Context: an optimization exercise on an open-source flow, tuned for small area and a short achievable clock period. The choices shown serve that exercise and are no tape-out recipe. Where RTL was checked, it was by simulation tests only, not by an equivalence proof against the original. Some runs may be left out. An edit can pass the tests and still lose a function that they never use. Only the layout flow was run in runs 2 and 3; the RTL was not checked for function there.

`config.mk`:
```
export PLATFORM = sky130hd
export DESIGN_NAME = CTE
export DESIGN_NICKNAME = CTE
export VERILOG_FILES = /design/flow/design.v
export SDC_FILE = /design/flow/constraint.sdc
export NUM_CORES = 4
export LEC_CHECK = 0
export CAP_MARGIN = 20
export CORE_MARGIN = 2
export CORE_UTILIZATION = 40
export SLEW_MARGIN = 20
```
`constraint.sdc`:
```
create_clock -name core_clock -period 25.0 [get_ports {clk}]
set_input_delay 5.0000 -clock core_clock [delete_from_list [all_inputs] [get_ports {clk}]]
set_output_delay 5.0000 -clock core_clock [all_outputs]
set_load 0.01 [all_outputs]
```
`design.v`:
```
`timescale 1ns/10ps
module CTE ( clk, reset, op_mode, in_en, yuv_in, rgb_in, busy, out_valid, rgb_out, yuv_out);
input   clk ;
input   reset ;
input   op_mode;
input   in_en;
output  busy;
output  out_valid;
input   [7:0]   yuv_in;
output  [23:0]  rgb_out;
input   [23:0]  rgb_in;
output  [7:0]   yuv_out;
parameter signed [5 -1:0] r_v_coef = 5'b01101;  
parameter signed [5 -1:0] g_u_coef = 5'b11110;  
parameter signed [5 -1:0] g_v_coef = 5'b11010;  
wire signed [13 -1:0] r_nxt;
wire signed [13 -1:0] g_u_nxt;
wire signed [13 -1:0] g_v_nxt;
wire signed [13 -1:0] b_nxt;
wire signed [13 -1:0] r_result, g_result, b_result;
wire [8 -1:0] r_out, g_out, b_out;
reg signed [13 -1:0] y;
reg signed [13 -1:0] r, g, b;
reg [1:0] cnt_yuv2rgb;  
reg busy_reg;
reg out_valid_reg;
assign r_nxt = r_v_coef * $signed(yuv_in);
assign g_u_nxt = g + g_u_coef * $signed(yuv_in);
assign g_v_nxt = g + g_v_coef * $signed(yuv_in);
assign b_nxt = b + $signed({yuv_in, 4'b0000});
assign r_result = r + y;
assign g_result = g + y;
assign b_result = b + y;
assign rgb_out = {r_out, g_out, b_out};
round_bound R_ROUND_BOUND(.x(r_result), .out_x(r_out));
round_bound G_ROUND_BOUND(.x(g_result), .out_x(g_out));
round_bound B_ROUND_BOUND(.x(b_result), .out_x(b_out));
always @(posedge clk or posedge reset) begin
    if (reset) begin
        y <= 0;
        r <= 0;
        g <= 0;
        b <= 0;
        cnt_yuv2rgb <= 0;
        busy_reg <= 0;
        out_valid_reg <= 0;
    end
    else if (~op_mode && busy_reg && out_valid_reg) begin
        busy_reg <= 0;
        out_valid_reg <= 0;
        r <= 0;
        g <= 0;
        b <= 0;
    end
    else if (~op_mode && busy_reg && cnt_yuv2rgb == 2'b00) begin
        out_valid_reg <= 1;
    end
    else if (busy_reg) begin
        busy_reg <= 0;
        out_valid_reg <= 1;
    end
    else if (~op_mode && in_en && cnt_yuv2rgb == 2'b00) begin
        g <= g_u_nxt;
        b <= b_nxt;
        cnt_yuv2rgb <= cnt_yuv2rgb + 1;
    end
    else if (~op_mode && in_en && cnt_yuv2rgb == 2'b01) begin
        y <= {1'b0, yuv_in, 3'b0};
        cnt_yuv2rgb <= cnt_yuv2rgb + 1;
    end
    else if (~op_mode && in_en && cnt_yuv2rgb == 2'b10) begin
        r <= r_nxt;
        g <= g_v_nxt;
        cnt_yuv2rgb <= cnt_yuv2rgb + 1;
        busy_reg <= 1;
    end
    else if (~op_mode && in_en && cnt_yuv2rgb == 2'b11) begin
        y <= {1'b0, yuv_in, 3'b0};
        cnt_yuv2rgb <= cnt_yuv2rgb + 1;
        busy_reg <= 1;
        out_valid_reg <= 0;
    end
end
parameter signed [5 -1:0] coef_1_3 = 5'b01101;
parameter signed [6 -1:0] coef_2_1 = 6'b101000;
parameter signed [7 -1:0] coef_2_2 = 7'b1001100;
parameter signed [8 -1:0] coef_2_3 = 8'b01001100;
parameter signed [8 -1:0] coef_3_1 = 8'b01001000;
parameter signed [8 -1:0] coef_3_2 = 8'b11000000;
parameter signed [5 -1:0] coef_3_3 = 5'b11000;
parameter signed [9 -1:0] divisor_pos  = 9'b010100101;  
parameter signed [9 -1:0] divisor_neg  = 9'b101011011;  
wire signed [8 -1:0] yuv_out_nxt;
wire signed [18 -1:0] y_r_g_nxt;
wire signed [18 -1:0] y_b_nxt;
wire signed [18 -1:0] y_nxt;
wire signed [18 -1:0] u_r_g_nxt;
wire signed [18 -1:0] u_b_nxt;
wire signed [18 -1:0] u_nxt;
wire signed [18 -1:0] v_nxt;
wire signed [9 -1:0] divisor;
wire signed [18 -1:0] yuv_aft;  
reg signed [8 -1:0] yuv_out_reg;
reg [1:0] cnt_rgb2yuv;
reg out_valid_reg_2;
reg busy_reg_2;
reg [23:0] rgb_in_reg;
reg [18 -1:0] u_r_g_reg;
assign y_r_g_nxt = -(u_r_g_reg<<<1);
assign y_b_nxt = coef_1_3 * $signed({1'b0, rgb_in_reg[7 :0]});
assign y_nxt = (y_r_g_nxt + y_b_nxt)<<<1;
assign u_r_g_nxt = coef_2_1 * $signed({1'b0, rgb_in[23 :16]}) + coef_2_2 * $signed({1'b0, rgb_in[15 :8]});
assign u_b_nxt = coef_2_3 * $signed({1'b0, rgb_in[7 :0]});
assign u_nxt = (u_r_g_nxt + u_b_nxt)<<<1;
assign v_nxt = ((coef_3_1 * $signed({1'b0, rgb_in_reg[23 :16]}) + coef_3_2 * $signed({1'b0, rgb_in_reg[15 :8]})) + coef_3_3 * $signed({1'b0, rgb_in_reg[7 :0]}))<<<1;
assign yuv_aft = (cnt_rgb2yuv == 2'b00) ? u_nxt :
                 (cnt_rgb2yuv == 2'b01) ? y_nxt :
                 (cnt_rgb2yuv == 2'b10) ? v_nxt :
                 (cnt_rgb2yuv == 2'b11) ? y_nxt : 18'bx;
assign divisor = (yuv_aft[18 -1]) ? divisor_neg : divisor_pos;
assign yuv_out_nxt = (yuv_aft + divisor) / (divisor_pos<<<1);
assign yuv_out = yuv_out_reg;
assign out_valid = out_valid_reg || out_valid_reg_2;
assign busy = busy_reg || busy_reg_2;
always @(posedge clk or posedge reset) begin
    if (reset) begin
        cnt_rgb2yuv <= 0;
        busy_reg_2 <= 0;
        out_valid_reg_2 <= 0;
        rgb_in_reg <= 0;
        yuv_out_reg <= 0;
    end
    else if (op_mode && in_en && cnt_rgb2yuv == 2'b00) begin
        rgb_in_reg <= rgb_in;
        u_r_g_reg <= u_r_g_nxt;
        cnt_rgb2yuv <= cnt_rgb2yuv + 1;
        out_valid_reg_2 <= 1;
        busy_reg_2 <= 1;
        yuv_out_reg <= yuv_out_nxt;
    end
    else if (op_mode && in_en && cnt_rgb2yuv == 2'b01) begin
        cnt_rgb2yuv <= cnt_rgb2yuv + 1;
        busy_reg_2 <= 0;
        yuv_out_reg <= yuv_out_nxt;
    end
    else if (op_mode && in_en && cnt_rgb2yuv == 2'b10) begin
        rgb_in_reg <= rgb_in;
        u_r_g_reg <= u_r_g_nxt;
        cnt_rgb2yuv <= cnt_rgb2yuv + 1;
        busy_reg_2 <= 1;
        yuv_out_reg <= yuv_out_nxt;
    end
    else if (op_mode && in_en && cnt_rgb2yuv == 2'b11) begin
        cnt_rgb2yuv <= cnt_rgb2yuv + 1;
        busy_reg_2 <= 0;
        yuv_out_reg <= yuv_out_nxt;
    end
end
endmodule
module round_bound (x, out_x);
input signed [13 -1:0] x;
output [8 -1:0] out_x;
wire [13-3 -1:0] x_shift;
wire [13-3 -1:0] rounded_x;
wire carry_bit;
wire sign;
wire upperbound;
assign x_shift = x>>>3;
assign carry_bit = x[3 -1];
assign rounded_x = x_shift + carry_bit;
assign upperbound = rounded_x[9 - 1];  
assign sign = rounded_x[13-3 -1];
assign out_x = (sign) ? 8'b00000000 : 
                (upperbound) ? 8'b11111111 : rounded_x;
endmodule
```
`run.sh`:
```
#!/bin/bash
# synth_recipe.tcl (not shown) runs the flow's synth.tcl, then flattens the netlist and writes it again
# the make line also repeats each setting of config.mk as NAME=value (left out here)
make -C /OpenROAD-flow-scripts/flow DESIGN_CONFIG=/design/flow/config.mk WORK_HOME=/design/flow/orfs CLKGATE_MAP_FILE= SYNTH_SCRIPT=/design/flow/synth_recipe.tcl finish
```
Figure 1. Nets reached from selected ports (run 1).
Bar = 50 um.
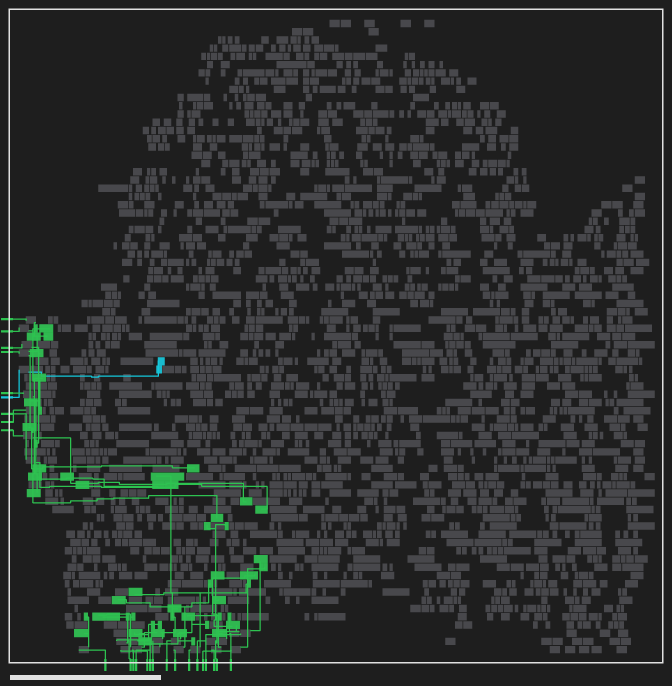
- rgb_in: green (direction input; end cells 56; buffers 24; wire 1260 um)
- reset: cyan (direction input; end cells 2; buffers 1; wire 61.5 um)

Figure 2. Track usage over the die (run 1).
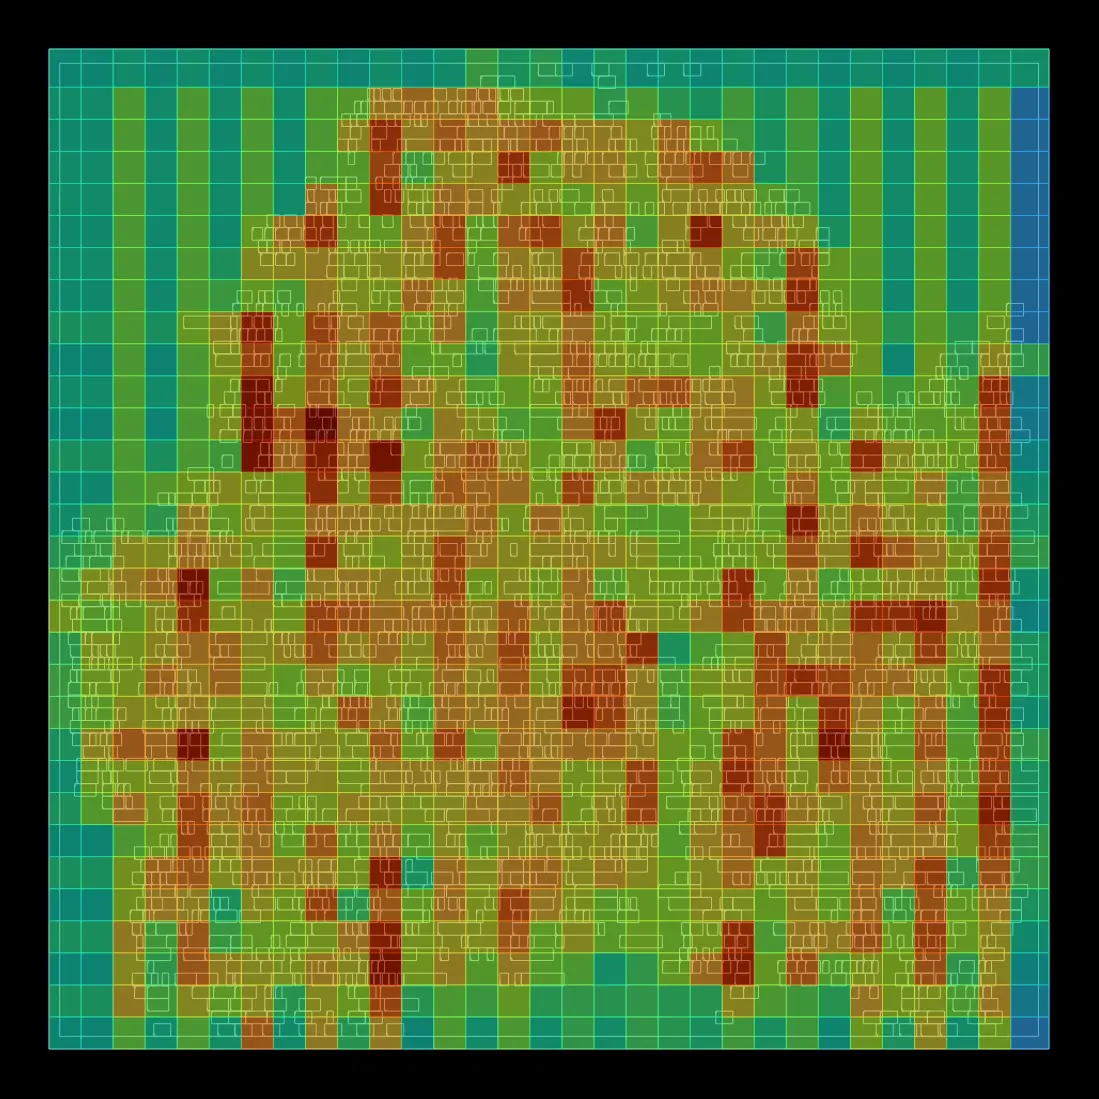
M2 GR Usage: 35.7%
Total GRT Usage: 21.0%
WL per Instance: 16.8 um
Top Usage Layer GRT: met2

Figure 3. Routed clock nets over the placement (run 1).
Bar = 50 um.
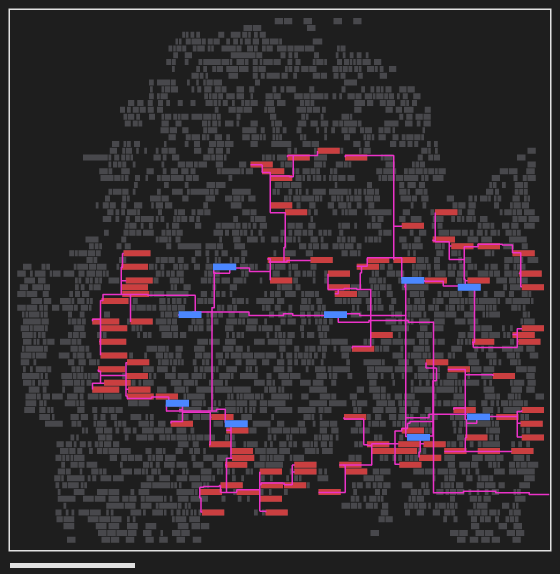
- clock wires: magenta (length 1530 um)
- clock drivers: blue (count 9)
- flip-flops: red (count 94)
- routed clock nets: 10
Setup Skew: 0.00767 ns
worst-skew pair later-pin latency: 0.36 ns

Figure 4. I/O pins on the die edge (run 1).
Bar = 50 um. Pins as bars across the die edge, other pins in grey.
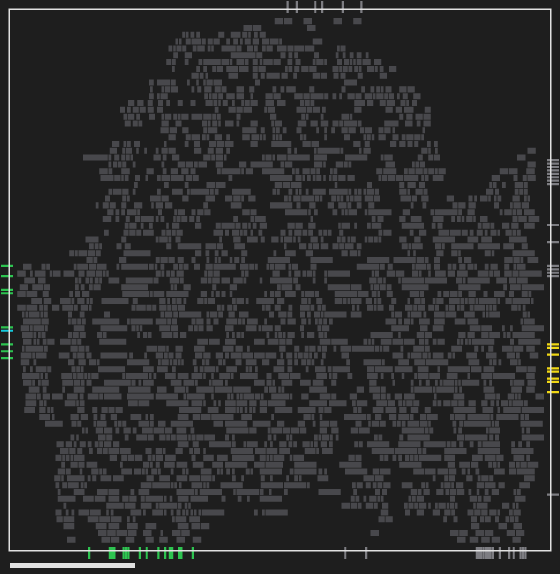
- reset: cyan (pins 1; direction input; edge west)
- yuv_in: yellow (pins 8; direction input; edge east)
- rgb_in: green (pins 24; direction input; edge 16 south, 8 west)
die height: 215 um
DIE WIDTH: 215 um

==> flow_summary.toml, run 1 <==
[outcome]
status = "complete, no violations"

[route]
drc_errors = 0
firstDrtPassIters = 5
finalWirelength_um = 48300
ant_nets = 0
routed_via_density = 5.70
drt_iter0_markers = 942
vias = 16400

[cells_and_area]
drive_above_1_share_pct = 5.53
largest_reg_flops = 24
n_antenna_cell = 0
syn2layout_area_growth_pct = 9.23
fin_nets = 2618

[critical_path]
critical_path_arrival_ns = 23.22
crit_path_max_incr_delay_ns = 0.83
worstPathRequired_ns = 25.23
crit_fanout = 18
reg2reg_slack_ns = 7.78
endpoint_kind = "flip-flop"
critical_path_class = "input pin to flip-flop"
crit_top_cell = "ha_1"
crit_path_start_kind = "input pin"
r2r_cells = 59
cpMaxStageDelayCell = "o41ai_4"

[floorplan]
rows = 77
initial_core_util_pct = 40.4
design.core.area_um2 = 44100
dieArea_um2 = 46300
io_pins = 70

[timing]
finalHoldViolCount = 0
worst_pin_slew_ns = 1.06
timing.final.crit_share_pct = 92.0
fmax_mhz = 43.5
rsz0062_at_grt = "no"
fin_crit_ns = 22.99
slew_headroom_pct = 29.1
drv_slew = 0
finalSetupViolCount = 0
tns_ns = 0

[place]
io_buffers = 69
dp_hpwl_um = 39500
place.gp.congestion = 0.917

[synth]
synthesis.area_um2 = 17800
synth_compound_area_share_pct = 27.4
async_flop_share_pct = 85.1
avgSynthCellArea_um2 = 7.97
ys_warn_count = 1
ys_seq_area_share_pct = 13.6
synth_nets = 2583
synth_simple_gate_area_share_pct = 16.4
synth_cell_types = 120
synthTopCellsByArea = "ha_1 (19%), dfrtp_1 (11%), xnor2_1 (7.3%)"
yosysTopAreaCell = "ha_1"
ys_ff_latch = 94
synthFlopType = "dfrtp_1"
synth_top_family_by_area = "compound AO/OA/AOI/OAI gates"
synthMuxAreaShare_pct = 2.66
synthAdderAreaFrac_pct = 23.6
synth_xor_area_share_pct = 10.2
netlist_instances = 2239
synth_edf_count = 14
netlist.area_leader.share_pct = 18.6

[global_routing]
grt_start_max_net_pins = 81
grt_pass1_wl_um = 81000
antenna_found_initial = 0
grt_pass1_vias = 16100
grt_overflow_total = 0

[cts]
postCtsHoldBufs = 0
cts_tree = "built"
cts_root_buf = "clkbuf_16"
clk_pin_slew_ns = 0.07
h-tree-depth = 3
numCtsBuffers = 9
post_cts.repair.setup_buffers = 0
cts_sinks = 94
clockBufferDepth = 2
ctsResizeCount = 0

[job]
max-cap-violations = 0

[hold_path]
hold_depth = 2
hold_class = "flip-flop to flip-flop"
==> run 1: final cells by class <==
cell class	instances	area [um^2]
fill	4478	24600
multi-input combinational	1861	14300
sequential	94	2420
inverter	230	865
timing repair buffer	78	762
tap	592	741
clock buffer	12	289
clock inverter	4	72.6
==> run 1: metrics by stage <==
| step | hold slack [ns] | cell area (um^2) | setup WS (ns) | instances | utilization (%) |
|---|---|---|---|---|---|
| 2_1_floorplan | 0.434 | 17800 | 6.03 | 2239 | - |
| 3_3_place_gp | 0.466 | 19100 | 2.40 | 2854 | 43.3 |
| 3_5_place_dp | 0.485 | 19100 | 1.74 | 2854 | 43.3 |
| 4_1_cts | 0.501 | 19500 | 2.06 | 2870 | 44.1 |
| 5_1_grt | 0.512 | 19500 | 0.645 | 2871 | 44.2 |
| 6_report | 0.494 | 19500 | 2.01 | 2871 | 44.2 |
==> run 1: cell usage after synthesis, types with 20 or more instances <==
cell      instances
a21o_1           37
o21a_1           37
fa_1             42
a211oi_1         22
nand3_1          68
xor2_1           58
or3_1            24
a21oi_1         181
o211ai_1         27
nand2_1         170
nor2_1          127
nor3_1           39
a31oi_1          22
xnor2_1         149
clkbuf_1         38
ha_1            266
o21bai_1         42
dfrtp_1          80
o21ai_0         135
mux2i_1          21
inv_1           227
nand2b_1         20
and2_1           25
==> run 1: worst paths after layout <==
kind                               startpoint        endpoint
worst max-delay path               rgb_in[13]  yuv_out_reg[4]
worst min register to register           g[1]            g[1]
worst min-delay path                     g[1]            g[1]
worst max register to register  rgb_in_reg[2]  yuv_out_reg[4]
min in group asynchronous               reset   rgb_in_reg[6]
max in group asynchronous               reset            r[2]
==> run 1: cell usage in the layout, fill, tap and decap left out, types with 9 or more instances in the layout <==
master | Yosys | layout
edfxtp_1 | 14 | 14
ha_1 | 266 | 266
a22oi_1 | 9 | 9
o21ai_1 | 16 | 16
clkdlybuf4s50_1 | 0 | 69
or3_1 | 24 | 24
a31oi_1 | 22 | 22
o21a_1 | 37 | 37
nand2_1 | 170 | 170
nor3_1 | 39 | 39
nand2b_1 | 20 | 20
and2_1 | 25 | 25
dfrtp_1 | 80 | 80
o211ai_1 | 27 | 27
nand3_1 | 68 | 68
and3_1 | 17 | 17
o22ai_1 | 12 | 12
o21bai_1 | 42 | 42
nor2_1 | 127 | 126
nor2b_1 | 17 | 17
xnor2_1 | 149 | 149
a21oi_1 | 181 | 181
or2_2 | 17 | 17
xor2_1 | 58 | 57
nand4_1 | 17 | 17
o211a_1 | 9 | 9
nor4_1 | 15 | 15
o21ai_0 | 135 | 135
o31ai_1 | 17 | 17
mux2i_1 | 21 | 21
inv_1 | 227 | 226
clkbuf_16 | 0 | 11
a211oi_1 | 22 | 22
mux2_2 | 19 | 19
fa_1 | 42 | 42
a21o_1 | 37 | 37
==> run 1: metal layers <==
layer,global-route usage [%],wire length [um]
met1,28.8,23200
met5,0,0
met2,35.7,22500
met4,4.64,885
met3,1.92,1760
==> run 1: worst max-delay path, delay by kind of cell <==
kind                     cells  cell delay (ns)
adder cells (fa/ha/maj)      9             3.01
buffers and inverters        2             0.93
XOR/XNOR                     4             1.28
multiplexers                 3             0.96
AND/OR/NAND/NOR             14             4.22
AO/OA/AOI/OAI               29             7.77
==> run 1: cells by family (layout without fill, tap and decap cells) <==
| family | count (synthesis) | count (layout) |
|---|---|---|
| AOI/OAI and AO/OA | 704 | 704 |
| xor gates and xnor gates | 207 | 207 |
| adders and majority gates | 313 | 313 |
| buffers and inverters | 284 | 324 |
| DFF | 94 | 94 |
| muxes | 43 | 43 |
| other | 1 | 1 |
| and+or+nand+nor | 593 | 593 |
Figure 5. The whole layout, all layers (run 1).
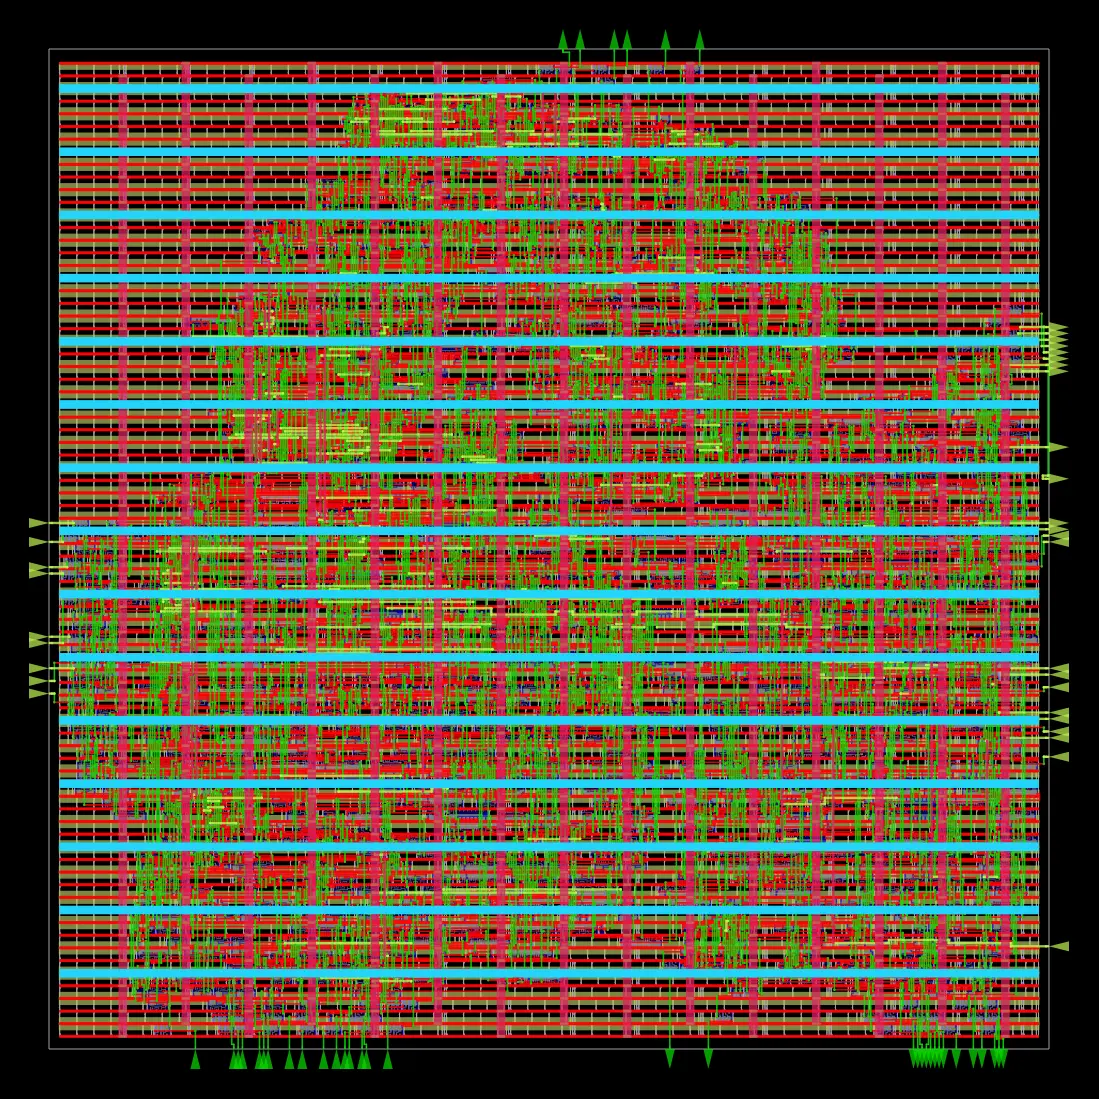

## Run 2: files that changed since run 1, shown whole
==> design.v <==
`timescale 1ns/10ps
module CTE ( clk, reset, op_mode, in_en, yuv_in, rgb_in, busy, out_valid, rgb_out, yuv_out);
input   clk ;
input   reset ;
input   op_mode;
input   in_en;
output  busy;
output  out_valid;
input   [7:0]   yuv_in;
output  [23:0]  rgb_out;
input   [23:0]  rgb_in;
output  [7:0]   yuv_out;
reg [1:0] cnt;
reg busy_r, valid_r;
reg [23:0] d;
reg [7:0] q;
assign busy = busy_r;
assign out_valid = valid_r;
assign yuv_out = q;
CTE_m0 M0 (.yy(q), .uu(d[23:16]), .vv(d[15:8]), .rgb(rgb_out));
wire [23:0] x = (cnt == 2'd0) ? rgb_in : d;
wire [7:0] e_q;
CTE_eng ENG (.xr(x[23:16]), .xg(x[15:8]), .xb(x[7:0]), .su(cnt == 2'd0), .sy(cnt[0]), .sv(cnt == 2'd2), .q(e_q));
always @(posedge clk or posedge reset) begin
    if (reset) begin
        cnt <= 2'd0;
        busy_r <= 1'b0;
        valid_r <= 1'b0;
    end else if (op_mode) begin
        if (in_en) begin
            cnt <= cnt + 2'd1;
            busy_r <= ~cnt[0];
            valid_r <= 1'b1;
        end
    end else begin
        if (busy_r && valid_r) begin
            busy_r <= 1'b0;
            valid_r <= 1'b0;
        end else if (busy_r && cnt == 2'd0) begin
            valid_r <= 1'b1;
        end else if (busy_r) begin
            busy_r <= 1'b0;
            valid_r <= 1'b1;
        end else if (in_en) begin
            cnt <= cnt + 2'd1;
            if (cnt[1]) busy_r <= 1'b1;
            if (cnt == 2'd3) valid_r <= 1'b0;
        end
    end
end
always @(posedge clk) begin
    if (op_mode) begin
        if (in_en && !cnt[0]) d <= rgb_in;
        if (in_en) q <= e_q;
    end else if (in_en && !busy_r) begin
        if (cnt == 2'd0) d[23:16] <= yuv_in;
        if (cnt == 2'd2) d[15:8] <= yuv_in;
        if (cnt[0]) q <= yuv_in;
    end
end
endmodule
module CTE_eng (xr, xg, xb, su, sy, sv, q);
input [7:0] xr, xg, xb;
input su, sy, sv;
output [7:0] q;
wire ea_0 = ((su|sv) & xr[0]);
wire ea_1 = ((su|sv) & xr[1]) | (sy & xr[0]);
wire ea_2 = ((su|sv) & xr[2]) | (sy & xr[1]);
wire ea_3 = ((su|sv) & xr[3]) | (sy & xr[2]);
wire ea_4 = ((su|sv) & xr[4]) | (sy & xr[3]);
wire ea_5 = ((su|sv) & xr[5]) | (sy & xr[4]);
wire ea_6 = ((su|sv) & xr[6]) | (sy & xr[5]);
wire ea_7 = ((su|sv) & xr[7]) | (sy & xr[6]);
wire ea_8 = (sy & xr[7]);
wire ea_9 = (su & ~xr[0]) | (sy & xr[0]);
wire ea_10 = (su & ~xr[1]) | (sy & xr[1]) | (sv & xr[0]);
wire ea_11 = (su & ~xr[2]) | (sy & xr[2]) | (sv & xr[1]);
wire ea_12 = (su & ~xr[3]) | (sy & xr[3]) | (sv & xr[2]);
wire ea_13 = (su & ~xr[4]) | (sy & xr[4]) | (sv & xr[3]);
wire ea_14 = (su & ~xr[5]) | (sy & xr[5]) | (sv & xr[4]);
wire ea_15 = (su & ~xr[6]) | (sy & xr[6]) | (sv & xr[5]);
wire ea_16 = (su & ~xr[7]) | (sy & xr[7]) | (sv & xr[6]);
wire ea_17 = (sv & xr[7]);
wire ea_18 = (sy & xg[0]) | ((su|sv) & ~xg[0]);
wire ea_19 = (sy & xg[1]) | ((su|sv) & ~xg[1]);
wire ea_20 = (sy & xg[2]) | ((su|sv) & ~xg[2]);
wire ea_21 = (sy & xg[3]) | ((su|sv) & ~xg[3]);
wire ea_22 = (sy & xg[4]) | ((su|sv) & ~xg[4]);
wire ea_23 = (sy & xg[5]) | ((su|sv) & ~xg[5]);
wire ea_24 = (sy & xg[6]) | ((su|sv) & ~xg[6]);
wire ea_25 = (sy & xg[7]) | ((su|sv) & ~xg[7]);
wire ea_26 = ((su|sy) & xg[0]);
wire ea_27 = ((su|sy) & xg[1]);
wire ea_28 = ((su|sy) & xg[2]);
wire ea_29 = ((su|sy) & xg[3]);
wire ea_30 = ((su|sy) & xg[4]);
wire ea_31 = ((su|sy) & xg[5]);
wire ea_32 = ((su|sy) & xg[6]);
wire ea_33 = ((su|sy) & xg[7]);
wire ea_34 = (su & xg[0]);
wire ea_35 = (su & xg[1]);
wire ea_36 = (su & xg[2]);
wire ea_37 = (su & xg[3]) | (sy & xg[0]);
wire ea_38 = (su & xg[4]) | (sy & xg[1]);
wire ea_39 = (su & xg[5]) | (sy & xg[2]);
wire ea_40 = (su & xg[6]) | (sy & xg[3]);
wire ea_41 = (su & xg[7]) | (sy & xg[4]);
wire ea_42 = (sy & xg[5]);
wire ea_43 = (sy & xg[6]);
wire ea_44 = (sy & xg[7]);
wire ea_45 = ((su|sy) & xb[0]) | (sv & ~xb[0]);
wire ea_46 = ((su|sy) & xb[1]) | (sv & ~xb[1]);
wire ea_47 = ((su|sy) & xb[2]) | (sv & ~xb[2]);
wire ea_48 = ((su|sy) & xb[3]) | (sv & ~xb[3]);
wire ea_49 = ((su|sy) & xb[4]) | (sv & ~xb[4]);
wire ea_50 = ((su|sy) & xb[5]) | (sv & ~xb[5]);
wire ea_51 = ((su|sy) & xb[6]) | (sv & ~xb[6]);
wire ea_52 = ((su|sy) & xb[7]) | (sv & ~xb[7]);
wire ea_53 = ((su|sy) & xb[0]);
wire ea_54 = ((su|sy) & xb[1]);
wire ea_55 = ((su|sy) & xb[2]);
wire ea_56 = ((su|sy) & xb[3]);
wire ea_57 = ((su|sy) & xb[4]);
wire ea_58 = ((su|sy) & xb[5]);
wire ea_59 = ((su|sy) & xb[6]);
wire ea_60 = ((su|sy) & xb[7]);
wire ea_61 = (sy & xb[0]);
wire ea_62 = (sy & xb[1]);
wire ea_63 = (sy & xb[2]);
wire ea_64 = (sy & xb[3]);
wire ea_65 = (sy & xb[4]);
wire ea_66 = (sy & xb[5]);
wire ea_67 = (su & xb[0]) | (sy & xb[6]);
wire ea_68 = (su & xb[1]) | (sy & xb[7]);
wire ea_69 = (su & xb[2]);
wire ea_70 = (su & xb[3]);
wire ea_71 = (su & xb[4]);
wire ea_72 = (su & xb[5]);
wire ea_73 = (su & xb[6]);
wire ea_74 = (su & xb[7]);
wire ea_75 = sv;
wire ea_76 = su;
wire ea_77 = sy;
wire ea_78 = sy;
wire ea_79 = su|sv;
wire ea_80 = sv;
wire ea_81 = su|sy;
wire ea_82 = su;
wire ea_83 = su|sy;
wire ea_84 = su;
wire ea_85 = ea_0 ^ ea_26;
wire ea_86 = ea_0 & ea_26;
wire ea_87 = 1'b1 ^ ea_1 ^ ea_27;
wire ea_88 = (1'b1 & ea_1) | (1'b1 & ea_27) | (ea_1 & ea_27);
wire ea_89 = ea_2 ^ ea_9 ^ ea_28;
wire ea_90 = (ea_2 & ea_9) | (ea_2 & ea_28) | (ea_9 & ea_28);
wire ea_91 = ea_37 ^ ea_47;
wire ea_92 = ea_37 & ea_47;
wire ea_93 = ea_3 ^ ea_10 ^ ea_18;
wire ea_94 = (ea_3 & ea_10) | (ea_3 & ea_18) | (ea_10 & ea_18);
wire ea_95 = ea_29 ^ ea_38 ^ ea_48;
wire ea_96 = (ea_29 & ea_38) | (ea_29 & ea_48) | (ea_38 & ea_48);
wire ea_97 = ea_57 ^ ea_67;
wire ea_98 = ea_57 & ea_67;
wire ea_99 = ea_4 ^ ea_11 ^ ea_19;
wire ea_100 = (ea_4 & ea_11) | (ea_4 & ea_19) | (ea_11 & ea_19);
wire ea_101 = ea_30 ^ ea_39 ^ ea_49;
wire ea_102 = (ea_30 & ea_39) | (ea_30 & ea_49) | (ea_39 & ea_49);
wire ea_103 = ea_58 ^ ea_68 ^ ea_78;
wire ea_104 = (ea_58 & ea_68) | (ea_58 & ea_78) | (ea_68 & ea_78);
wire ea_105 = ea_5 ^ ea_12 ^ ea_20;
wire ea_106 = (ea_5 & ea_12) | (ea_5 & ea_20) | (ea_12 & ea_20);
wire ea_107 = ea_31 ^ ea_40 ^ ea_50;
wire ea_108 = (ea_31 & ea_40) | (ea_31 & ea_50) | (ea_40 & ea_50);
wire ea_109 = ea_59 ^ ea_69 ^ ea_79;
wire ea_110 = (ea_59 & ea_69) | (ea_59 & ea_79) | (ea_69 & ea_79);
wire ea_111 = 1'b1 ^ ea_6 ^ ea_13;
wire ea_112 = (1'b1 & ea_6) | (1'b1 & ea_13) | (ea_6 & ea_13);
wire ea_113 = ea_21 ^ ea_32 ^ ea_41;
wire ea_114 = (ea_21 & ea_32) | (ea_21 & ea_41) | (ea_32 & ea_41);
wire ea_115 = ea_51 ^ ea_60 ^ ea_70;
wire ea_116 = (ea_51 & ea_60) | (ea_51 & ea_70) | (ea_60 & ea_70);
wire ea_117 = ea_7 ^ ea_14 ^ ea_22;
wire ea_118 = (ea_7 & ea_14) | (ea_7 & ea_22) | (ea_14 & ea_22);
wire ea_119 = ea_33 ^ ea_42 ^ ea_52;
wire ea_120 = (ea_33 & ea_42) | (ea_33 & ea_52) | (ea_42 & ea_52);
wire ea_121 = ea_8 ^ ea_15 ^ ea_23;
wire ea_122 = (ea_8 & ea_15) | (ea_8 & ea_23) | (ea_15 & ea_23);
wire ea_123 = ea_35 ^ ea_45 ^ ea_54;
wire ea_124 = (ea_35 & ea_45) | (ea_35 & ea_54) | (ea_45 & ea_54);
wire ea_125 = ea_36 ^ ea_46 ^ ea_55;
wire ea_126 = (ea_36 & ea_46) | (ea_36 & ea_55) | (ea_46 & ea_55);
wire ea_127 = ea_65 ^ ea_86;
wire ea_128 = ea_65 & ea_86;
wire ea_129 = ea_56 ^ ea_66 ^ ea_76;
wire ea_130 = (ea_56 & ea_66) | (ea_56 & ea_76) | (ea_66 & ea_76);
wire ea_131 = ea_88 ^ ea_89 ^ ea_91;
wire ea_132 = (ea_88 & ea_89) | (ea_88 & ea_91) | (ea_89 & ea_91);
wire ea_133 = ea_77 ^ ea_90 ^ ea_92;
wire ea_134 = (ea_77 & ea_90) | (ea_77 & ea_92) | (ea_90 & ea_92);
wire ea_135 = ea_93 ^ ea_95 ^ ea_97;
wire ea_136 = (ea_93 & ea_95) | (ea_93 & ea_97) | (ea_95 & ea_97);
wire ea_137 = ea_94 ^ ea_96 ^ ea_98;
wire ea_138 = (ea_94 & ea_96) | (ea_94 & ea_98) | (ea_96 & ea_98);
wire ea_139 = ea_99 ^ ea_101 ^ ea_103;
wire ea_140 = (ea_99 & ea_101) | (ea_99 & ea_103) | (ea_101 & ea_103);
wire ea_141 = ea_100 ^ ea_102 ^ ea_104;
wire ea_142 = (ea_100 & ea_102) | (ea_100 & ea_104) | (ea_102 & ea_104);
wire ea_143 = ea_105 ^ ea_107 ^ ea_109;
wire ea_144 = (ea_105 & ea_107) | (ea_105 & ea_109) | (ea_107 & ea_109);
wire ea_145 = ea_106 ^ ea_108 ^ ea_110;
wire ea_146 = (ea_106 & ea_108) | (ea_106 & ea_110) | (ea_108 & ea_110);
wire ea_147 = ea_111 ^ ea_113 ^ ea_115;
wire ea_148 = (ea_111 & ea_113) | (ea_111 & ea_115) | (ea_113 & ea_115);
wire ea_149 = ea_71 ^ ea_112 ^ ea_114;
wire ea_150 = (ea_71 & ea_112) | (ea_71 & ea_114) | (ea_112 & ea_114);
wire ea_151 = ea_116 ^ ea_117 ^ ea_119;
wire ea_152 = (ea_116 & ea_117) | (ea_116 & ea_119) | (ea_117 & ea_119);
wire ea_153 = ea_43 ^ ea_72 ^ ea_80;
wire ea_154 = (ea_43 & ea_72) | (ea_43 & ea_80) | (ea_72 & ea_80);
wire ea_155 = ea_118 ^ ea_120 ^ ea_121;
wire ea_156 = (ea_118 & ea_120) | (ea_118 & ea_121) | (ea_120 & ea_121);
wire ea_157 = ea_16 ^ ea_24 ^ ea_44;
wire ea_158 = (ea_16 & ea_24) | (ea_16 & ea_44) | (ea_24 & ea_44);
wire ea_159 = ea_73 ^ ea_81 ^ ea_122;
wire ea_160 = (ea_73 & ea_81) | (ea_73 & ea_122) | (ea_81 & ea_122);
wire ea_161 = ea_17 ^ ea_25 ^ ea_74;
wire ea_162 = (ea_17 & ea_25) | (ea_17 & ea_74) | (ea_25 & ea_74);
wire ea_163 = ea_64 ^ ea_75;
wire ea_164 = ea_64 & ea_75;
wire ea_165 = ea_124 ^ ea_87 ^ ea_125;
wire ea_166 = (ea_124 & ea_87) | (ea_124 & ea_125) | (ea_87 & ea_125);
wire ea_167 = ea_126 ^ ea_129 ^ ea_128;
wire ea_168 = (ea_126 & ea_129) | (ea_126 & ea_128) | (ea_129 & ea_128);
wire ea_169 = ea_130 ^ ea_132 ^ ea_133;
wire ea_170 = (ea_130 & ea_132) | (ea_130 & ea_133) | (ea_132 & ea_133);
wire ea_171 = ea_134 ^ ea_136 ^ ea_137;
wire ea_172 = (ea_134 & ea_136) | (ea_134 & ea_137) | (ea_136 & ea_137);
wire ea_173 = ea_138 ^ ea_140 ^ ea_141;
wire ea_174 = (ea_138 & ea_140) | (ea_138 & ea_141) | (ea_140 & ea_141);
wire ea_175 = ea_142 ^ ea_144 ^ ea_145;
wire ea_176 = (ea_142 & ea_144) | (ea_142 & ea_145) | (ea_144 & ea_145);
wire ea_177 = ea_146 ^ ea_148 ^ ea_149;
wire ea_178 = (ea_146 & ea_148) | (ea_146 & ea_149) | (ea_148 & ea_149);
wire ea_179 = ea_153 ^ ea_150 ^ ea_152;
wire ea_180 = (ea_153 & ea_150) | (ea_153 & ea_152) | (ea_150 & ea_152);
wire ea_181 = ea_154 ^ ea_157 ^ ea_156;
wire ea_182 = (ea_154 & ea_157) | (ea_154 & ea_156) | (ea_157 & ea_156);
wire ea_183 = ea_82 ^ ea_158 ^ ea_161;
wire ea_184 = (ea_82 & ea_158) | (ea_82 & ea_161) | (ea_158 & ea_161);
wire ea_185 = ea_34 ^ ea_53;
wire ea_186 = ea_34 & ea_53;
wire ea_187 = ea_85 ^ ea_123 ^ ea_163;
wire ea_188 = (ea_85 & ea_123) | (ea_85 & ea_163) | (ea_123 & ea_163);
wire ea_189 = ea_164 ^ ea_127 ^ ea_165;
wire ea_190 = (ea_164 & ea_127) | (ea_164 & ea_165) | (ea_127 & ea_165);
wire ea_191 = ea_166 ^ ea_131 ^ ea_167;
wire ea_192 = (ea_166 & ea_131) | (ea_166 & ea_167) | (ea_131 & ea_167);
wire ea_193 = ea_135 ^ ea_168 ^ ea_169;
wire ea_194 = (ea_135 & ea_168) | (ea_135 & ea_169) | (ea_168 & ea_169);
wire ea_195 = ea_139 ^ ea_170 ^ ea_171;
wire ea_196 = (ea_139 & ea_170) | (ea_139 & ea_171) | (ea_170 & ea_171);
wire ea_197 = ea_143 ^ ea_172 ^ ea_173;
wire ea_198 = (ea_143 & ea_172) | (ea_143 & ea_173) | (ea_172 & ea_173);
wire ea_199 = ea_147 ^ ea_174 ^ ea_175;
wire ea_200 = (ea_147 & ea_174) | (ea_147 & ea_175) | (ea_174 & ea_175);
wire ea_201 = ea_151 ^ ea_176 ^ ea_177;
wire ea_202 = (ea_151 & ea_176) | (ea_151 & ea_177) | (ea_176 & ea_177);
wire ea_203 = ea_155 ^ ea_178 ^ ea_179;
wire ea_204 = (ea_155 & ea_178) | (ea_155 & ea_179) | (ea_178 & ea_179);
wire ea_205 = ea_159 ^ ea_180 ^ ea_181;
wire ea_206 = (ea_159 & ea_180) | (ea_159 & ea_181) | (ea_180 & ea_181);
wire ea_207 = ea_160 ^ ea_183 ^ ea_182;
wire ea_208 = (ea_160 & ea_183) | (ea_160 & ea_182) | (ea_183 & ea_182);
wire ea_209 = ea_83 ^ ea_162 ^ ea_184;
wire ea_210 = (ea_83 & ea_162) | (ea_83 & ea_184) | (ea_162 & ea_184);
wire ea_211 = 1'b1 ^ ea_61;
wire ea_212 = 1'b1 & ea_61;
wire ea_213 = 1'b1 ^ ea_62;
wire ea_214 = 1'b1 & ea_62;
wire ea_215 = ea_63 ^ ea_185;
wire ea_216 = ea_63 & ea_185;
wire ea_217 = ea_186 ^ ea_187;
wire ea_218 = ea_186 & ea_187;
wire ea_219 = ea_188 ^ ea_189;
wire ea_220 = ea_188 & ea_189;
wire ea_221 = ea_190 ^ ea_191;
wire ea_222 = ea_190 & ea_191;
wire ea_223 = ea_192 ^ ea_193;
wire ea_224 = ea_192 & ea_193;
wire ea_225 = ea_194 ^ ea_195;
wire ea_226 = ea_194 & ea_195;
wire ea_227 = ea_196 ^ ea_197;
wire ea_228 = ea_196 & ea_197;
wire ea_229 = ea_198 ^ ea_199;
wire ea_230 = ea_198 & ea_199;
wire ea_231 = ea_200 ^ ea_201;
wire ea_232 = ea_200 & ea_201;
wire ea_233 = ea_202 ^ ea_203;
wire ea_234 = ea_202 & ea_203;
wire ea_235 = ea_204 ^ ea_205;
wire ea_236 = ea_204 & ea_205;
wire ea_237 = ea_206 ^ ea_207;
wire ea_238 = ea_206 & ea_207;
wire ea_239 = ea_208 ^ ea_209;
wire ea_240 = ea_208 & ea_209;
wire ea_241 = ea_210 ^ ea_84;
wire ea_242 = ea_210 & ea_84;
wire ea_243 = ea_214 | (ea_213 & ea_212);
wire ea_244 = ea_213 & ea_211;
wire ea_245 = ea_216 | (ea_215 & ea_214);
wire ea_246 = ea_215 & ea_213;
wire ea_247 = ea_218 | (ea_217 & ea_216);
wire ea_248 = ea_217 & ea_215;
wire ea_249 = ea_220 | (ea_219 & ea_218);
wire ea_250 = ea_219 & ea_217;
wire ea_251 = ea_222 | (ea_221 & ea_220);
wire ea_252 = ea_221 & ea_219;
wire ea_253 = ea_224 | (ea_223 & ea_222);
wire ea_254 = ea_223 & ea_221;
wire ea_255 = ea_226 | (ea_225 & ea_224);
wire ea_256 = ea_225 & ea_223;
wire ea_257 = ea_228 | (ea_227 & ea_226);
wire ea_258 = ea_227 & ea_225;
wire ea_259 = ea_230 | (ea_229 & ea_228);
wire ea_260 = ea_229 & ea_227;
wire ea_261 = ea_232 | (ea_231 & ea_230);
wire ea_262 = ea_231 & ea_229;
wire ea_263 = ea_234 | (ea_233 & ea_232);
wire ea_264 = ea_233 & ea_231;
wire ea_265 = ea_236 | (ea_235 & ea_234);
wire ea_266 = ea_235 & ea_233;
wire ea_267 = ea_238 | (ea_237 & ea_236);
wire ea_268 = ea_237 & ea_235;
wire ea_269 = ea_240 | (ea_239 & ea_238);
wire ea_270 = ea_239 & ea_237;
wire ea_271 = ea_242 | (ea_241 & ea_240);
wire ea_272 = ea_241 & ea_239;
wire ea_273 = ea_245 | (ea_246 & ea_212);
wire ea_274 = ea_246 & ea_211;
wire ea_275 = ea_247 | (ea_248 & ea_243);
wire ea_276 = ea_248 & ea_244;
wire ea_277 = ea_249 | (ea_250 & ea_245);
wire ea_278 = ea_250 & ea_246;
wire ea_279 = ea_251 | (ea_252 & ea_247);
wire ea_280 = ea_252 & ea_248;
wire ea_281 = ea_253 | (ea_254 & ea_249);
wire ea_282 = ea_254 & ea_250;
wire ea_283 = ea_255 | (ea_256 & ea_251);
wire ea_284 = ea_256 & ea_252;
wire ea_285 = ea_257 | (ea_258 & ea_253);
wire ea_286 = ea_258 & ea_254;
wire ea_287 = ea_259 | (ea_260 & ea_255);
wire ea_288 = ea_260 & ea_256;
wire ea_289 = ea_261 | (ea_262 & ea_257);
wire ea_290 = ea_262 & ea_258;
wire ea_291 = ea_263 | (ea_264 & ea_259);
wire ea_292 = ea_264 & ea_260;
wire ea_293 = ea_265 | (ea_266 & ea_261);
wire ea_294 = ea_266 & ea_262;
wire ea_295 = ea_267 | (ea_268 & ea_263);
wire ea_296 = ea_268 & ea_264;
wire ea_297 = ea_269 | (ea_270 & ea_265);
wire ea_298 = ea_270 & ea_266;
wire ea_299 = ea_271 | (ea_272 & ea_267);
wire ea_300 = ea_272 & ea_268;
wire ea_301 = ea_277 | (ea_278 & ea_212);
wire ea_302 = ea_278 & ea_211;
wire ea_303 = ea_279 | (ea_280 & ea_243);
wire ea_304 = ea_280 & ea_244;
wire ea_305 = ea_281 | (ea_282 & ea_273);
wire ea_306 = ea_282 & ea_274;
wire ea_307 = ea_283 | (ea_284 & ea_275);
wire ea_308 = ea_284 & ea_276;
wire ea_309 = ea_285 | (ea_286 & ea_277);
wire ea_310 = ea_286 & ea_278;
wire ea_311 = ea_287 | (ea_288 & ea_279);
wire ea_312 = ea_288 & ea_280;
wire ea_313 = ea_289 | (ea_290 & ea_281);
wire ea_314 = ea_290 & ea_282;
wire ea_315 = ea_291 | (ea_292 & ea_283);
wire ea_316 = ea_292 & ea_284;
wire ea_317 = ea_293 | (ea_294 & ea_285);
wire ea_318 = ea_294 & ea_286;
wire ea_319 = ea_295 | (ea_296 & ea_287);
wire ea_320 = ea_296 & ea_288;
wire ea_321 = ea_297 | (ea_298 & ea_289);
wire ea_322 = ea_298 & ea_290;
wire ea_323 = ea_299 | (ea_300 & ea_291);
wire ea_324 = ea_300 & ea_292;
wire ea_325 = ea_309 | (ea_310 & ea_212);
wire ea_326 = ea_310 & ea_211;
wire ea_327 = ea_311 | (ea_312 & ea_243);
wire ea_328 = ea_312 & ea_244;
wire ea_329 = ea_313 | (ea_314 & ea_273);
wire ea_330 = ea_314 & ea_274;
wire ea_331 = ea_315 | (ea_316 & ea_275);
wire ea_332 = ea_316 & ea_276;
wire ea_333 = ea_317 | (ea_318 & ea_301);
wire ea_334 = ea_318 & ea_302;
wire ea_335 = ea_319 | (ea_320 & ea_303);
wire ea_336 = ea_320 & ea_304;
wire ea_337 = ea_321 | (ea_322 & ea_305);
wire ea_338 = ea_322 & ea_306;
wire ea_339 = ea_323 | (ea_324 & ea_307);
wire ea_340 = ea_324 & ea_308;
wire ea_341 = ea_213 ^ ea_212;
wire ea_342 = ea_215 ^ ea_243;
wire ea_343 = ea_217 ^ ea_273;
wire ea_344 = ea_219 ^ ea_275;
wire ea_345 = ea_221 ^ ea_301;
wire ea_346 = ea_223 ^ ea_303;
wire ea_347 = ea_225 ^ ea_305;
wire ea_348 = ea_227 ^ ea_307;
wire ea_349 = ea_229 ^ ea_325;
wire ea_350 = ea_231 ^ ea_327;
wire ea_351 = ea_233 ^ ea_329;
wire ea_352 = ea_235 ^ ea_331;
wire ea_353 = ea_237 ^ ea_333;
wire ea_354 = ea_239 ^ ea_335;
wire ea_355 = ea_241 ^ ea_337;
wire eb_0 = 1'b1 ^ ea_211;
wire eb_1 = 1'b1 & ea_211;
wire eb_2 = 1'b1 ^ ea_211 ^ ea_341;
wire eb_3 = (1'b1 & ea_211) | (1'b1 & ea_341) | (ea_211 & ea_341);
wire eb_4 = ea_345 ^ ea_346;
wire eb_5 = ea_345 & ea_346;
wire eb_6 = 1'b1 ^ ea_341 ^ ea_342;
wire eb_7 = (1'b1 & ea_341) | (1'b1 & ea_342) | (ea_341 & ea_342);
wire eb_8 = ea_346 ^ ea_347 ^ ea_349;
wire eb_9 = (ea_346 & ea_347) | (ea_346 & ea_349) | (ea_347 & ea_349);
wire eb_10 = 1'b1 ^ ea_342 ^ ea_343;
wire eb_11 = (1'b1 & ea_342) | (1'b1 & ea_343) | (ea_342 & ea_343);
wire eb_12 = ea_347 ^ ea_348 ^ ea_350;
wire eb_13 = (ea_347 & ea_348) | (ea_347 & ea_350) | (ea_348 & ea_350);
wire eb_14 = 1'b1 ^ ea_343 ^ ea_344;
wire eb_15 = (1'b1 & ea_343) | (1'b1 & ea_344) | (ea_343 & ea_344);
wire eb_16 = ea_348 ^ ea_349 ^ ea_351;
wire eb_17 = (ea_348 & ea_349) | (ea_348 & ea_351) | (ea_349 & ea_351);
wire eb_18 = 1'b1 ^ ea_344 ^ ea_345;
wire eb_19 = (1'b1 & ea_344) | (1'b1 & ea_345) | (ea_344 & ea_345);
wire eb_20 = ea_349 ^ ea_350;
wire eb_21 = ea_349 & ea_350;
wire eb_22 = 1'b1 ^ ea_345 ^ ea_346;
wire eb_23 = (1'b1 & ea_345) | (1'b1 & ea_346) | (ea_345 & ea_346);
wire eb_24 = 1'b1 ^ ea_346;
wire eb_25 = 1'b1 & ea_346;
wire eb_26 = 1'b1 ^ ea_347;
wire eb_27 = 1'b1 & ea_347;
wire eb_28 = 1'b1 ^ ea_343 ^ ea_344;
wire eb_29 = (1'b1 & ea_343) | (1'b1 & ea_344) | (ea_343 & ea_344);
wire eb_30 = eb_0 ^ ea_344 ^ ea_345;
wire eb_31 = (eb_0 & ea_344) | (eb_0 & ea_345) | (ea_344 & ea_345);
wire eb_32 = ea_347 ^ ea_350;
wire eb_33 = ea_347 & ea_350;
wire eb_34 = eb_1 ^ eb_2 ^ ea_348;
wire eb_35 = (eb_1 & eb_2) | (eb_1 & ea_348) | (eb_2 & ea_348);
wire eb_36 = ea_351 ^ ea_352 ^ eb_4;
wire eb_37 = (ea_351 & ea_352) | (ea_351 & eb_4) | (ea_352 & eb_4);
wire eb_38 = eb_3 ^ eb_6 ^ eb_5;
wire eb_39 = (eb_3 & eb_6) | (eb_3 & eb_5) | (eb_6 & eb_5);
wire eb_40 = ea_352 ^ ea_353 ^ eb_8;
wire eb_41 = (ea_352 & ea_353) | (ea_352 & eb_8) | (ea_353 & eb_8);
wire eb_42 = eb_7 ^ eb_10 ^ ea_353;
wire eb_43 = (eb_7 & eb_10) | (eb_7 & ea_353) | (eb_10 & ea_353);
wire eb_44 = ea_354 ^ eb_9 ^ eb_12;
wire eb_45 = (ea_354 & eb_9) | (ea_354 & eb_12) | (eb_9 & eb_12);
wire eb_46 = eb_11 ^ eb_14 ^ ea_354;
wire eb_47 = (eb_11 & eb_14) | (eb_11 & ea_354) | (eb_14 & ea_354);
wire eb_48 = ea_355 ^ eb_13 ^ eb_16;
wire eb_49 = (ea_355 & eb_13) | (ea_355 & eb_16) | (eb_13 & eb_16);
wire eb_50 = eb_15 ^ eb_18 ^ ea_352;
wire eb_51 = (eb_15 & eb_18) | (eb_15 & ea_352) | (eb_18 & ea_352);
wire eb_52 = ea_355 ^ eb_17 ^ eb_20;
wire eb_53 = (ea_355 & eb_17) | (ea_355 & eb_20) | (eb_17 & eb_20);
wire eb_54 = eb_19 ^ ea_350 ^ ea_351;
wire eb_55 = (eb_19 & ea_350) | (eb_19 & ea_351) | (ea_350 & ea_351);
wire eb_56 = ea_353 ^ eb_22 ^ eb_21;
wire eb_57 = (ea_353 & eb_22) | (ea_353 & eb_21) | (eb_22 & eb_21);
wire eb_58 = ea_347 ^ eb_23 ^ ea_351;
wire eb_59 = (ea_347 & eb_23) | (ea_347 & ea_351) | (eb_23 & ea_351);
wire eb_60 = ea_352 ^ ea_354 ^ eb_24;
wire eb_61 = (ea_352 & ea_354) | (ea_352 & eb_24) | (ea_354 & eb_24);
wire eb_62 = ea_348 ^ eb_25 ^ ea_352;
wire eb_63 = (ea_348 & eb_25) | (ea_348 & ea_352) | (eb_25 & ea_352);
wire eb_64 = ea_353 ^ ea_355 ^ eb_26;
wire eb_65 = (ea_353 & ea_355) | (ea_353 & eb_26) | (ea_355 & eb_26);
wire eb_66 = 1'b1 ^ ea_348 ^ eb_27;
wire eb_67 = (1'b1 & ea_348) | (1'b1 & eb_27) | (ea_348 & eb_27);
wire eb_68 = ea_349 ^ ea_353 ^ ea_354;
wire eb_69 = (ea_349 & ea_353) | (ea_349 & ea_354) | (ea_353 & ea_354);
wire eb_70 = 1'b1 ^ ea_349 ^ ea_350;
wire eb_71 = (1'b1 & ea_349) | (1'b1 & ea_350) | (ea_349 & ea_350);
wire eb_72 = ea_354 ^ ea_355;
wire eb_73 = ea_354 & ea_355;
wire eb_74 = 1'b1 ^ ea_350 ^ ea_351;
wire eb_75 = (1'b1 & ea_350) | (1'b1 & ea_351) | (ea_350 & ea_351);
wire eb_76 = eb_28 ^ ea_346;
wire eb_77 = eb_28 & ea_346;
wire eb_78 = eb_29 ^ eb_30 ^ ea_351;
wire eb_79 = (eb_29 & eb_30) | (eb_29 & ea_351) | (eb_30 & ea_351);
wire eb_80 = eb_31 ^ eb_34 ^ eb_33;
wire eb_81 = (eb_31 & eb_34) | (eb_31 & eb_33) | (eb_34 & eb_33);
wire eb_82 = eb_35 ^ eb_37 ^ eb_38;
wire eb_83 = (eb_35 & eb_37) | (eb_35 & eb_38) | (eb_37 & eb_38);
wire eb_84 = eb_39 ^ eb_42 ^ eb_41;
wire eb_85 = (eb_39 & eb_42) | (eb_39 & eb_41) | (eb_42 & eb_41);
wire eb_86 = eb_43 ^ eb_46 ^ eb_45;
wire eb_87 = (eb_43 & eb_46) | (eb_43 & eb_45) | (eb_46 & eb_45);
wire eb_88 = eb_47 ^ eb_50 ^ eb_49;
wire eb_89 = (eb_47 & eb_50) | (eb_47 & eb_49) | (eb_50 & eb_49);
wire eb_90 = eb_51 ^ eb_54 ^ eb_53;
wire eb_91 = (eb_51 & eb_54) | (eb_51 & eb_53) | (eb_54 & eb_53);
wire eb_92 = eb_55 ^ eb_58 ^ eb_60;
wire eb_93 = (eb_55 & eb_58) | (eb_55 & eb_60) | (eb_58 & eb_60);
wire eb_94 = eb_59 ^ eb_61 ^ eb_62;
wire eb_95 = (eb_59 & eb_61) | (eb_59 & eb_62) | (eb_61 & eb_62);
wire eb_96 = eb_63 ^ eb_65 ^ eb_66;
wire eb_97 = (eb_63 & eb_65) | (eb_63 & eb_66) | (eb_65 & eb_66);
wire eb_98 = eb_67 ^ eb_69 ^ eb_70;
wire eb_99 = (eb_67 & eb_69) | (eb_67 & eb_70) | (eb_69 & eb_70);
wire eb_100 = ea_355 ^ eb_71 ^ eb_73;
wire eb_101 = (ea_355 & eb_71) | (ea_355 & eb_73) | (eb_71 & eb_73);
wire eb_102 = 1'b1 ^ ea_351 ^ ea_352;
wire eb_103 = (1'b1 & ea_351) | (1'b1 & ea_352) | (ea_351 & ea_352);
wire eb_104 = 1'b1 ^ ea_352;
wire eb_105 = 1'b1 & ea_352;
wire eb_106 = 1'b1 ^ ea_353;
wire eb_107 = 1'b1 & ea_353;
wire eb_108 = 1'b1 ^ ea_354;
wire eb_109 = 1'b1 & ea_354;
wire eb_110 = ea_349 ^ ea_350;
wire eb_111 = ea_349 & ea_350;
wire eb_112 = eb_77 ^ eb_32 ^ eb_78;
wire eb_113 = (eb_77 & eb_32) | (eb_77 & eb_78) | (eb_32 & eb_78);
wire eb_114 = eb_79 ^ eb_36 ^ eb_80;
wire eb_115 = (eb_79 & eb_36) | (eb_79 & eb_80) | (eb_36 & eb_80);
wire eb_116 = eb_81 ^ eb_40 ^ eb_82;
wire eb_117 = (eb_81 & eb_40) | (eb_81 & eb_82) | (eb_40 & eb_82);
wire eb_118 = eb_83 ^ eb_44 ^ eb_84;
wire eb_119 = (eb_83 & eb_44) | (eb_83 & eb_84) | (eb_44 & eb_84);
wire eb_120 = eb_48 ^ eb_85 ^ eb_86;
wire eb_121 = (eb_48 & eb_85) | (eb_48 & eb_86) | (eb_85 & eb_86);
wire eb_122 = eb_52 ^ eb_87 ^ eb_88;
wire eb_123 = (eb_52 & eb_87) | (eb_52 & eb_88) | (eb_87 & eb_88);
wire eb_124 = eb_56 ^ eb_89 ^ eb_90;
wire eb_125 = (eb_56 & eb_89) | (eb_56 & eb_90) | (eb_89 & eb_90);
wire eb_126 = eb_57 ^ eb_92 ^ eb_91;
wire eb_127 = (eb_57 & eb_92) | (eb_57 & eb_91) | (eb_92 & eb_91);
wire eb_128 = eb_64 ^ eb_93 ^ eb_94;
wire eb_129 = (eb_64 & eb_93) | (eb_64 & eb_94) | (eb_93 & eb_94);
wire eb_130 = eb_68 ^ eb_95 ^ eb_96;
wire eb_131 = (eb_68 & eb_95) | (eb_68 & eb_96) | (eb_95 & eb_96);
wire eb_132 = eb_72 ^ eb_97 ^ eb_98;
wire eb_133 = (eb_72 & eb_97) | (eb_72 & eb_98) | (eb_97 & eb_98);
wire eb_134 = eb_74 ^ eb_99 ^ eb_100;
wire eb_135 = (eb_74 & eb_99) | (eb_74 & eb_100) | (eb_99 & eb_100);
wire eb_136 = eb_75 ^ eb_102 ^ eb_101;
wire eb_137 = (eb_75 & eb_102) | (eb_75 & eb_101) | (eb_102 & eb_101);
wire eb_138 = ea_353 ^ eb_103 ^ eb_104;
wire eb_139 = (ea_353 & eb_103) | (ea_353 & eb_104) | (eb_103 & eb_104);
wire eb_140 = ea_354 ^ eb_105 ^ eb_106;
wire eb_141 = (ea_354 & eb_105) | (ea_354 & eb_106) | (eb_105 & eb_106);
wire eb_142 = ea_355 ^ eb_107 ^ eb_108;
wire eb_143 = (ea_355 & eb_107) | (ea_355 & eb_108) | (eb_107 & eb_108);
wire eb_144 = 1'b1 ^ ea_355 ^ eb_109;
wire eb_145 = (1'b1 & ea_355) | (1'b1 & eb_109) | (ea_355 & eb_109);
wire eb_146 = eb_76 ^ eb_110;
wire eb_147 = eb_76 & eb_110;
wire eb_148 = eb_111 ^ eb_112;
wire eb_149 = eb_111 & eb_112;
wire eb_150 = eb_113 ^ eb_114;
wire eb_151 = eb_113 & eb_114;
wire eb_152 = eb_115 ^ eb_116;
wire eb_153 = eb_115 & eb_116;
wire eb_154 = eb_117 ^ eb_118;
wire eb_155 = eb_117 & eb_118;
wire eb_156 = eb_119 ^ eb_120;
wire eb_157 = eb_119 & eb_120;
wire eb_158 = eb_121 ^ eb_122;
wire eb_159 = eb_121 & eb_122;
wire eb_160 = eb_123 ^ eb_124;
wire eb_161 = eb_123 & eb_124;
wire eb_162 = eb_125 ^ eb_126;
wire eb_163 = eb_125 & eb_126;
wire eb_164 = eb_127 ^ eb_128;
wire eb_165 = eb_127 & eb_128;
wire eb_166 = eb_129 ^ eb_130;
wire eb_167 = eb_129 & eb_130;
wire eb_168 = eb_131 ^ eb_132;
wire eb_169 = eb_131 & eb_132;
wire eb_170 = eb_133 ^ eb_134;
wire eb_171 = eb_133 & eb_134;
wire eb_172 = eb_135 ^ eb_136;
wire eb_173 = eb_135 & eb_136;
wire eb_174 = eb_137 ^ eb_138;
wire eb_175 = eb_137 & eb_138;
wire eb_176 = eb_139 ^ eb_140;
wire eb_177 = eb_139 & eb_140;
wire eb_178 = eb_141 ^ eb_142;
wire eb_179 = eb_141 & eb_142;
wire eb_180 = eb_143 ^ eb_144;
wire eb_181 = eb_143 & eb_144;
wire eb_182 = eb_149 | (eb_148 & eb_147);
wire eb_183 = eb_148 & eb_146;
wire eb_184 = eb_151 | (eb_150 & eb_149);
wire eb_185 = eb_150 & eb_148;
wire eb_186 = eb_153 | (eb_152 & eb_151);
wire eb_187 = eb_152 & eb_150;
wire eb_188 = eb_155 | (eb_154 & eb_153);
wire eb_189 = eb_154 & eb_152;
wire eb_190 = eb_157 | (eb_156 & eb_155);
wire eb_191 = eb_156 & eb_154;
wire eb_192 = eb_159 | (eb_158 & eb_157);
wire eb_193 = eb_158 & eb_156;
wire eb_194 = eb_161 | (eb_160 & eb_159);
wire eb_195 = eb_160 & eb_158;
wire eb_196 = eb_163 | (eb_162 & eb_161);
wire eb_197 = eb_162 & eb_160;
wire eb_198 = eb_165 | (eb_164 & eb_163);
wire eb_199 = eb_164 & eb_162;
wire eb_200 = eb_167 | (eb_166 & eb_165);
wire eb_201 = eb_166 & eb_164;
wire eb_202 = eb_169 | (eb_168 & eb_167);
wire eb_203 = eb_168 & eb_166;
wire eb_204 = eb_171 | (eb_170 & eb_169);
wire eb_205 = eb_170 & eb_168;
wire eb_206 = eb_173 | (eb_172 & eb_171);
wire eb_207 = eb_172 & eb_170;
wire eb_208 = eb_175 | (eb_174 & eb_173);
wire eb_209 = eb_174 & eb_172;
wire eb_210 = eb_177 | (eb_176 & eb_175);
wire eb_211 = eb_176 & eb_174;
wire eb_212 = eb_179 | (eb_178 & eb_177);
wire eb_213 = eb_178 & eb_176;
wire eb_214 = eb_181 | (eb_180 & eb_179);
wire eb_215 = eb_180 & eb_178;
wire eb_216 = eb_184 | (eb_185 & eb_147);
wire eb_217 = eb_185 & eb_146;
wire eb_218 = eb_186 | (eb_187 & eb_182);
wire eb_219 = eb_187 & eb_183;
wire eb_220 = eb_188 | (eb_189 & eb_184);
wire eb_221 = eb_189 & eb_185;
wire eb_222 = eb_190 | (eb_191 & eb_186);
wire eb_223 = eb_191 & eb_187;
wire eb_224 = eb_192 | (eb_193 & eb_188);
wire eb_225 = eb_193 & eb_189;
wire eb_226 = eb_194 | (eb_195 & eb_190);
wire eb_227 = eb_195 & eb_191;
wire eb_228 = eb_196 | (eb_197 & eb_192);
wire eb_229 = eb_197 & eb_193;
wire eb_230 = eb_198 | (eb_199 & eb_194);
wire eb_231 = eb_199 & eb_195;
wire eb_232 = eb_200 | (eb_201 & eb_196);
wire eb_233 = eb_201 & eb_197;
wire eb_234 = eb_202 | (eb_203 & eb_198);
wire eb_235 = eb_203 & eb_199;
wire eb_236 = eb_204 | (eb_205 & eb_200);
wire eb_237 = eb_205 & eb_201;
wire eb_238 = eb_206 | (eb_207 & eb_202);
wire eb_239 = eb_207 & eb_203;
wire eb_240 = eb_208 | (eb_209 & eb_204);
wire eb_241 = eb_209 & eb_205;
wire eb_242 = eb_210 | (eb_211 & eb_206);
wire eb_243 = eb_211 & eb_207;
wire eb_244 = eb_212 | (eb_213 & eb_208);
wire eb_245 = eb_213 & eb_209;
wire eb_246 = eb_214 | (eb_215 & eb_210);
wire eb_247 = eb_215 & eb_211;
wire eb_248 = eb_220 | (eb_221 & eb_147);
wire eb_249 = eb_221 & eb_146;
wire eb_250 = eb_222 | (eb_223 & eb_182);
wire eb_251 = eb_223 & eb_183;
wire eb_252 = eb_224 | (eb_225 & eb_216);
wire eb_253 = eb_225 & eb_217;
wire eb_254 = eb_226 | (eb_227 & eb_218);
wire eb_255 = eb_227 & eb_219;
wire eb_256 = eb_228 | (eb_229 & eb_220);
wire eb_257 = eb_229 & eb_221;
wire eb_258 = eb_230 | (eb_231 & eb_222);
wire eb_259 = eb_231 & eb_223;
wire eb_260 = eb_232 | (eb_233 & eb_224);
wire eb_261 = eb_233 & eb_225;
wire eb_262 = eb_234 | (eb_235 & eb_226);
wire eb_263 = eb_235 & eb_227;
wire eb_264 = eb_236 | (eb_237 & eb_228);
wire eb_265 = eb_237 & eb_229;
wire eb_266 = eb_238 | (eb_239 & eb_230);
wire eb_267 = eb_239 & eb_231;
wire eb_268 = eb_240 | (eb_241 & eb_232);
wire eb_269 = eb_241 & eb_233;
wire eb_270 = eb_242 | (eb_243 & eb_234);
wire eb_271 = eb_243 & eb_235;
wire eb_272 = eb_244 | (eb_245 & eb_236);
wire eb_273 = eb_245 & eb_237;
wire eb_274 = eb_246 | (eb_247 & eb_238);
wire eb_275 = eb_247 & eb_239;
wire eb_276 = eb_256 | (eb_257 & eb_147);
wire eb_277 = eb_257 & eb_146;
wire eb_278 = eb_258 | (eb_259 & eb_182);
wire eb_279 = eb_259 & eb_183;
wire eb_280 = eb_260 | (eb_261 & eb_216);
wire eb_281 = eb_261 & eb_217;
wire eb_282 = eb_262 | (eb_263 & eb_218);
wire eb_283 = eb_263 & eb_219;
wire eb_284 = eb_264 | (eb_265 & eb_248);
wire eb_285 = eb_265 & eb_249;
wire eb_286 = eb_266 | (eb_267 & eb_250);
wire eb_287 = eb_267 & eb_251;
wire eb_288 = eb_268 | (eb_269 & eb_252);
wire eb_289 = eb_269 & eb_253;
wire eb_290 = eb_270 | (eb_271 & eb_254);
wire eb_291 = eb_271 & eb_255;
wire eb_292 = eb_272 | (eb_273 & eb_256);
wire eb_293 = eb_273 & eb_257;
wire eb_294 = eb_274 | (eb_275 & eb_258);
wire eb_295 = eb_275 & eb_259;
wire eb_296 = eb_292 | (eb_293 & eb_147);
wire eb_297 = eb_293 & eb_146;
wire eb_298 = eb_294 | (eb_295 & eb_182);
wire eb_299 = eb_295 & eb_183;
wire eb_300 = eb_148 ^ eb_147;
wire eb_301 = eb_150 ^ eb_182;
wire eb_302 = eb_152 ^ eb_216;
wire eb_303 = eb_154 ^ eb_218;
wire eb_304 = eb_156 ^ eb_248;
wire eb_305 = eb_158 ^ eb_250;
wire eb_306 = eb_160 ^ eb_252;
wire eb_307 = eb_162 ^ eb_254;
wire eb_308 = eb_164 ^ eb_276;
wire eb_309 = eb_166 ^ eb_278;
wire eb_310 = eb_168 ^ eb_280;
wire eb_311 = eb_170 ^ eb_282;
wire eb_312 = eb_172 ^ eb_284;
wire eb_313 = eb_174 ^ eb_286;
wire eb_314 = eb_176 ^ eb_288;
wire eb_315 = eb_178 ^ eb_290;
wire eb_316 = eb_180 ^ eb_296;
assign q = {~eb_316, eb_315, eb_314, eb_313, eb_312, eb_311, eb_310, eb_309};
endmodule
module CTE_m0 (yy, uu, vv, rgb);
input [7:0] yy, uu, vv;
output [23:0] rgb;
wire m0_0 = ~vv[7];
wire m0_1 = ~vv[7];
wire m0_2 = ~vv[7];
wire m0_3 = yy[4] ^ vv[4];
wire m0_4 = yy[4] & vv[4];
wire m0_5 = yy[5] ^ vv[5];
wire m0_6 = yy[5] & vv[5];
wire m0_7 = yy[0] ^ vv[0];
wire m0_8 = yy[0] & vv[0];
wire m0_9 = yy[1] ^ vv[1] ^ vv[2];
wire m0_10 = (yy[1] & vv[1]) | (yy[1] & vv[2]) | (vv[1] & vv[2]);
wire m0_11 = yy[2] ^ vv[2] ^ vv[3];
wire m0_12 = (yy[2] & vv[2]) | (yy[2] & vv[3]) | (vv[2] & vv[3]);
wire m0_13 = yy[3] ^ vv[3] ^ vv[4];
wire m0_14 = (yy[3] & vv[3]) | (yy[3] & vv[4]) | (vv[3] & vv[4]);
wire m0_15 = vv[5] ^ m0_2 ^ 1'b1;
wire m0_16 = (vv[5] & m0_2) | (vv[5] & 1'b1) | (m0_2 & 1'b1);
wire m0_17 = vv[6] ^ 1'b1 ^ m0_4;
wire m0_18 = (vv[6] & 1'b1) | (vv[6] & m0_4) | (1'b1 & m0_4);
wire m0_19 = yy[6] ^ vv[6] ^ m0_1;
wire m0_20 = (yy[6] & vv[6]) | (yy[6] & m0_1) | (vv[6] & m0_1);
wire m0_21 = vv[0] ^ vv[2];
wire m0_22 = vv[0] & vv[2];
wire m0_23 = vv[1] ^ vv[3] ^ m0_7;
wire m0_24 = (vv[1] & vv[3]) | (vv[1] & m0_7) | (vv[3] & m0_7);
wire m0_25 = vv[4] ^ m0_8 ^ m0_9;
wire m0_26 = (vv[4] & m0_8) | (vv[4] & m0_9) | (m0_8 & m0_9);
wire m0_27 = vv[5] ^ m0_10 ^ m0_11;
wire m0_28 = (vv[5] & m0_10) | (vv[5] & m0_11) | (m0_10 & m0_11);
wire m0_29 = vv[6] ^ m0_12 ^ m0_13;
wire m0_30 = (vv[6] & m0_12) | (vv[6] & m0_13) | (m0_12 & m0_13);
wire m0_31 = m0_14 ^ m0_3 ^ m0_15;
wire m0_32 = (m0_14 & m0_3) | (m0_14 & m0_15) | (m0_3 & m0_15);
wire m0_33 = m0_16 ^ m0_5 ^ m0_17;
wire m0_34 = (m0_16 & m0_5) | (m0_16 & m0_17) | (m0_5 & m0_17);
wire m0_35 = m0_6 ^ m0_19 ^ m0_18;
wire m0_36 = (m0_6 & m0_19) | (m0_6 & m0_18) | (m0_19 & m0_18);
wire m0_37 = yy[7] ^ m0_0 ^ m0_20;
wire m0_38 = (yy[7] & m0_0) | (yy[7] & m0_20) | (m0_0 & m0_20);
wire m0_39 = 1'b1 ^ m0_21;
wire m0_40 = 1'b1 & m0_21;
wire m0_41 = m0_22 ^ m0_23;
wire m0_42 = m0_22 & m0_23;
wire m0_43 = m0_24 ^ m0_25;
wire m0_44 = m0_24 & m0_25;
wire m0_45 = m0_26 ^ m0_27;
wire m0_46 = m0_26 & m0_27;
wire m0_47 = m0_28 ^ m0_29;
wire m0_48 = m0_28 & m0_29;
wire m0_49 = m0_30 ^ m0_31;
wire m0_50 = m0_30 & m0_31;
wire m0_51 = m0_32 ^ m0_33;
wire m0_52 = m0_32 & m0_33;
wire m0_53 = m0_34 ^ m0_35;
wire m0_54 = m0_34 & m0_35;
wire m0_55 = m0_36 ^ m0_37;
wire m0_56 = m0_36 & m0_37;
wire m0_57 = m0_38 ^ 1'b1;
wire m0_58 = m0_38 & 1'b1;
wire m0_59 = m0_42 | (m0_41 & m0_40);
wire m0_60 = m0_44 | (m0_43 & m0_59);
wire m0_61 = m0_46 | (m0_45 & m0_60);
wire m0_62 = m0_48 | (m0_47 & m0_61);
wire m0_63 = m0_50 | (m0_49 & m0_62);
wire m0_64 = m0_52 | (m0_51 & m0_63);
wire m0_65 = m0_54 | (m0_53 & m0_64);
wire m0_66 = m0_56 | (m0_55 & m0_65);
wire m0_67 = m0_58 | (m0_57 & m0_66);
wire m0_68 = 1'b1 & m0_67;
wire m0_69 = m0_41 ^ m0_40;
wire m0_70 = m0_43 ^ m0_59;
wire m0_71 = m0_45 ^ m0_60;
wire m0_72 = m0_47 ^ m0_61;
wire m0_73 = m0_49 ^ m0_62;
wire m0_74 = m0_51 ^ m0_63;
wire m0_75 = m0_53 ^ m0_64;
wire m0_76 = m0_55 ^ m0_65;
wire m0_77 = m0_57 ^ m0_66;
wire m0_78 = 1'b1 ^ m0_67;
wire m0_79 = ~m0_78 & (m0_77 | m0_69);
wire m0_80 = ~m0_78 & (m0_77 | m0_70);
wire m0_81 = ~m0_78 & (m0_77 | m0_71);
wire m0_82 = ~m0_78 & (m0_77 | m0_72);
wire m0_83 = ~m0_78 & (m0_77 | m0_73);
wire m0_84 = ~m0_78 & (m0_77 | m0_74);
wire m0_85 = ~m0_78 & (m0_77 | m0_75);
wire m0_86 = ~m0_78 & (m0_77 | m0_76);
wire m0_87 = ~uu[0];
wire m0_88 = ~uu[1];
wire m0_89 = ~uu[2];
wire m0_90 = ~uu[3];
wire m0_91 = ~uu[4];
wire m0_92 = ~uu[5];
wire m0_93 = ~uu[6];
wire m0_94 = ~vv[0];
wire m0_95 = ~vv[1];
wire m0_96 = ~vv[2];
wire m0_97 = ~vv[3];
wire m0_98 = ~vv[4];
wire m0_99 = ~vv[5];
wire m0_100 = ~vv[6];
wire m0_101 = ~vv[7];
wire m0_102 = yy[0] ^ m0_89;
wire m0_103 = yy[0] & m0_89;
wire m0_104 = yy[1] ^ m0_90;
wire m0_105 = yy[1] & m0_90;
wire m0_106 = yy[2] ^ m0_91;
wire m0_107 = yy[2] & m0_91;
wire m0_108 = yy[3] ^ m0_92;
wire m0_109 = yy[3] & m0_92;
wire m0_110 = yy[4] ^ m0_93;
wire m0_111 = yy[4] & m0_93;
wire m0_112 = yy[5] ^ uu[7];
wire m0_113 = yy[5] & uu[7];
wire m0_114 = m0_94 ^ vv[2];
wire m0_115 = m0_94 & vv[2];
wire m0_116 = m0_95 ^ vv[3] ^ m0_103;
wire m0_117 = (m0_95 & vv[3]) | (m0_95 & m0_103) | (vv[3] & m0_103);
wire m0_118 = m0_96 ^ vv[4] ^ m0_105;
wire m0_119 = (m0_96 & vv[4]) | (m0_96 & m0_105) | (vv[4] & m0_105);
wire m0_120 = m0_97 ^ vv[5] ^ m0_107;
wire m0_121 = (m0_97 & vv[5]) | (m0_97 & m0_107) | (vv[5] & m0_107);
wire m0_122 = m0_98 ^ vv[6] ^ m0_109;
wire m0_123 = (m0_98 & vv[6]) | (m0_98 & m0_109) | (vv[6] & m0_109);
wire m0_124 = m0_99 ^ m0_101 ^ m0_111;
wire m0_125 = (m0_99 & m0_101) | (m0_99 & m0_111) | (m0_101 & m0_111);
wire m0_126 = yy[6] ^ m0_100 ^ 1'b1;
wire m0_127 = (yy[6] & m0_100) | (yy[6] & 1'b1) | (m0_100 & 1'b1);
wire m0_128 = m0_87 ^ vv[0];
wire m0_129 = m0_87 & vv[0];
wire m0_130 = m0_88 ^ vv[1] ^ 1'b1;
wire m0_131 = (m0_88 & vv[1]) | (m0_88 & 1'b1) | (vv[1] & 1'b1);
wire m0_132 = 1'b1 ^ m0_102 ^ m0_114;
wire m0_133 = (1'b1 & m0_102) | (1'b1 & m0_114) | (m0_102 & m0_114);
wire m0_134 = m0_115 ^ m0_104 ^ m0_116;
wire m0_135 = (m0_115 & m0_104) | (m0_115 & m0_116) | (m0_104 & m0_116);
wire m0_136 = m0_106 ^ m0_117 ^ m0_118;
wire m0_137 = (m0_106 & m0_117) | (m0_106 & m0_118) | (m0_117 & m0_118);
wire m0_138 = m0_108 ^ m0_119 ^ m0_120;
wire m0_139 = (m0_108 & m0_119) | (m0_108 & m0_120) | (m0_119 & m0_120);
wire m0_140 = m0_110 ^ m0_121 ^ m0_122;
wire m0_141 = (m0_110 & m0_121) | (m0_110 & m0_122) | (m0_121 & m0_122);
wire m0_142 = m0_112 ^ m0_123 ^ m0_124;
wire m0_143 = (m0_112 & m0_123) | (m0_112 & m0_124) | (m0_123 & m0_124);
wire m0_144 = m0_113 ^ m0_126 ^ m0_125;
wire m0_145 = (m0_113 & m0_126) | (m0_113 & m0_125) | (m0_126 & m0_125);
wire m0_146 = yy[7] ^ vv[7] ^ m0_127;
wire m0_147 = (yy[7] & vv[7]) | (yy[7] & m0_127) | (vv[7] & m0_127);
wire m0_148 = 1'b1 ^ m0_128;
wire m0_149 = 1'b1 & m0_128;
wire m0_150 = m0_129 ^ m0_130;
wire m0_151 = m0_129 & m0_130;
wire m0_152 = m0_131 ^ m0_132;
wire m0_153 = m0_131 & m0_132;
wire m0_154 = m0_133 ^ m0_134;
wire m0_155 = m0_133 & m0_134;
wire m0_156 = m0_135 ^ m0_136;
wire m0_157 = m0_135 & m0_136;
wire m0_158 = m0_137 ^ m0_138;
wire m0_159 = m0_137 & m0_138;
wire m0_160 = m0_139 ^ m0_140;
wire m0_161 = m0_139 & m0_140;
wire m0_162 = m0_141 ^ m0_142;
wire m0_163 = m0_141 & m0_142;
wire m0_164 = m0_143 ^ m0_144;
wire m0_165 = m0_143 & m0_144;
wire m0_166 = m0_145 ^ m0_146;
wire m0_167 = m0_145 & m0_146;
wire m0_168 = m0_147 ^ 1'b1;
wire m0_169 = m0_147 & 1'b1;
wire m0_170 = m0_151 | (m0_150 & m0_149);
wire m0_171 = m0_153 | (m0_152 & m0_170);
wire m0_172 = m0_155 | (m0_154 & m0_171);
wire m0_173 = m0_157 | (m0_156 & m0_172);
wire m0_174 = m0_159 | (m0_158 & m0_173);
wire m0_175 = m0_161 | (m0_160 & m0_174);
wire m0_176 = m0_163 | (m0_162 & m0_175);
wire m0_177 = m0_165 | (m0_164 & m0_176);
wire m0_178 = m0_167 | (m0_166 & m0_177);
wire m0_179 = m0_169 | (m0_168 & m0_178);
wire m0_180 = 1'b1 & m0_179;
wire m0_181 = m0_150 ^ m0_149;
wire m0_182 = m0_152 ^ m0_170;
wire m0_183 = m0_154 ^ m0_171;
wire m0_184 = m0_156 ^ m0_172;
wire m0_185 = m0_158 ^ m0_173;
wire m0_186 = m0_160 ^ m0_174;
wire m0_187 = m0_162 ^ m0_175;
wire m0_188 = m0_164 ^ m0_176;
wire m0_189 = m0_166 ^ m0_177;
wire m0_190 = m0_168 ^ m0_178;
wire m0_191 = 1'b1 ^ m0_179;
wire m0_192 = ~m0_191 & (m0_190 | m0_182);
wire m0_193 = ~m0_191 & (m0_190 | m0_183);
wire m0_194 = ~m0_191 & (m0_190 | m0_184);
wire m0_195 = ~m0_191 & (m0_190 | m0_185);
wire m0_196 = ~m0_191 & (m0_190 | m0_186);
wire m0_197 = ~m0_191 & (m0_190 | m0_187);
wire m0_198 = ~m0_191 & (m0_190 | m0_188);
wire m0_199 = ~m0_191 & (m0_190 | m0_189);
wire m0_200 = ~uu[7];
wire m0_201 = yy[1] ^ uu[0];
wire m0_202 = yy[1] & uu[0];
wire m0_203 = yy[2] ^ uu[1];
wire m0_204 = yy[2] & uu[1];
wire m0_205 = yy[3] ^ uu[2];
wire m0_206 = yy[3] & uu[2];
wire m0_207 = yy[4] ^ uu[3];
wire m0_208 = yy[4] & uu[3];
wire m0_209 = yy[5] ^ uu[4];
wire m0_210 = yy[5] & uu[4];
wire m0_211 = yy[6] ^ uu[5];
wire m0_212 = yy[6] & uu[5];
wire m0_213 = yy[7] ^ uu[6];
wire m0_214 = yy[7] & uu[6];
wire m0_215 = m0_200 ^ 1'b1;
wire m0_216 = m0_200 & 1'b1;
wire m0_217 = m0_204 | (m0_203 & m0_202);
wire m0_218 = m0_206 | (m0_205 & m0_217);
wire m0_219 = m0_208 | (m0_207 & m0_218);
wire m0_220 = m0_210 | (m0_209 & m0_219);
wire m0_221 = m0_212 | (m0_211 & m0_220);
wire m0_222 = m0_214 | (m0_213 & m0_221);
wire m0_223 = m0_216 | (m0_215 & m0_222);
wire m0_224 = 1'b1 & m0_223;
wire m0_225 = m0_203 ^ m0_202;
wire m0_226 = m0_205 ^ m0_217;
wire m0_227 = m0_207 ^ m0_218;
wire m0_228 = m0_209 ^ m0_219;
wire m0_229 = m0_211 ^ m0_220;
wire m0_230 = m0_213 ^ m0_221;
wire m0_231 = m0_215 ^ m0_222;
wire m0_232 = 1'b1 ^ m0_223;
wire m0_233 = ~m0_232 & (m0_231 | yy[0]);
wire m0_234 = ~m0_232 & (m0_231 | m0_201);
wire m0_235 = ~m0_232 & (m0_231 | m0_225);
wire m0_236 = ~m0_232 & (m0_231 | m0_226);
wire m0_237 = ~m0_232 & (m0_231 | m0_227);
wire m0_238 = ~m0_232 & (m0_231 | m0_228);
wire m0_239 = ~m0_232 & (m0_231 | m0_229);
wire m0_240 = ~m0_232 & (m0_231 | m0_230);
assign rgb = {m0_86, m0_85, m0_84, m0_83, m0_82, m0_81, m0_80, m0_79, m0_199, m0_198, m0_197, m0_196, m0_195, m0_194, m0_193, m0_192, m0_240, m0_239, m0_238, m0_237, m0_236, m0_235, m0_234, m0_233};
endmodule
Figure 6. The whole layout, all layers (run 2).
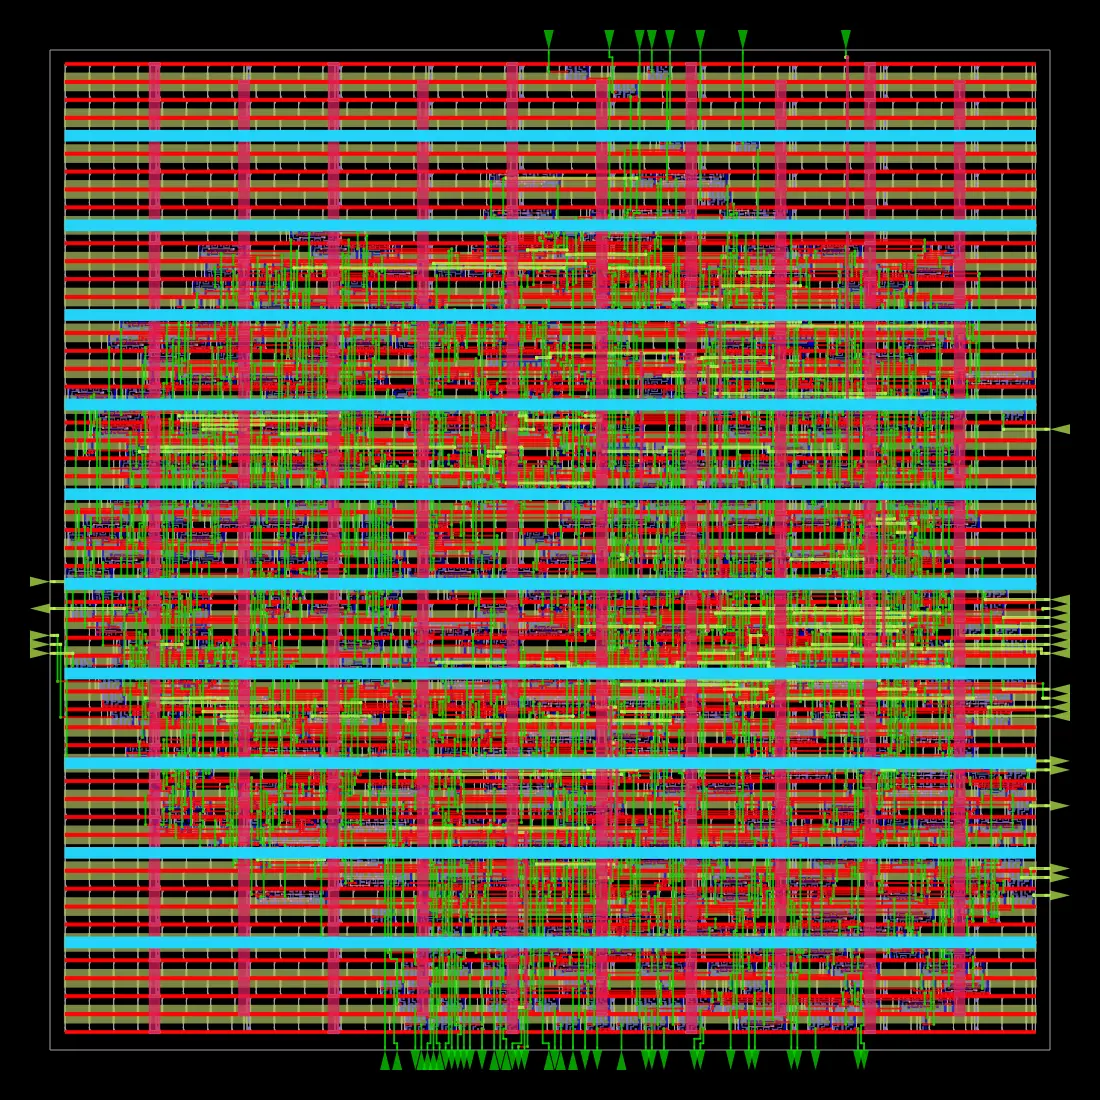
wirelength, routed: 22400 um
die height: 152 um
row cnt: 54
I/O Pins: 70
die area: 23000 um^2

Figure 7. Nets reached from selected ports (run 2).
Bar = 50 um.
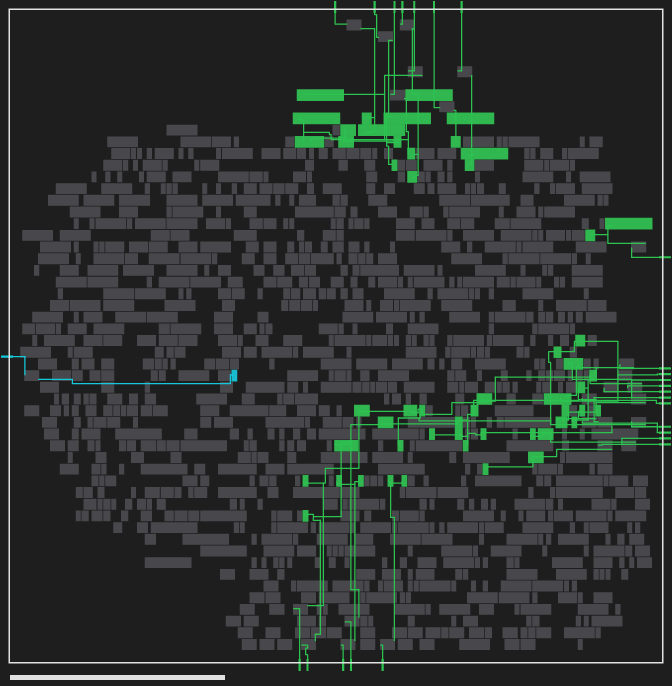
- rgb_in: green (direction input; end cells 59; buffers 24; wire 1290 um)
- reset: cyan (direction input; end cells 1; buffers 1; wire 55.6 um)
port bufs: 69

Figure 8. I/O pins on the die edge (run 2).
Bar = 50 um. Pins as bars across the die edge, other pins in grey.
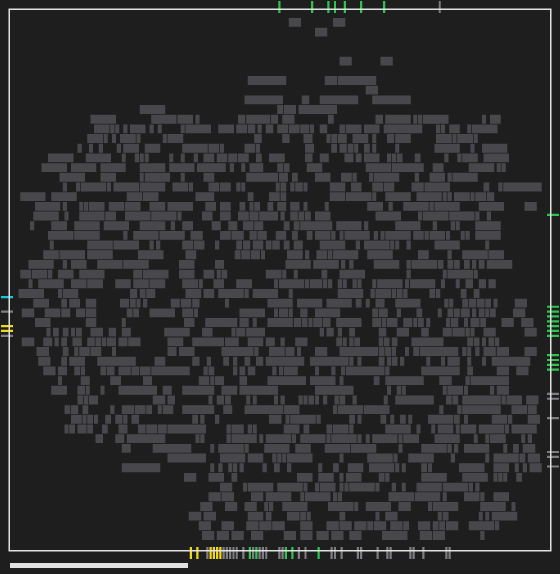
- reset: cyan (pins 1; direction input; edge west)
- rgb_in: green (pins 24; direction input; edge 12 east, 7 north, 5 south)
- yuv_in: yellow (pins 8; direction input; edge 6 south, 2 west)

Figure 9. Track usage over the die (run 2).
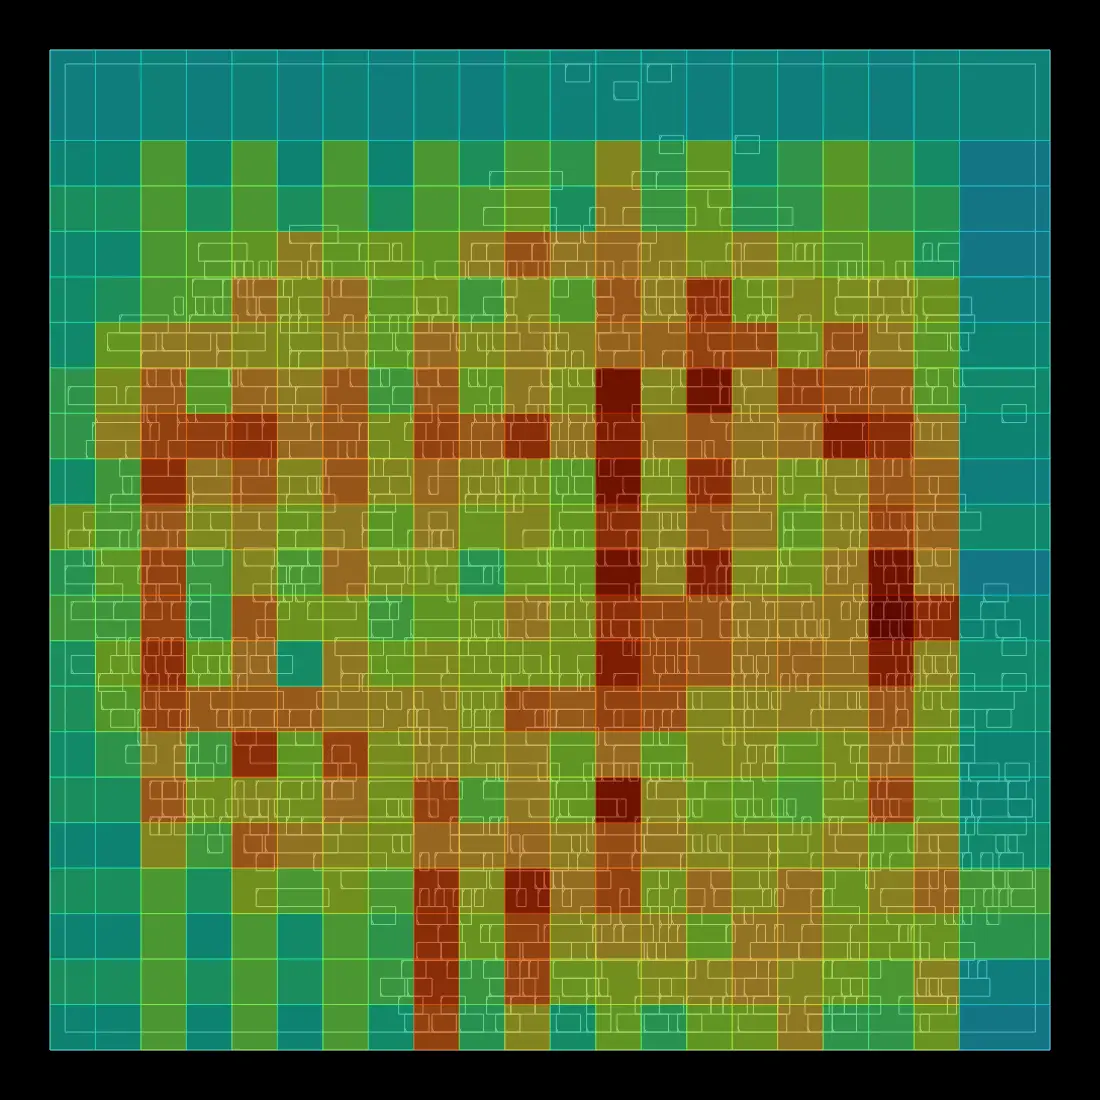
GR Util met3: 3.02%
Global Route met1 Usage: 30.4%

==> flow_summary.toml, run 2 <==
[cells_and_area]
final_cell_mix = "inv_1 (204), fa_1 (145), ha_1 (87)"
mostFrequentLayoutCell = "inv_1"
drive_above_1_share_pct = 3.24
syn2layout_area_growth_pct = 10.6
largest_reg_flops = 24
fin_nets = 1257
n_antenna_cell = 0
nFillCells = 2167

[timing]
tns_ns = 0
fin_crit_ns = 13.16
worst_pin_slew_ns = 0.850
finalHoldViolCount = 0
slew_headroom_pct = 42.9
hold-worst-slack_ns = 0.613
finalSetupViolCount = 0
fmax_mhz = 76.0
timing.final.crit_share_pct = 52.6
rsz0062_at_grt = "no"
clock_skew_ns = 0.0139
drv_slew = 0

[route]
vias = 6578
drc_errors = 0
drt_iter0_markers = 484
avgRoutedWirePerCell_um = 17.7
firstDrtPassIters = 6
routed_via_density = 5.18
ant_nets = 0

[synth]
synthFlopType = "edfxtp_1"
synth_xor_area_share_pct = 3.47
synthMuxAreaShare_pct = 1.40
netlist_instances = 962
synth_edf_count = 32
synth_cell_types = 69
synth_simple_gate_area_share_pct = 10.3
synthAdderAreaFrac_pct = 46.0
synth_nets = 1231
synth_top_family_by_area = "adder cells"
netlist_top_cells_count = "inv_1 (204), fa_1 (145), ha_1 (88)"
ys_ff_latch = 36
ys_seq_area_share_pct = 12.2
async_flop_share_pct = 11.1
netlist.area_leader.share_pct = 33.3
ys_warn_count = 1
avgSynthCellArea_um2 = 9.07
synthesis.area_um2 = 8730
synthTopCellsByArea = "fa_1 (33%), ha_1 (13%), edfxtp_1 (11%)"
yosysMostFrequentCell = "inv_1"
synth_compound_area_share_pct = 14.2
yosysTopAreaCell = "fa_1"

[cts]
cts_tree = "built"
ctsResizeCount = 0
postCtsHoldBufs = 0
h-tree-depth = 2
cts_sinks = 36
clock_latency_ns = 0.31
numCtsBuffers = 5
post_cts.repair.setup_buffers = 0
clockBufferDepth = 2
cts_root_buf = "clkbuf_16"
clk_pin_slew_ns = 0.07

[place]
place.gp.congestion = 0.895
dp_hpwl_um = 19300

[critical_path]
crit_fanout = 6
critical_path_class = "input pin to flip-flop"
crit_path_start_kind = "input pin"
worstPathRequired_ns = 25.13
endpoint_kind = "flip-flop"
critical_path_arrival_ns = 13.29

[floorplan]
chipWidth_um = 152
initial_core_util_pct = 40.4
design.core.area_um2 = 21600

[outcome]
status = "complete, no violations"

[global_routing]
antenna_found_initial = 0
grt_pass1_vias = 6704
grt_overflow_total = 0
grt_pass1_wl_um = 36300
grt_start_max_net_pins = 44
grt_use_total_pct = 20.8

[hold_path]
hold_class = "flip-flop to flip-flop"

[job]
max-cap-violations = 0
-- run 2: cell count changes in the layout (fill, tap and decap cells not counted), sizes merged, moves of 29 or more --
cell | before | now
nand2 | 171 | 84
o21bai | 42 | 0
o21ai | 155 | 34
nand3 | 68 | 6
xnor2 | 149 | 20
nor3 | 39 | 9
fa | 42 | 145
o21a | 37 | 8
xor2 | 58 | 12
a21oi | 186 | 75
dfrtp | 80 | 4
ha | 266 | 88
nor2 | 129 | 42
-- run 2: kinds of logic (layout without fill, tap and decap cells) --
family,count (synthesis),after routing
compound gates,192,192
xor+xnor,33,33
fa+ha+maj,234,234
buf+inv,262,289
flops,36,36
mux,12,12
simple gates,193,193
-- run 2: final timing paths --
check	end	cells past startpoint	from	slack, ns
max	q[3]	27	rgb_in[17]	11.84
max in group asynchronous	cnt[0]	2	reset	19.87
min	cnt[1]	1	cnt[1]	0.61
min reg2reg	cnt[1]	1	cnt[1]	0.61
max reg2reg	q[3]	28	cnt[0]	15.54
min in group asynchronous	busy_r	2	reset	4.96
-- run 2: layout make-up --
type	instances	area (um^2)	area share, %
Sequential cell	36	1060	11.0
Multi-Input combinational cell	664	6580	68.2
Inverter	205	769	7.97
Tap cell	280	350	3.63
Clock buffer	5	125	1.30
Clock inverter	3	21.3	0.220
Timing Repair Buffer	76	743	7.70
-- run 2: worst max-delay path, stage by stage --
cell and delay, ns:
clkdlybuf4s50_1 0.43, nand2_1 0.07, o21ai_0 0.16, nand2_1 0.14
o21ai_0 0.15, fa_1 0.56, inv_1 0.05, fa_1 0.38
inv_1 0.09, fa_1 0.44, fa_1 0.50, ha_1 0.42
nand2_1 0.14, or4_4 0.43, o211ai_2 0.14, a21o_4 0.19
xor2_1 0.59, fa_1 0.54, fa_1 0.40, fa_1 0.40
fa_1 0.47, ha_1 0.32, and4_1 0.27, nor2b_1 0.27
nand4_1 0.25, and4_1 0.27, o31ai_1 0.23
-- run 2: routing by layer --
layer / global-route usage [%] / part of all wire [%] / up-vias
met2: 33.3 / 47 / 203
met5: 0 / 0 / -
li1: - / - / 3130
met4: 3.61 / 1.4 / 0
met3: 3.02 / 5.8 / 19
met1: 30.4 / 46 / 3226
-- run 2: per-stage QoR --
step           setup slack (ns)  instances  util [%]  cell area, um^2
4_1_cts                   11.81       1269      44.6             9650
2_1_floorplan             12.76        962         -             8730
5_1_grt                   11.34       1269      44.6             9650
3_5_place_dp              11.51       1261      44.0             9500
6_report                  11.84       1269      44.6             9650
3_3_place_gp              11.52       1261      44.0             9500
Figure 10. Layout detail (run 2).
Bar = 5 um. Window x 104 to 124, y 104 to 124 um. Cells in grey, sequential cells in the stronger grey; small squares are vias.
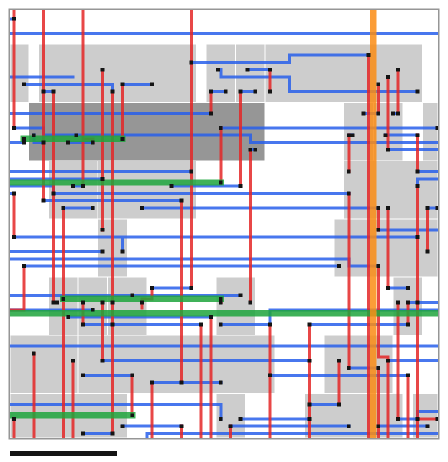

==> inputs of run 3 (changes only) <==
--- a/design.v
+++ b/design.v
@@ -13,14 +13,14 @@
 reg [1:0] cnt;
 reg busy_r, valid_r;
 reg [23:0] d;
-reg [7:0] q;
+reg [15:0] np;
 assign busy = busy_r;
 assign out_valid = valid_r;
-assign yuv_out = q;
-CTE_m0 M0 (.yy(q), .uu(d[23:16]), .vv(d[15:8]), .rgb(rgb_out));
+CTE_m0 M0 (.yy(np[7:0]), .uu(d[23:16]), .vv(d[15:8]), .rgb(rgb_out));
 wire [23:0] x = (cnt == 2'd0) ? rgb_in : d;
-wire [7:0] e_q;
-CTE_eng ENG (.xr(x[23:16]), .xg(x[15:8]), .xb(x[7:0]), .su(cnt == 2'd0), .sy(cnt[0]), .sv(cnt == 2'd2), .q(e_q));
+wire [15:0] na;
+CTE_engA ENGA (.xr(x[23:16]), .xg(x[15:8]), .xb(x[7:0]), .su(cnt == 2'd0), .sy(cnt[0]), .sv(cnt == 2'd2), .n(na));
+CTE_engB ENGB (.n(np), .q(yuv_out));
 always @(posedge clk or posedge reset) begin
     if (reset) begin
         cnt <= 2'd0;
@@ -51,18 +51,18 @@
 always @(posedge clk) begin
     if (op_mode) begin
         if (in_en && !cnt[0]) d <= rgb_in;
-        if (in_en) q <= e_q;
+        if (in_en) np <= na;
     end else if (in_en && !busy_r) begin
         if (cnt == 2'd0) d[23:16] <= yuv_in;
         if (cnt == 2'd2) d[15:8] <= yuv_in;
-        if (cnt[0]) q <= yuv_in;
+        if (cnt[0]) np[7:0] <= yuv_in;
     end
 end
 endmodule
-module CTE_eng (xr, xg, xb, su, sy, sv, q);
+module CTE_engA (xr, xg, xb, su, sy, sv, n);
 input [7:0] xr, xg, xb;
 input su, sy, sv;
-output [7:0] q;
+output [15:0] n;
 wire ea_0 = ((su|sv) & xr[0]);
 wire ea_1 = ((su|sv) & xr[1]) | (sy & xr[0]);
 wire ea_2 = ((su|sv) & xr[2]) | (sy & xr[1]);
@@ -419,6 +419,27 @@
 wire ea_353 = ea_237 ^ ea_333;
 wire ea_354 = ea_239 ^ ea_335;
 wire ea_355 = ea_241 ^ ea_337;
+assign n = {ea_355, ea_354, ea_353, ea_352, ea_351, ea_350, ea_349, ea_348, ea_347, ea_346, ea_345, ea_344, ea_343, ea_342, ea_341, ea_211};
+endmodule
+module CTE_engB (n, q);
+input [15:0] n;
+output [7:0] q;
+wire ea_211 = n[0];
+wire ea_341 = n[1];
+wire ea_342 = n[2];
+wire ea_343 = n[3];
+wire ea_344 = n[4];
+wire ea_345 = n[5];
+wire ea_346 = n[6];
+wire ea_347 = n[7];
+wire ea_348 = n[8];
+wire ea_349 = n[9];
+wire ea_350 = n[10];
+wire ea_351 = n[11];
+wire ea_352 = n[12];
+wire ea_353 = n[13];
+wire ea_354 = n[14];
+wire ea_355 = n[15];
 wire eb_0 = 1'b1 ^ ea_211;
 wire eb_1 = 1'b1 & ea_211;
 wire eb_2 = 1'b1 ^ ea_211 ^ ea_341;
Figure 11. Layout detail (run 3).
Bar = 5 um. Window x 103 to 123, y 103 to 123 um. Cells in grey, sequential cells in the stronger grey; small squares are vias.
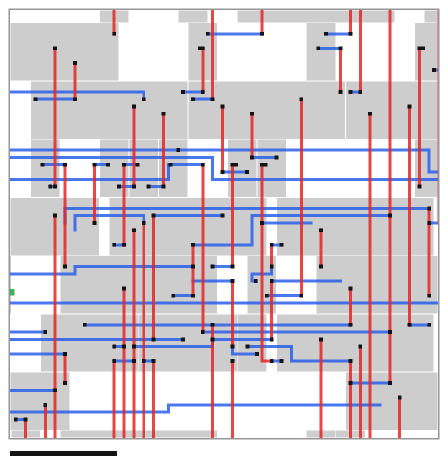
- metal 2: red
- metal 1: blue
- metal 3: green
- cells with their middle in the window: 25
- sequential cells in the window: 0
- most frequent: inv_1 (11), fa_1 (11), ha_1 (3)

Figure 12. The whole layout, all layers (run 3).
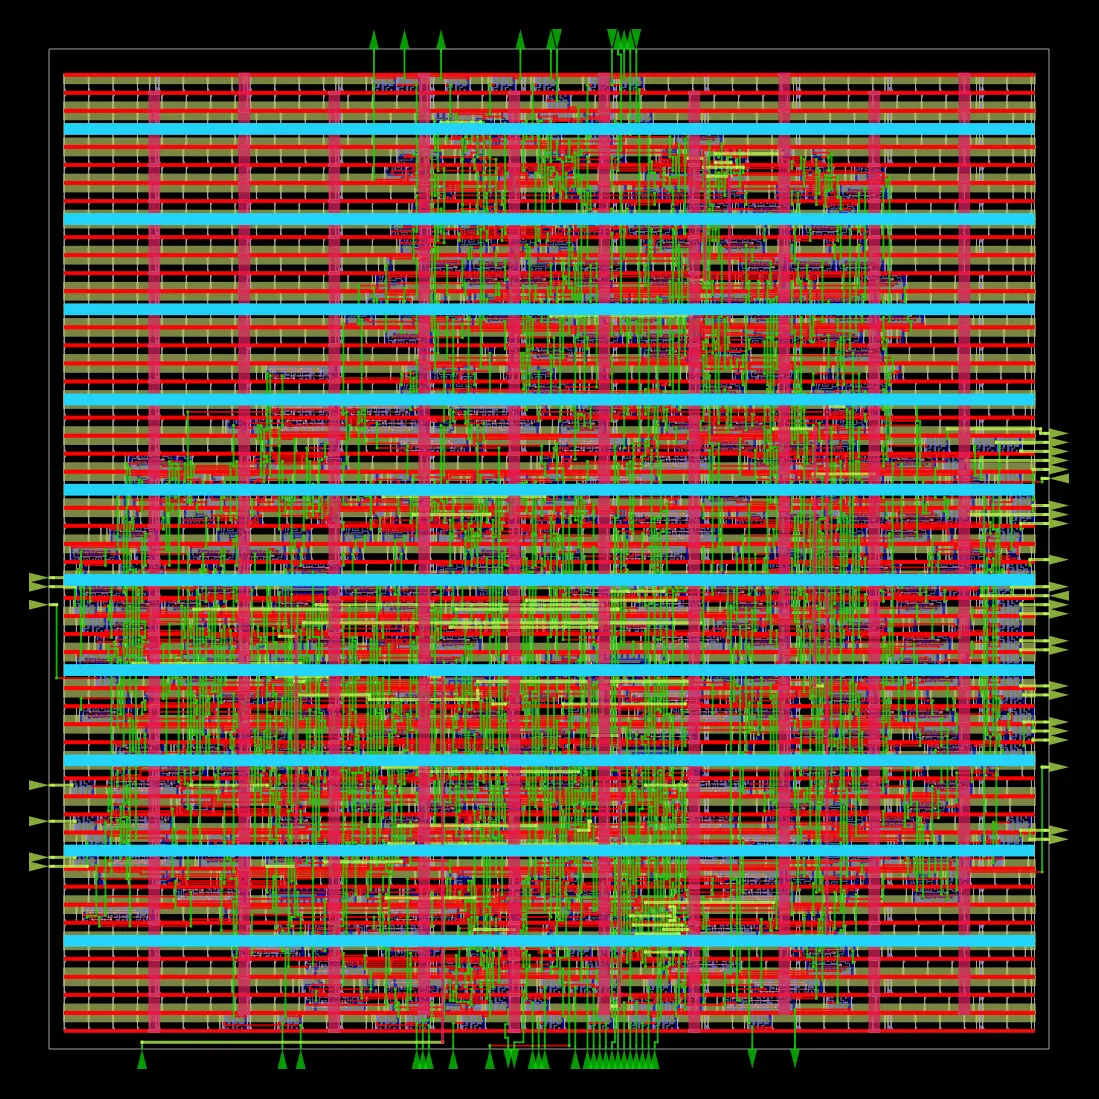
wirelength, routed: 19800 um
DIE WIDTH: 151 um

==> flow_summary.toml, run 3 <==
[outcome]
status = "complete, no violations"

[route]
drt_iter0_markers = 297
routed_via_density = 4.91
firstDrtPassIters = 6
ant_nets = 0
drc_errors = 0
vias = 6062

[timing]
setup_ws_ns = 13.96
finalHoldViolCount = 0
slew_headroom_pct = 41.0
clock_skew_ns = 0.00757
rsz0062_at_grt = "no"
fmax_mhz = 90.6
worst_pin_slew_ns = 0.875
timing.final.crit_share_pct = 44.1
fin_crit_ns = 11.04
tns_ns = 0
drv_slew = 0
finalSetupViolCount = 0

[floorplan]
rows = 53
design.core.area_um2 = 21100
initial_core_util_pct = 40.9
io_pins = 70
dieArea_um2 = 22700

[critical_path]
r2r_cells = 20
cpMaxStageDelayCell = "clkdlybuf4s50_1"
cp.depth = 16
critPathTopFamily = "adder cells"
crit_buf_inv = 4
crit_path_start_kind = "flip-flop"
endpoint_kind = "output pin"
worstPathRequired_ns = 20.00
critical_path_class = "flip-flop to output pin"
critical_path_arrival_ns = 6.04
crit_fanout = 8
crit_path_max_incr_delay_ns = 0.55
crit_top_cell = "fa_1"
crit_chain = "ha_1, inv_1, fa_1, inv_1, fa_1, fa_1, fa_1, fa_1, fa_1, fa_1, fa_1, fa_1, inv_1, ha_1, a21oi_1, clkdlybuf4s50_1"

[cells_and_area]
n_antenna_cell = 0
fin_nets = 1226
largest_reg_flops = 24
drive_above_1_share_pct = 2.61
final_cell_mix = "inv_1 (235), fa_1 (145), ha_1 (86)"
mostFrequentLayoutCell = "inv_1"
syn2layout_area_growth_pct = 10.2

[synth]
synth_nets = 1201
ys_warn_count = 1
async_flop_share_pct = 9.09
yosysMostFrequentCell = "inv_1"
netlist_top_cells_count = "inv_1 (235), fa_1 (145), ha_1 (86)"
synthAdderAreaFrac_pct = 46.3
synth_simple_gate_area_share_pct = 8.34
avgSynthCellArea_um2 = 9.22
netlist_instances = 934
synthTopCellsByArea = "fa_1 (34%), edfxtp_1 (14%), ha_1 (12%)"
netlist.area_leader.share_pct = 33.7
synth_cell_types = 53
synthMuxAreaShare_pct = 0.958
ys_seq_area_share_pct = 15.1
ys_ff_latch = 44
synth_compound_area_share_pct = 11.9
synthFlopType = "edfxtp_1"
synth_top_family_by_area = "adder cells"
synth_edf_count = 40
synth_xor_area_share_pct = 3.35
yosysTopAreaCell = "fa_1"
synthesis.area_um2 = 8620

[cts]
numCtsBuffers = 5
h-tree-depth = 2
cts_root_buf = "clkbuf_16"
cts_tree = "built"
clockBufferDepth = 2
cts_sinks = 44
post_cts.repair.setup_buffers = 0
ctsResizeCount = 0
clock_latency_ns = 0.30
postCtsHoldBufs = 0
clk_pin_slew_ns = 0.06

[global_routing]
antenna_found_initial = 0
grt_start_max_net_pins = 45
grt_overflow_total = 0
grt_pass1_wl_um = 33400
grt_pass1_vias = 6481

[place]
io_buffers = 69
dp_hpwl_um = 17000
place_ws_ns = 14.25
place.gp.congestion = 0.896

[hold_path]
hold_class = "flip-flop to flip-flop"
hold_depth = 2

[job]
max-cap-violations = 0
Figure 13. I/O pins on the die edge (run 3).
Bar = 50 um. Pins as bars across the die edge, other pins in grey.
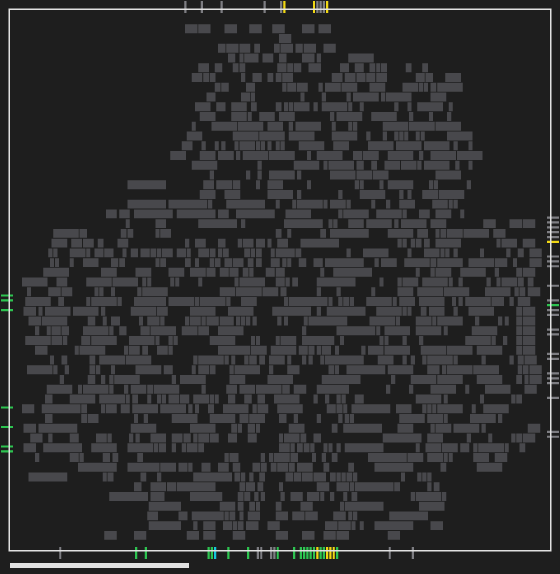
- rgb_in: green (pins 24; direction input; edge 16 south, 7 west, 1 east)
- yuv_in: yellow (pins 8; direction input; edge 4 south, 3 north, 1 east)
- reset: cyan (pins 1; direction input; edge south)
die height: 151 um

Figure 14. Track usage over the die (run 3).
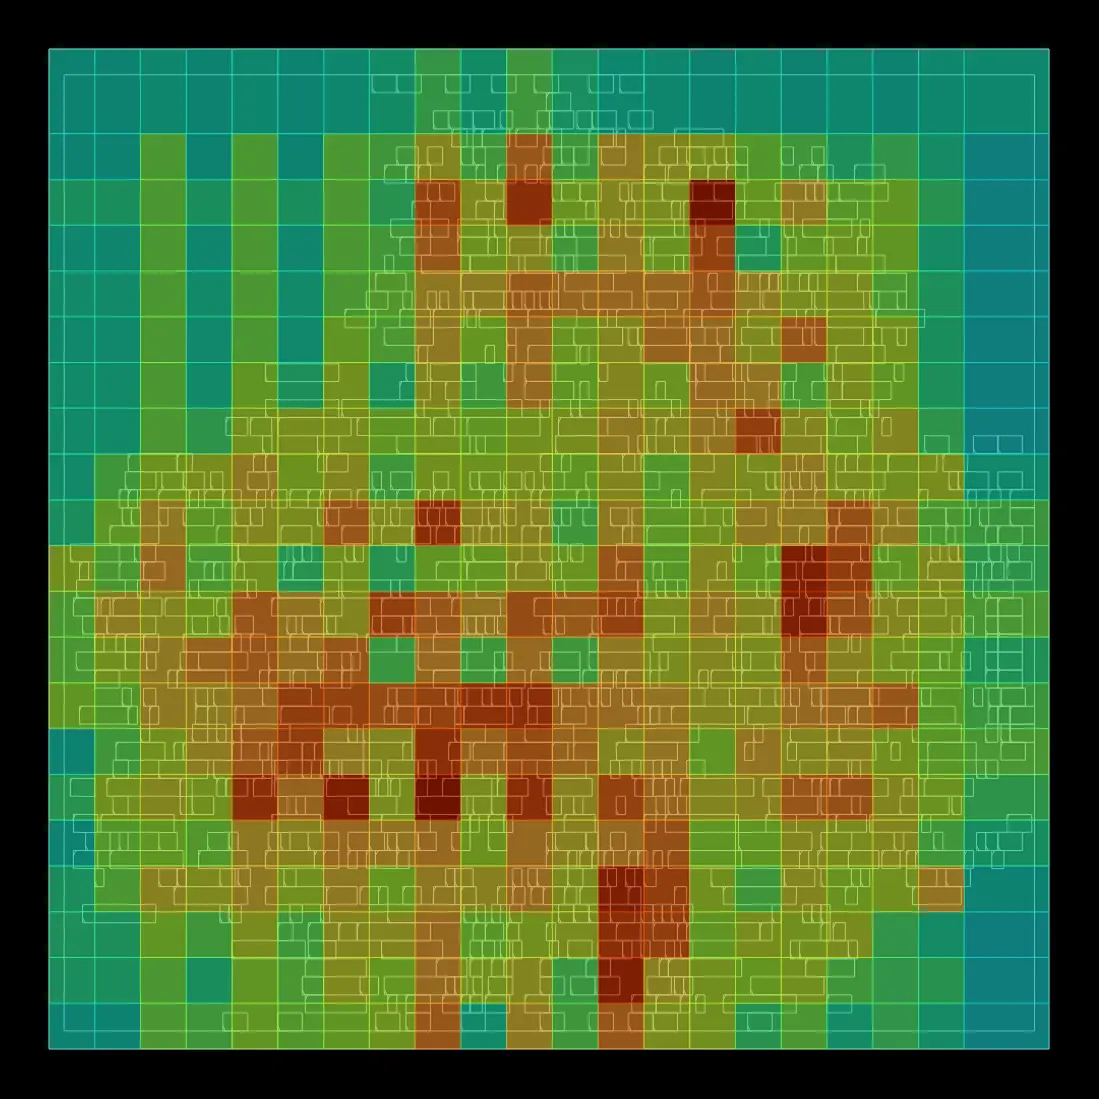
Global Route met1 Usage: 26.8%
Total GRT Usage: 19.1%
M2 GR Usage: 32.2%
post-layout util: 45.0%
WL per Instance: 16.0 um

run 3: worst min-delay path: cells and delay by family, from the launching register on:
family,cells,cell delay (ns)
compound gates,1,0.07
flops,1,0.40
simple gates,1,0.07
run 3: final cells by class:
cell class	count	area (um^2)
clock inverter	2	12.5
clock buffer	5	125
timing repair buffer	74	726
tap	275	344
fill	2081	11600
sequential	44	1300
multi-input combinational	598	6100
inverter	236	886
run 3: final timing paths:
| kind | start | end | slack, ns |
|---|---|---|---|
| min reg2reg | valid_r | valid_r | 0.59 |
| max | np[0] | rgb_out[23] | 13.96 |
| min | valid_r | valid_r | 0.59 |
| min in group asynchronous | reset | cnt[1] | 4.88 |
| max reg2reg | cnt[0] | np[14] | 18.10 |
| max in group asynchronous | reset | busy_r | 19.96 |
run 3: cells by family (layout without fill, tap and decap cells):
family | count (synthesis) | count (layout)
buffers and inverters | 292 | 317
adder cells (fa/ha/maj) | 232 | 232
AO/OA/AOI/OAI | 164 | 164
AND/OR/NAND/NOR | 161 | 161
flip-flops | 44 | 44
XOR/XNOR | 33 | 33
multiplexers | 8 | 8
run 3: per-stage QoR:
stage / std cells / hold slack [ns] / cell area [um^2] / utilization, %
6_report: 1234 / 0.589 / 9490 / 45.0
5_1_grt: 1234 / 0.635 / 9490 / 45.0
2_1_floorplan: 934 / 0.559 / 8620 / -
3_5_place_dp: 1227 / 0.585 / 9360 / 44.4
3_3_place_gp: 1226 / 0.588 / 9350 / 44.3
4_1_cts: 1234 / 0.595 / 9490 / 45.0
run 3: routing by layer:
layer,part of all wire (%),routed length (um),GRT usage (%)
met4,1.6,308,3.88
met5,0,0,0
met3,4.3,845,1.85
met1,46,9170,26.8
met2,48,9440,32.2
Figure 15. Routed clock nets over the placement (run 3).
Bar = 50 um.
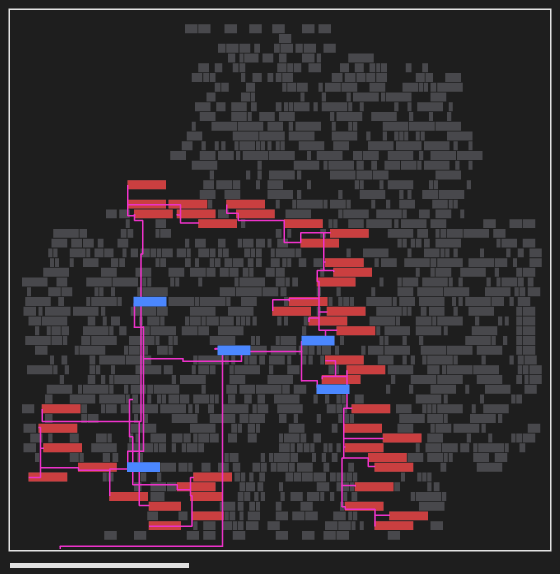

--- run 4: outline of the changes from run 3 ---
design.v: 1007 -> 1055 lines; modules unchanged: 1
  CTE_engA: edited, 362 -> 362 lines
  CTE_engB: edited, 338 -> 304 lines
  CTE_m0: edited, 246 -> 318 lines
  CTE_fa: new, 5 lines
  CTE_ha: new, 5 lines
==> module CTE_ha as of run 4 <==
module CTE_ha (a, b, s, co);
input a, b; output s, co;
assign s = a ^ b;
assign co = a & b;
endmodule
==> module CTE_fa as of run 4 <==
module CTE_fa (a, b, c, s, co);
input a, b, c; output s, co;
assign s = a ^ b ^ c;
assign co = (a & b) | (a & c) | (b & c);
endmodule
==> flow/run.sh (new file) <==
#!/bin/bash
# Standard layout (standard.sh: standard synthesis and ORFS flow), with the
# port buffers made from buf_2 instead of the default delay buffer, and timing repair aiming 15 ns above zero slack.
set -euo pipefail
bash standard.sh "BUFFER_PORTS_ARGS=-buffer_cell sky130_fd_sc_hd__buf_2" "SETUP_SLACK_MARGIN=15" finish > standard_flow.log 2>&1
==> standard.sh (new file) <==
#!/bin/bash
# synth_recipe.tcl (not shown) runs the flow's synth.tcl, then flattens the netlist and writes it again
# the make line also repeats each setting of config.mk as NAME=value (left out here)
make -C /OpenROAD-flow-scripts/flow DESIGN_CONFIG=/design/flow/config.mk WORK_HOME=/design/flow/orfs CLKGATE_MAP_FILE= SYNTH_SCRIPT=/design/flow/synth_recipe.tcl "${@:-finish}"
removed: run.sh
Figure 16. Routed clock nets over the placement (run 4).
Bar = 50 um.
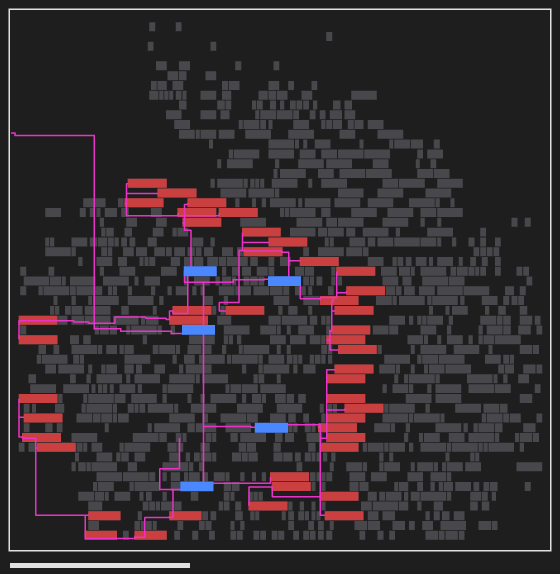
- clock wires: magenta (length 705 um)
- flip-flops: red (count 44)
- clock drivers: blue (count 5)
- routed clock nets: 6

Figure 17. Layout detail (run 4).
Bar = 5 um. Window x 103 to 123, y 103 to 123 um. Cells in grey, sequential cells in the stronger grey; small squares are vias.
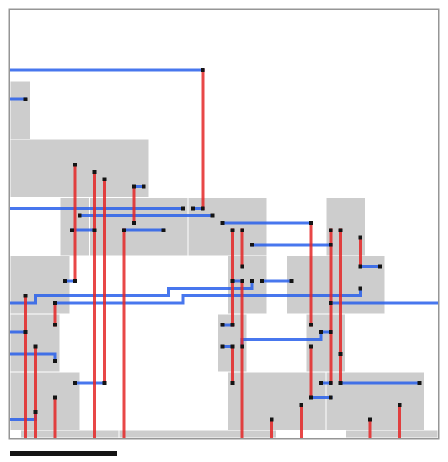
- metal 2: red
- metal 1: blue
- most frequent: ha_1 (5), nor3_1 (2)
- sequential cells in the window: 0
- cells with their middle in the window: 12

Figure 18. Nets reached from selected ports (run 4).
Bar = 50 um.
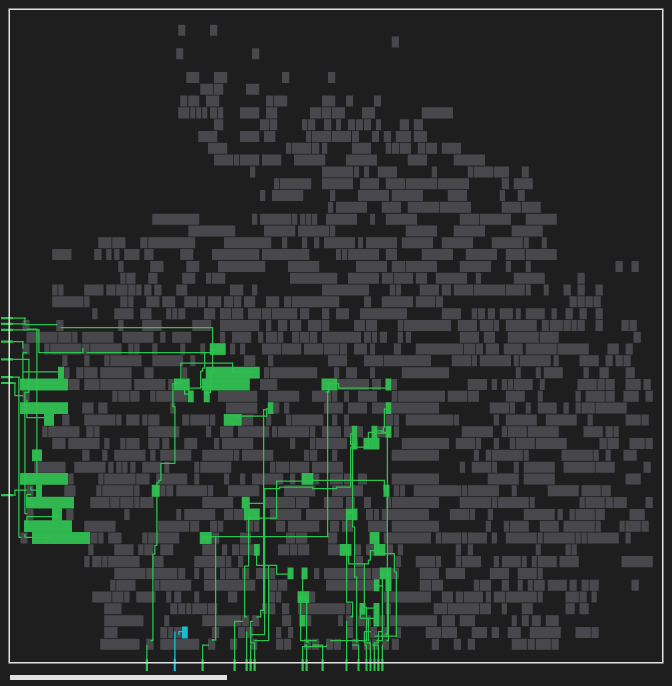
- rgb_in: green (direction input; end cells 54; buffers 24; wire 1160 um)
- reset: cyan (direction input; end cells 1; buffers 1; wire 8.40 um)

Figure 19. The whole layout, all layers (run 4).
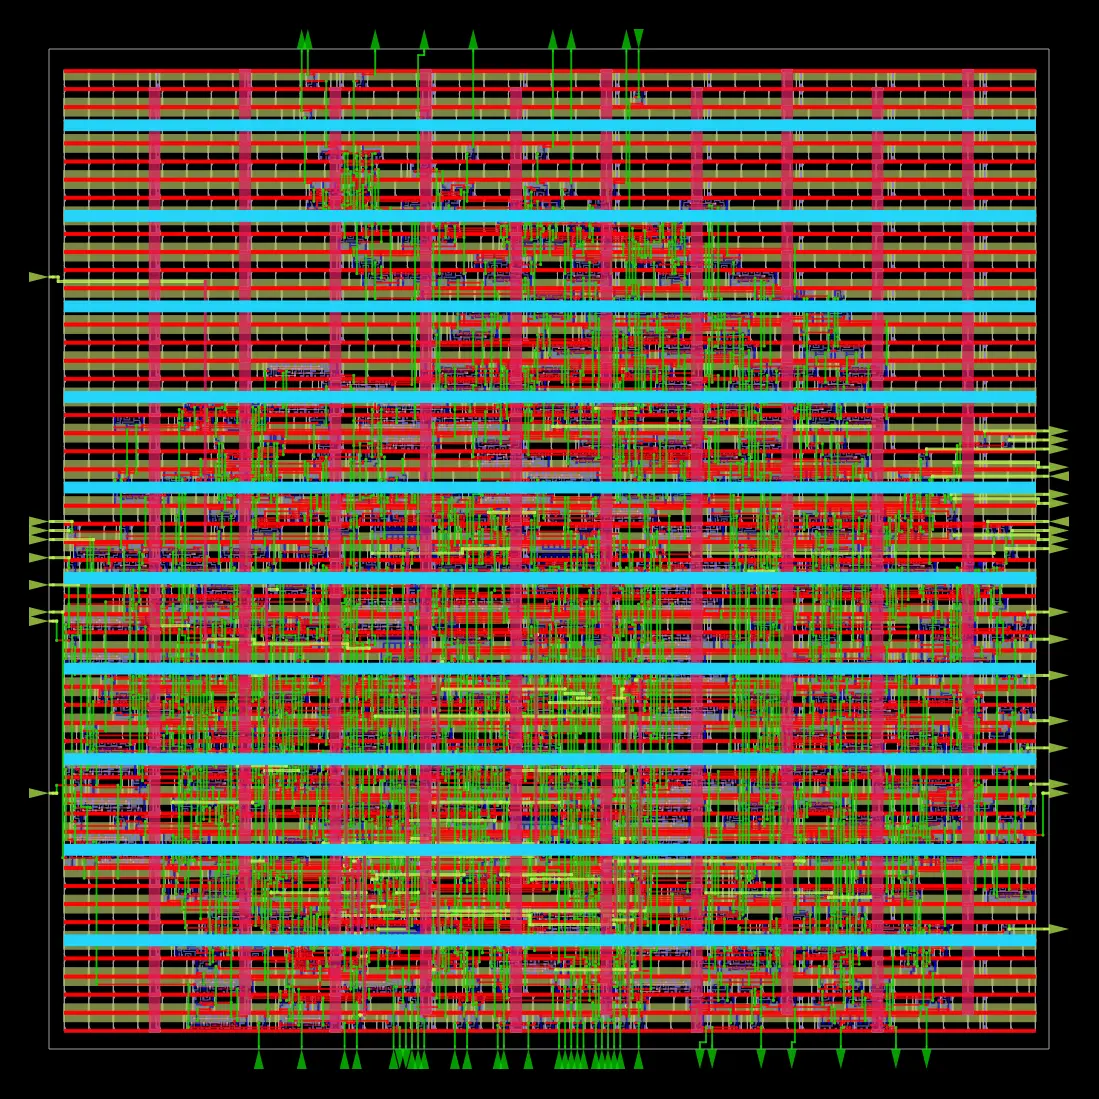
die area: 22600 um^2
row cnt: 53
final std cells w/o fill: 1210
post-layout util: 43.2%

==> flow_summary.toml, run 4 <==
[global_routing]
grt_overflow_total = 0
grt_pass1_wl_um = 32700
grt_pass1_vias = 6276
grt_start_max_net_pins = 40
antenna_found_initial = 0
grt_use_total_pct = 18.8

[cts]
numCtsBuffers = 5
cts_sinks = 44
cts_tree = "built"
h-tree-depth = 2
cts_root_buf = "clkbuf_16"
postCtsHoldBufs = 0
clockBufferDepth = 2
clk_pin_slew_ns = 0.06
clock_latency_ns = 0.29

[synth]
ys_seq_area_share_pct = 15.2
synth_cell_types = 53
synth_nets = 1172
synthFlopType = "edfxtp_1"
yosysMostFrequentCell = "inv_1"
ys_ff_latch = 44
avgSynthCellArea_um2 = 9.38
synthesis.area_um2 = 8550
yosysTopAreaCell = "fa_1"
netlist.area_leader.share_pct = 29.7
ys_warn_count = 1
synthTopCellsByArea = "fa_1 (30%), ha_1 (14%), edfxtp_1 (14%)"
synth_edf_count = 40
netlist_top_cells_count = "inv_1 (172), fa_1 (127), ha_1 (98)"
netlist_instances = 911
async_flop_share_pct = 9.09

[timing]
hold-worst-slack_ns = 0.605
fmax_mhz = 103
drv_slew = 0
finalHoldViolCount = 0
rsz0062_at_grt = "no"
worst_pin_slew_ns = 0.994
fin_crit_ns = 9.72
finalSetupViolCount = 0
slew_headroom_pct = 33.7
clock_skew_ns = 0.00670
tns_ns = 0
timing.final.crit_share_pct = 38.9

[critical_path]
critical_path_arrival_ns = 4.72
reg2reg_slack_ns = 17.65
crit_path_start_kind = "flip-flop"
endpoint_kind = "output pin"
critical_path_class = "flip-flop to output pin"
crit_fanout = 8
worstPathRequired_ns = 20.00

[floorplan]
chipWidth_um = 150
chipHeight_um = 150
initial_core_util_pct = 40.7
design.core.area_um2 = 21000
io_pins = 70

[outcome]
status = "complete, no violations"

[cells_and_area]
largest_reg_flops = 24
n_antenna_cell = 0
fin_nets = 1196
final_cell_area_um2 = 9070
final_cell_mix = "inv_1 (172), fa_1 (127), ha_1 (98)"
syn2layout_area_growth_pct = 6.13
mostFrequentLayoutCell = "inv_1"
drive_above_1_share_pct = 10.4

[route]
routed_via_density = 5.08
vias = 6144
ant_nets = 0
drt_iter0_markers = 286
avgRoutedWirePerCell_um = 16.5
routed-wl-met2_um = 9910
finalWirelength_um = 20000
drc_errors = 0
wl_met3_um = 803
routed.top_layer = "met4"
firstDrtPassIters = 5
drt-met1-wl_um = 8870

[place]
io_buffers = 69
place.gp.congestion = 0.878
place_area_um2 = 8910
post-place-cells = 1200
dp_hpwl_um = 17100

[job]
max-cap-violations = 0

[hold_path]
hold_class = "flip-flop to flip-flop"
==> run 4: cell count changes in the layout (fill, tap and decap cells not counted), sizes merged, moves of 12 or more <==
cell / before / now
fa: 145 / 127
buf: 5 / 74
ha: 86 / 98
maj3: 1 / 15
inv: 235 / 172
a21oi: 67 / 48
clkdlybuf4s50: 69 / 0
==> run 4: area by class of cell <==
cell class,instances,area [um^2]
flip-flops and latches,44,1300
repair buffers,74,383
clock buffers,6,129
inverters,173,649
multi-input cells,637,6260
fillers,2087,12000
clock inverters,1,5.00
well taps,275,344
==> run 4: final timing paths <==
path / cells past startpoint / to / from
worst max-delay path: 12 / yuv_out[7] / np[6]
worst min-delay path: 1 / cnt[1] / cnt[1]
worst max register to register: 19 / np[15] / cnt[0]
worst min register to register: 1 / cnt[1] / cnt[1]
max in group asynchronous: 2 / busy_r / reset
min in group asynchronous: 2 / cnt[1] / reset
==> run 4: cells by family (layout without fill, tap and decap cells) <==
| kind of cell | Yosys count | in the layout | share of synthesized area, % |
|---|---|---|---|
| buffers and inverters | 230 | 254 | 11.6 |
| XOR/XNOR | 41 | 41 | 4.20 |
| AO/OA/AOI/OAI | 164 | 164 | 12.3 |
| flip-flops | 44 | 44 | 15.2 |
| AND/OR/NAND/NOR | 186 | 186 | 10.1 |
| multiplexers | 6 | 6 | 0.732 |
| adder cells (fa/ha/maj) | 240 | 240 | 45.8 |
==> run 4: routing by layer <==
metal | up-vias | GRT usage [%]
met5 | - | 0
met4 | 0 | 4.53
met3 | 26 | 1.88
met2 | 126 | 32.7
met1 | 3010 | 25.2
li1 | 2982 | -
==> run 4: worst max-delay path, stage by stage, from the launching register on <==
cell and delay, ns:
edfxtp_1 0.57, fa_1 0.53, fa_1 0.46, fa_1 0.58
fa_1 0.42, ha_1 0.32, a21o_1 0.17, a221o_1 0.34
a31oi_1 0.29, o21a_1 0.30, nor4b_1 0.08, a311oi_1 0.22
buf_2 0.18
==> run 4: metrics by stage <==
stage	worst slack (ns)
finish	15.28
global route	15.01
CTS	15.11
detailed placement	15.40
global placement	15.45
floorplan	15.83
==> run 4: timing repair <==
item,4_1_cts,5_1_grt
resized for setup,0,1
setup buffers,0,3
endpoints found under the setup margin,0,3

-- static timing again, ports no longer ideal --
No port has a modelled driver above. Below, the same layouts with a new extraction and two added sets of constraints.
Step 1 assumes that a clkbuf_16 drives the clock port and a buf_2 every other input.
Step 2 adds t to the input delays and takes it off the output delays; t is the mean of the earliest and latest rising clock arrival at the registers after step 1. Input paths then give back, and output paths get back, about the clock's delay inside the block.
Slacks: ideal ports / drivers / drivers and shift; pairs: ideal ports / drivers.
run	t (ns)	slack for setup (ns)	hold WS [ns]	slew at the worst register clock pin (ns)	worst data-port slew with drivers (ns)
run 1	0.409	2.007 / 2.034 / 1.625	0.494 / 0.494 / 0.494	0.07 / 0.07	0.08
run 2	0.338	11.841 / 11.847 / 11.509	0.613 / 0.613 / 0.613	0.07 / 0.07	0.05
run 3	0.329	13.965 / 13.927 / 14.256	0.589 / 0.589 / 0.589	0.07 / 0.07	0.04
run 4	0.326	15.278 / 15.239 / 15.380	0.605 / 0.605 / 0.605	0.06 / 0.06	0.04
After both steps every run listed still meets setup and hold. For run 1, which loses most, drivers alone change the setup slack by +0.027 ns; drivers and shift together by -0.382 ns.
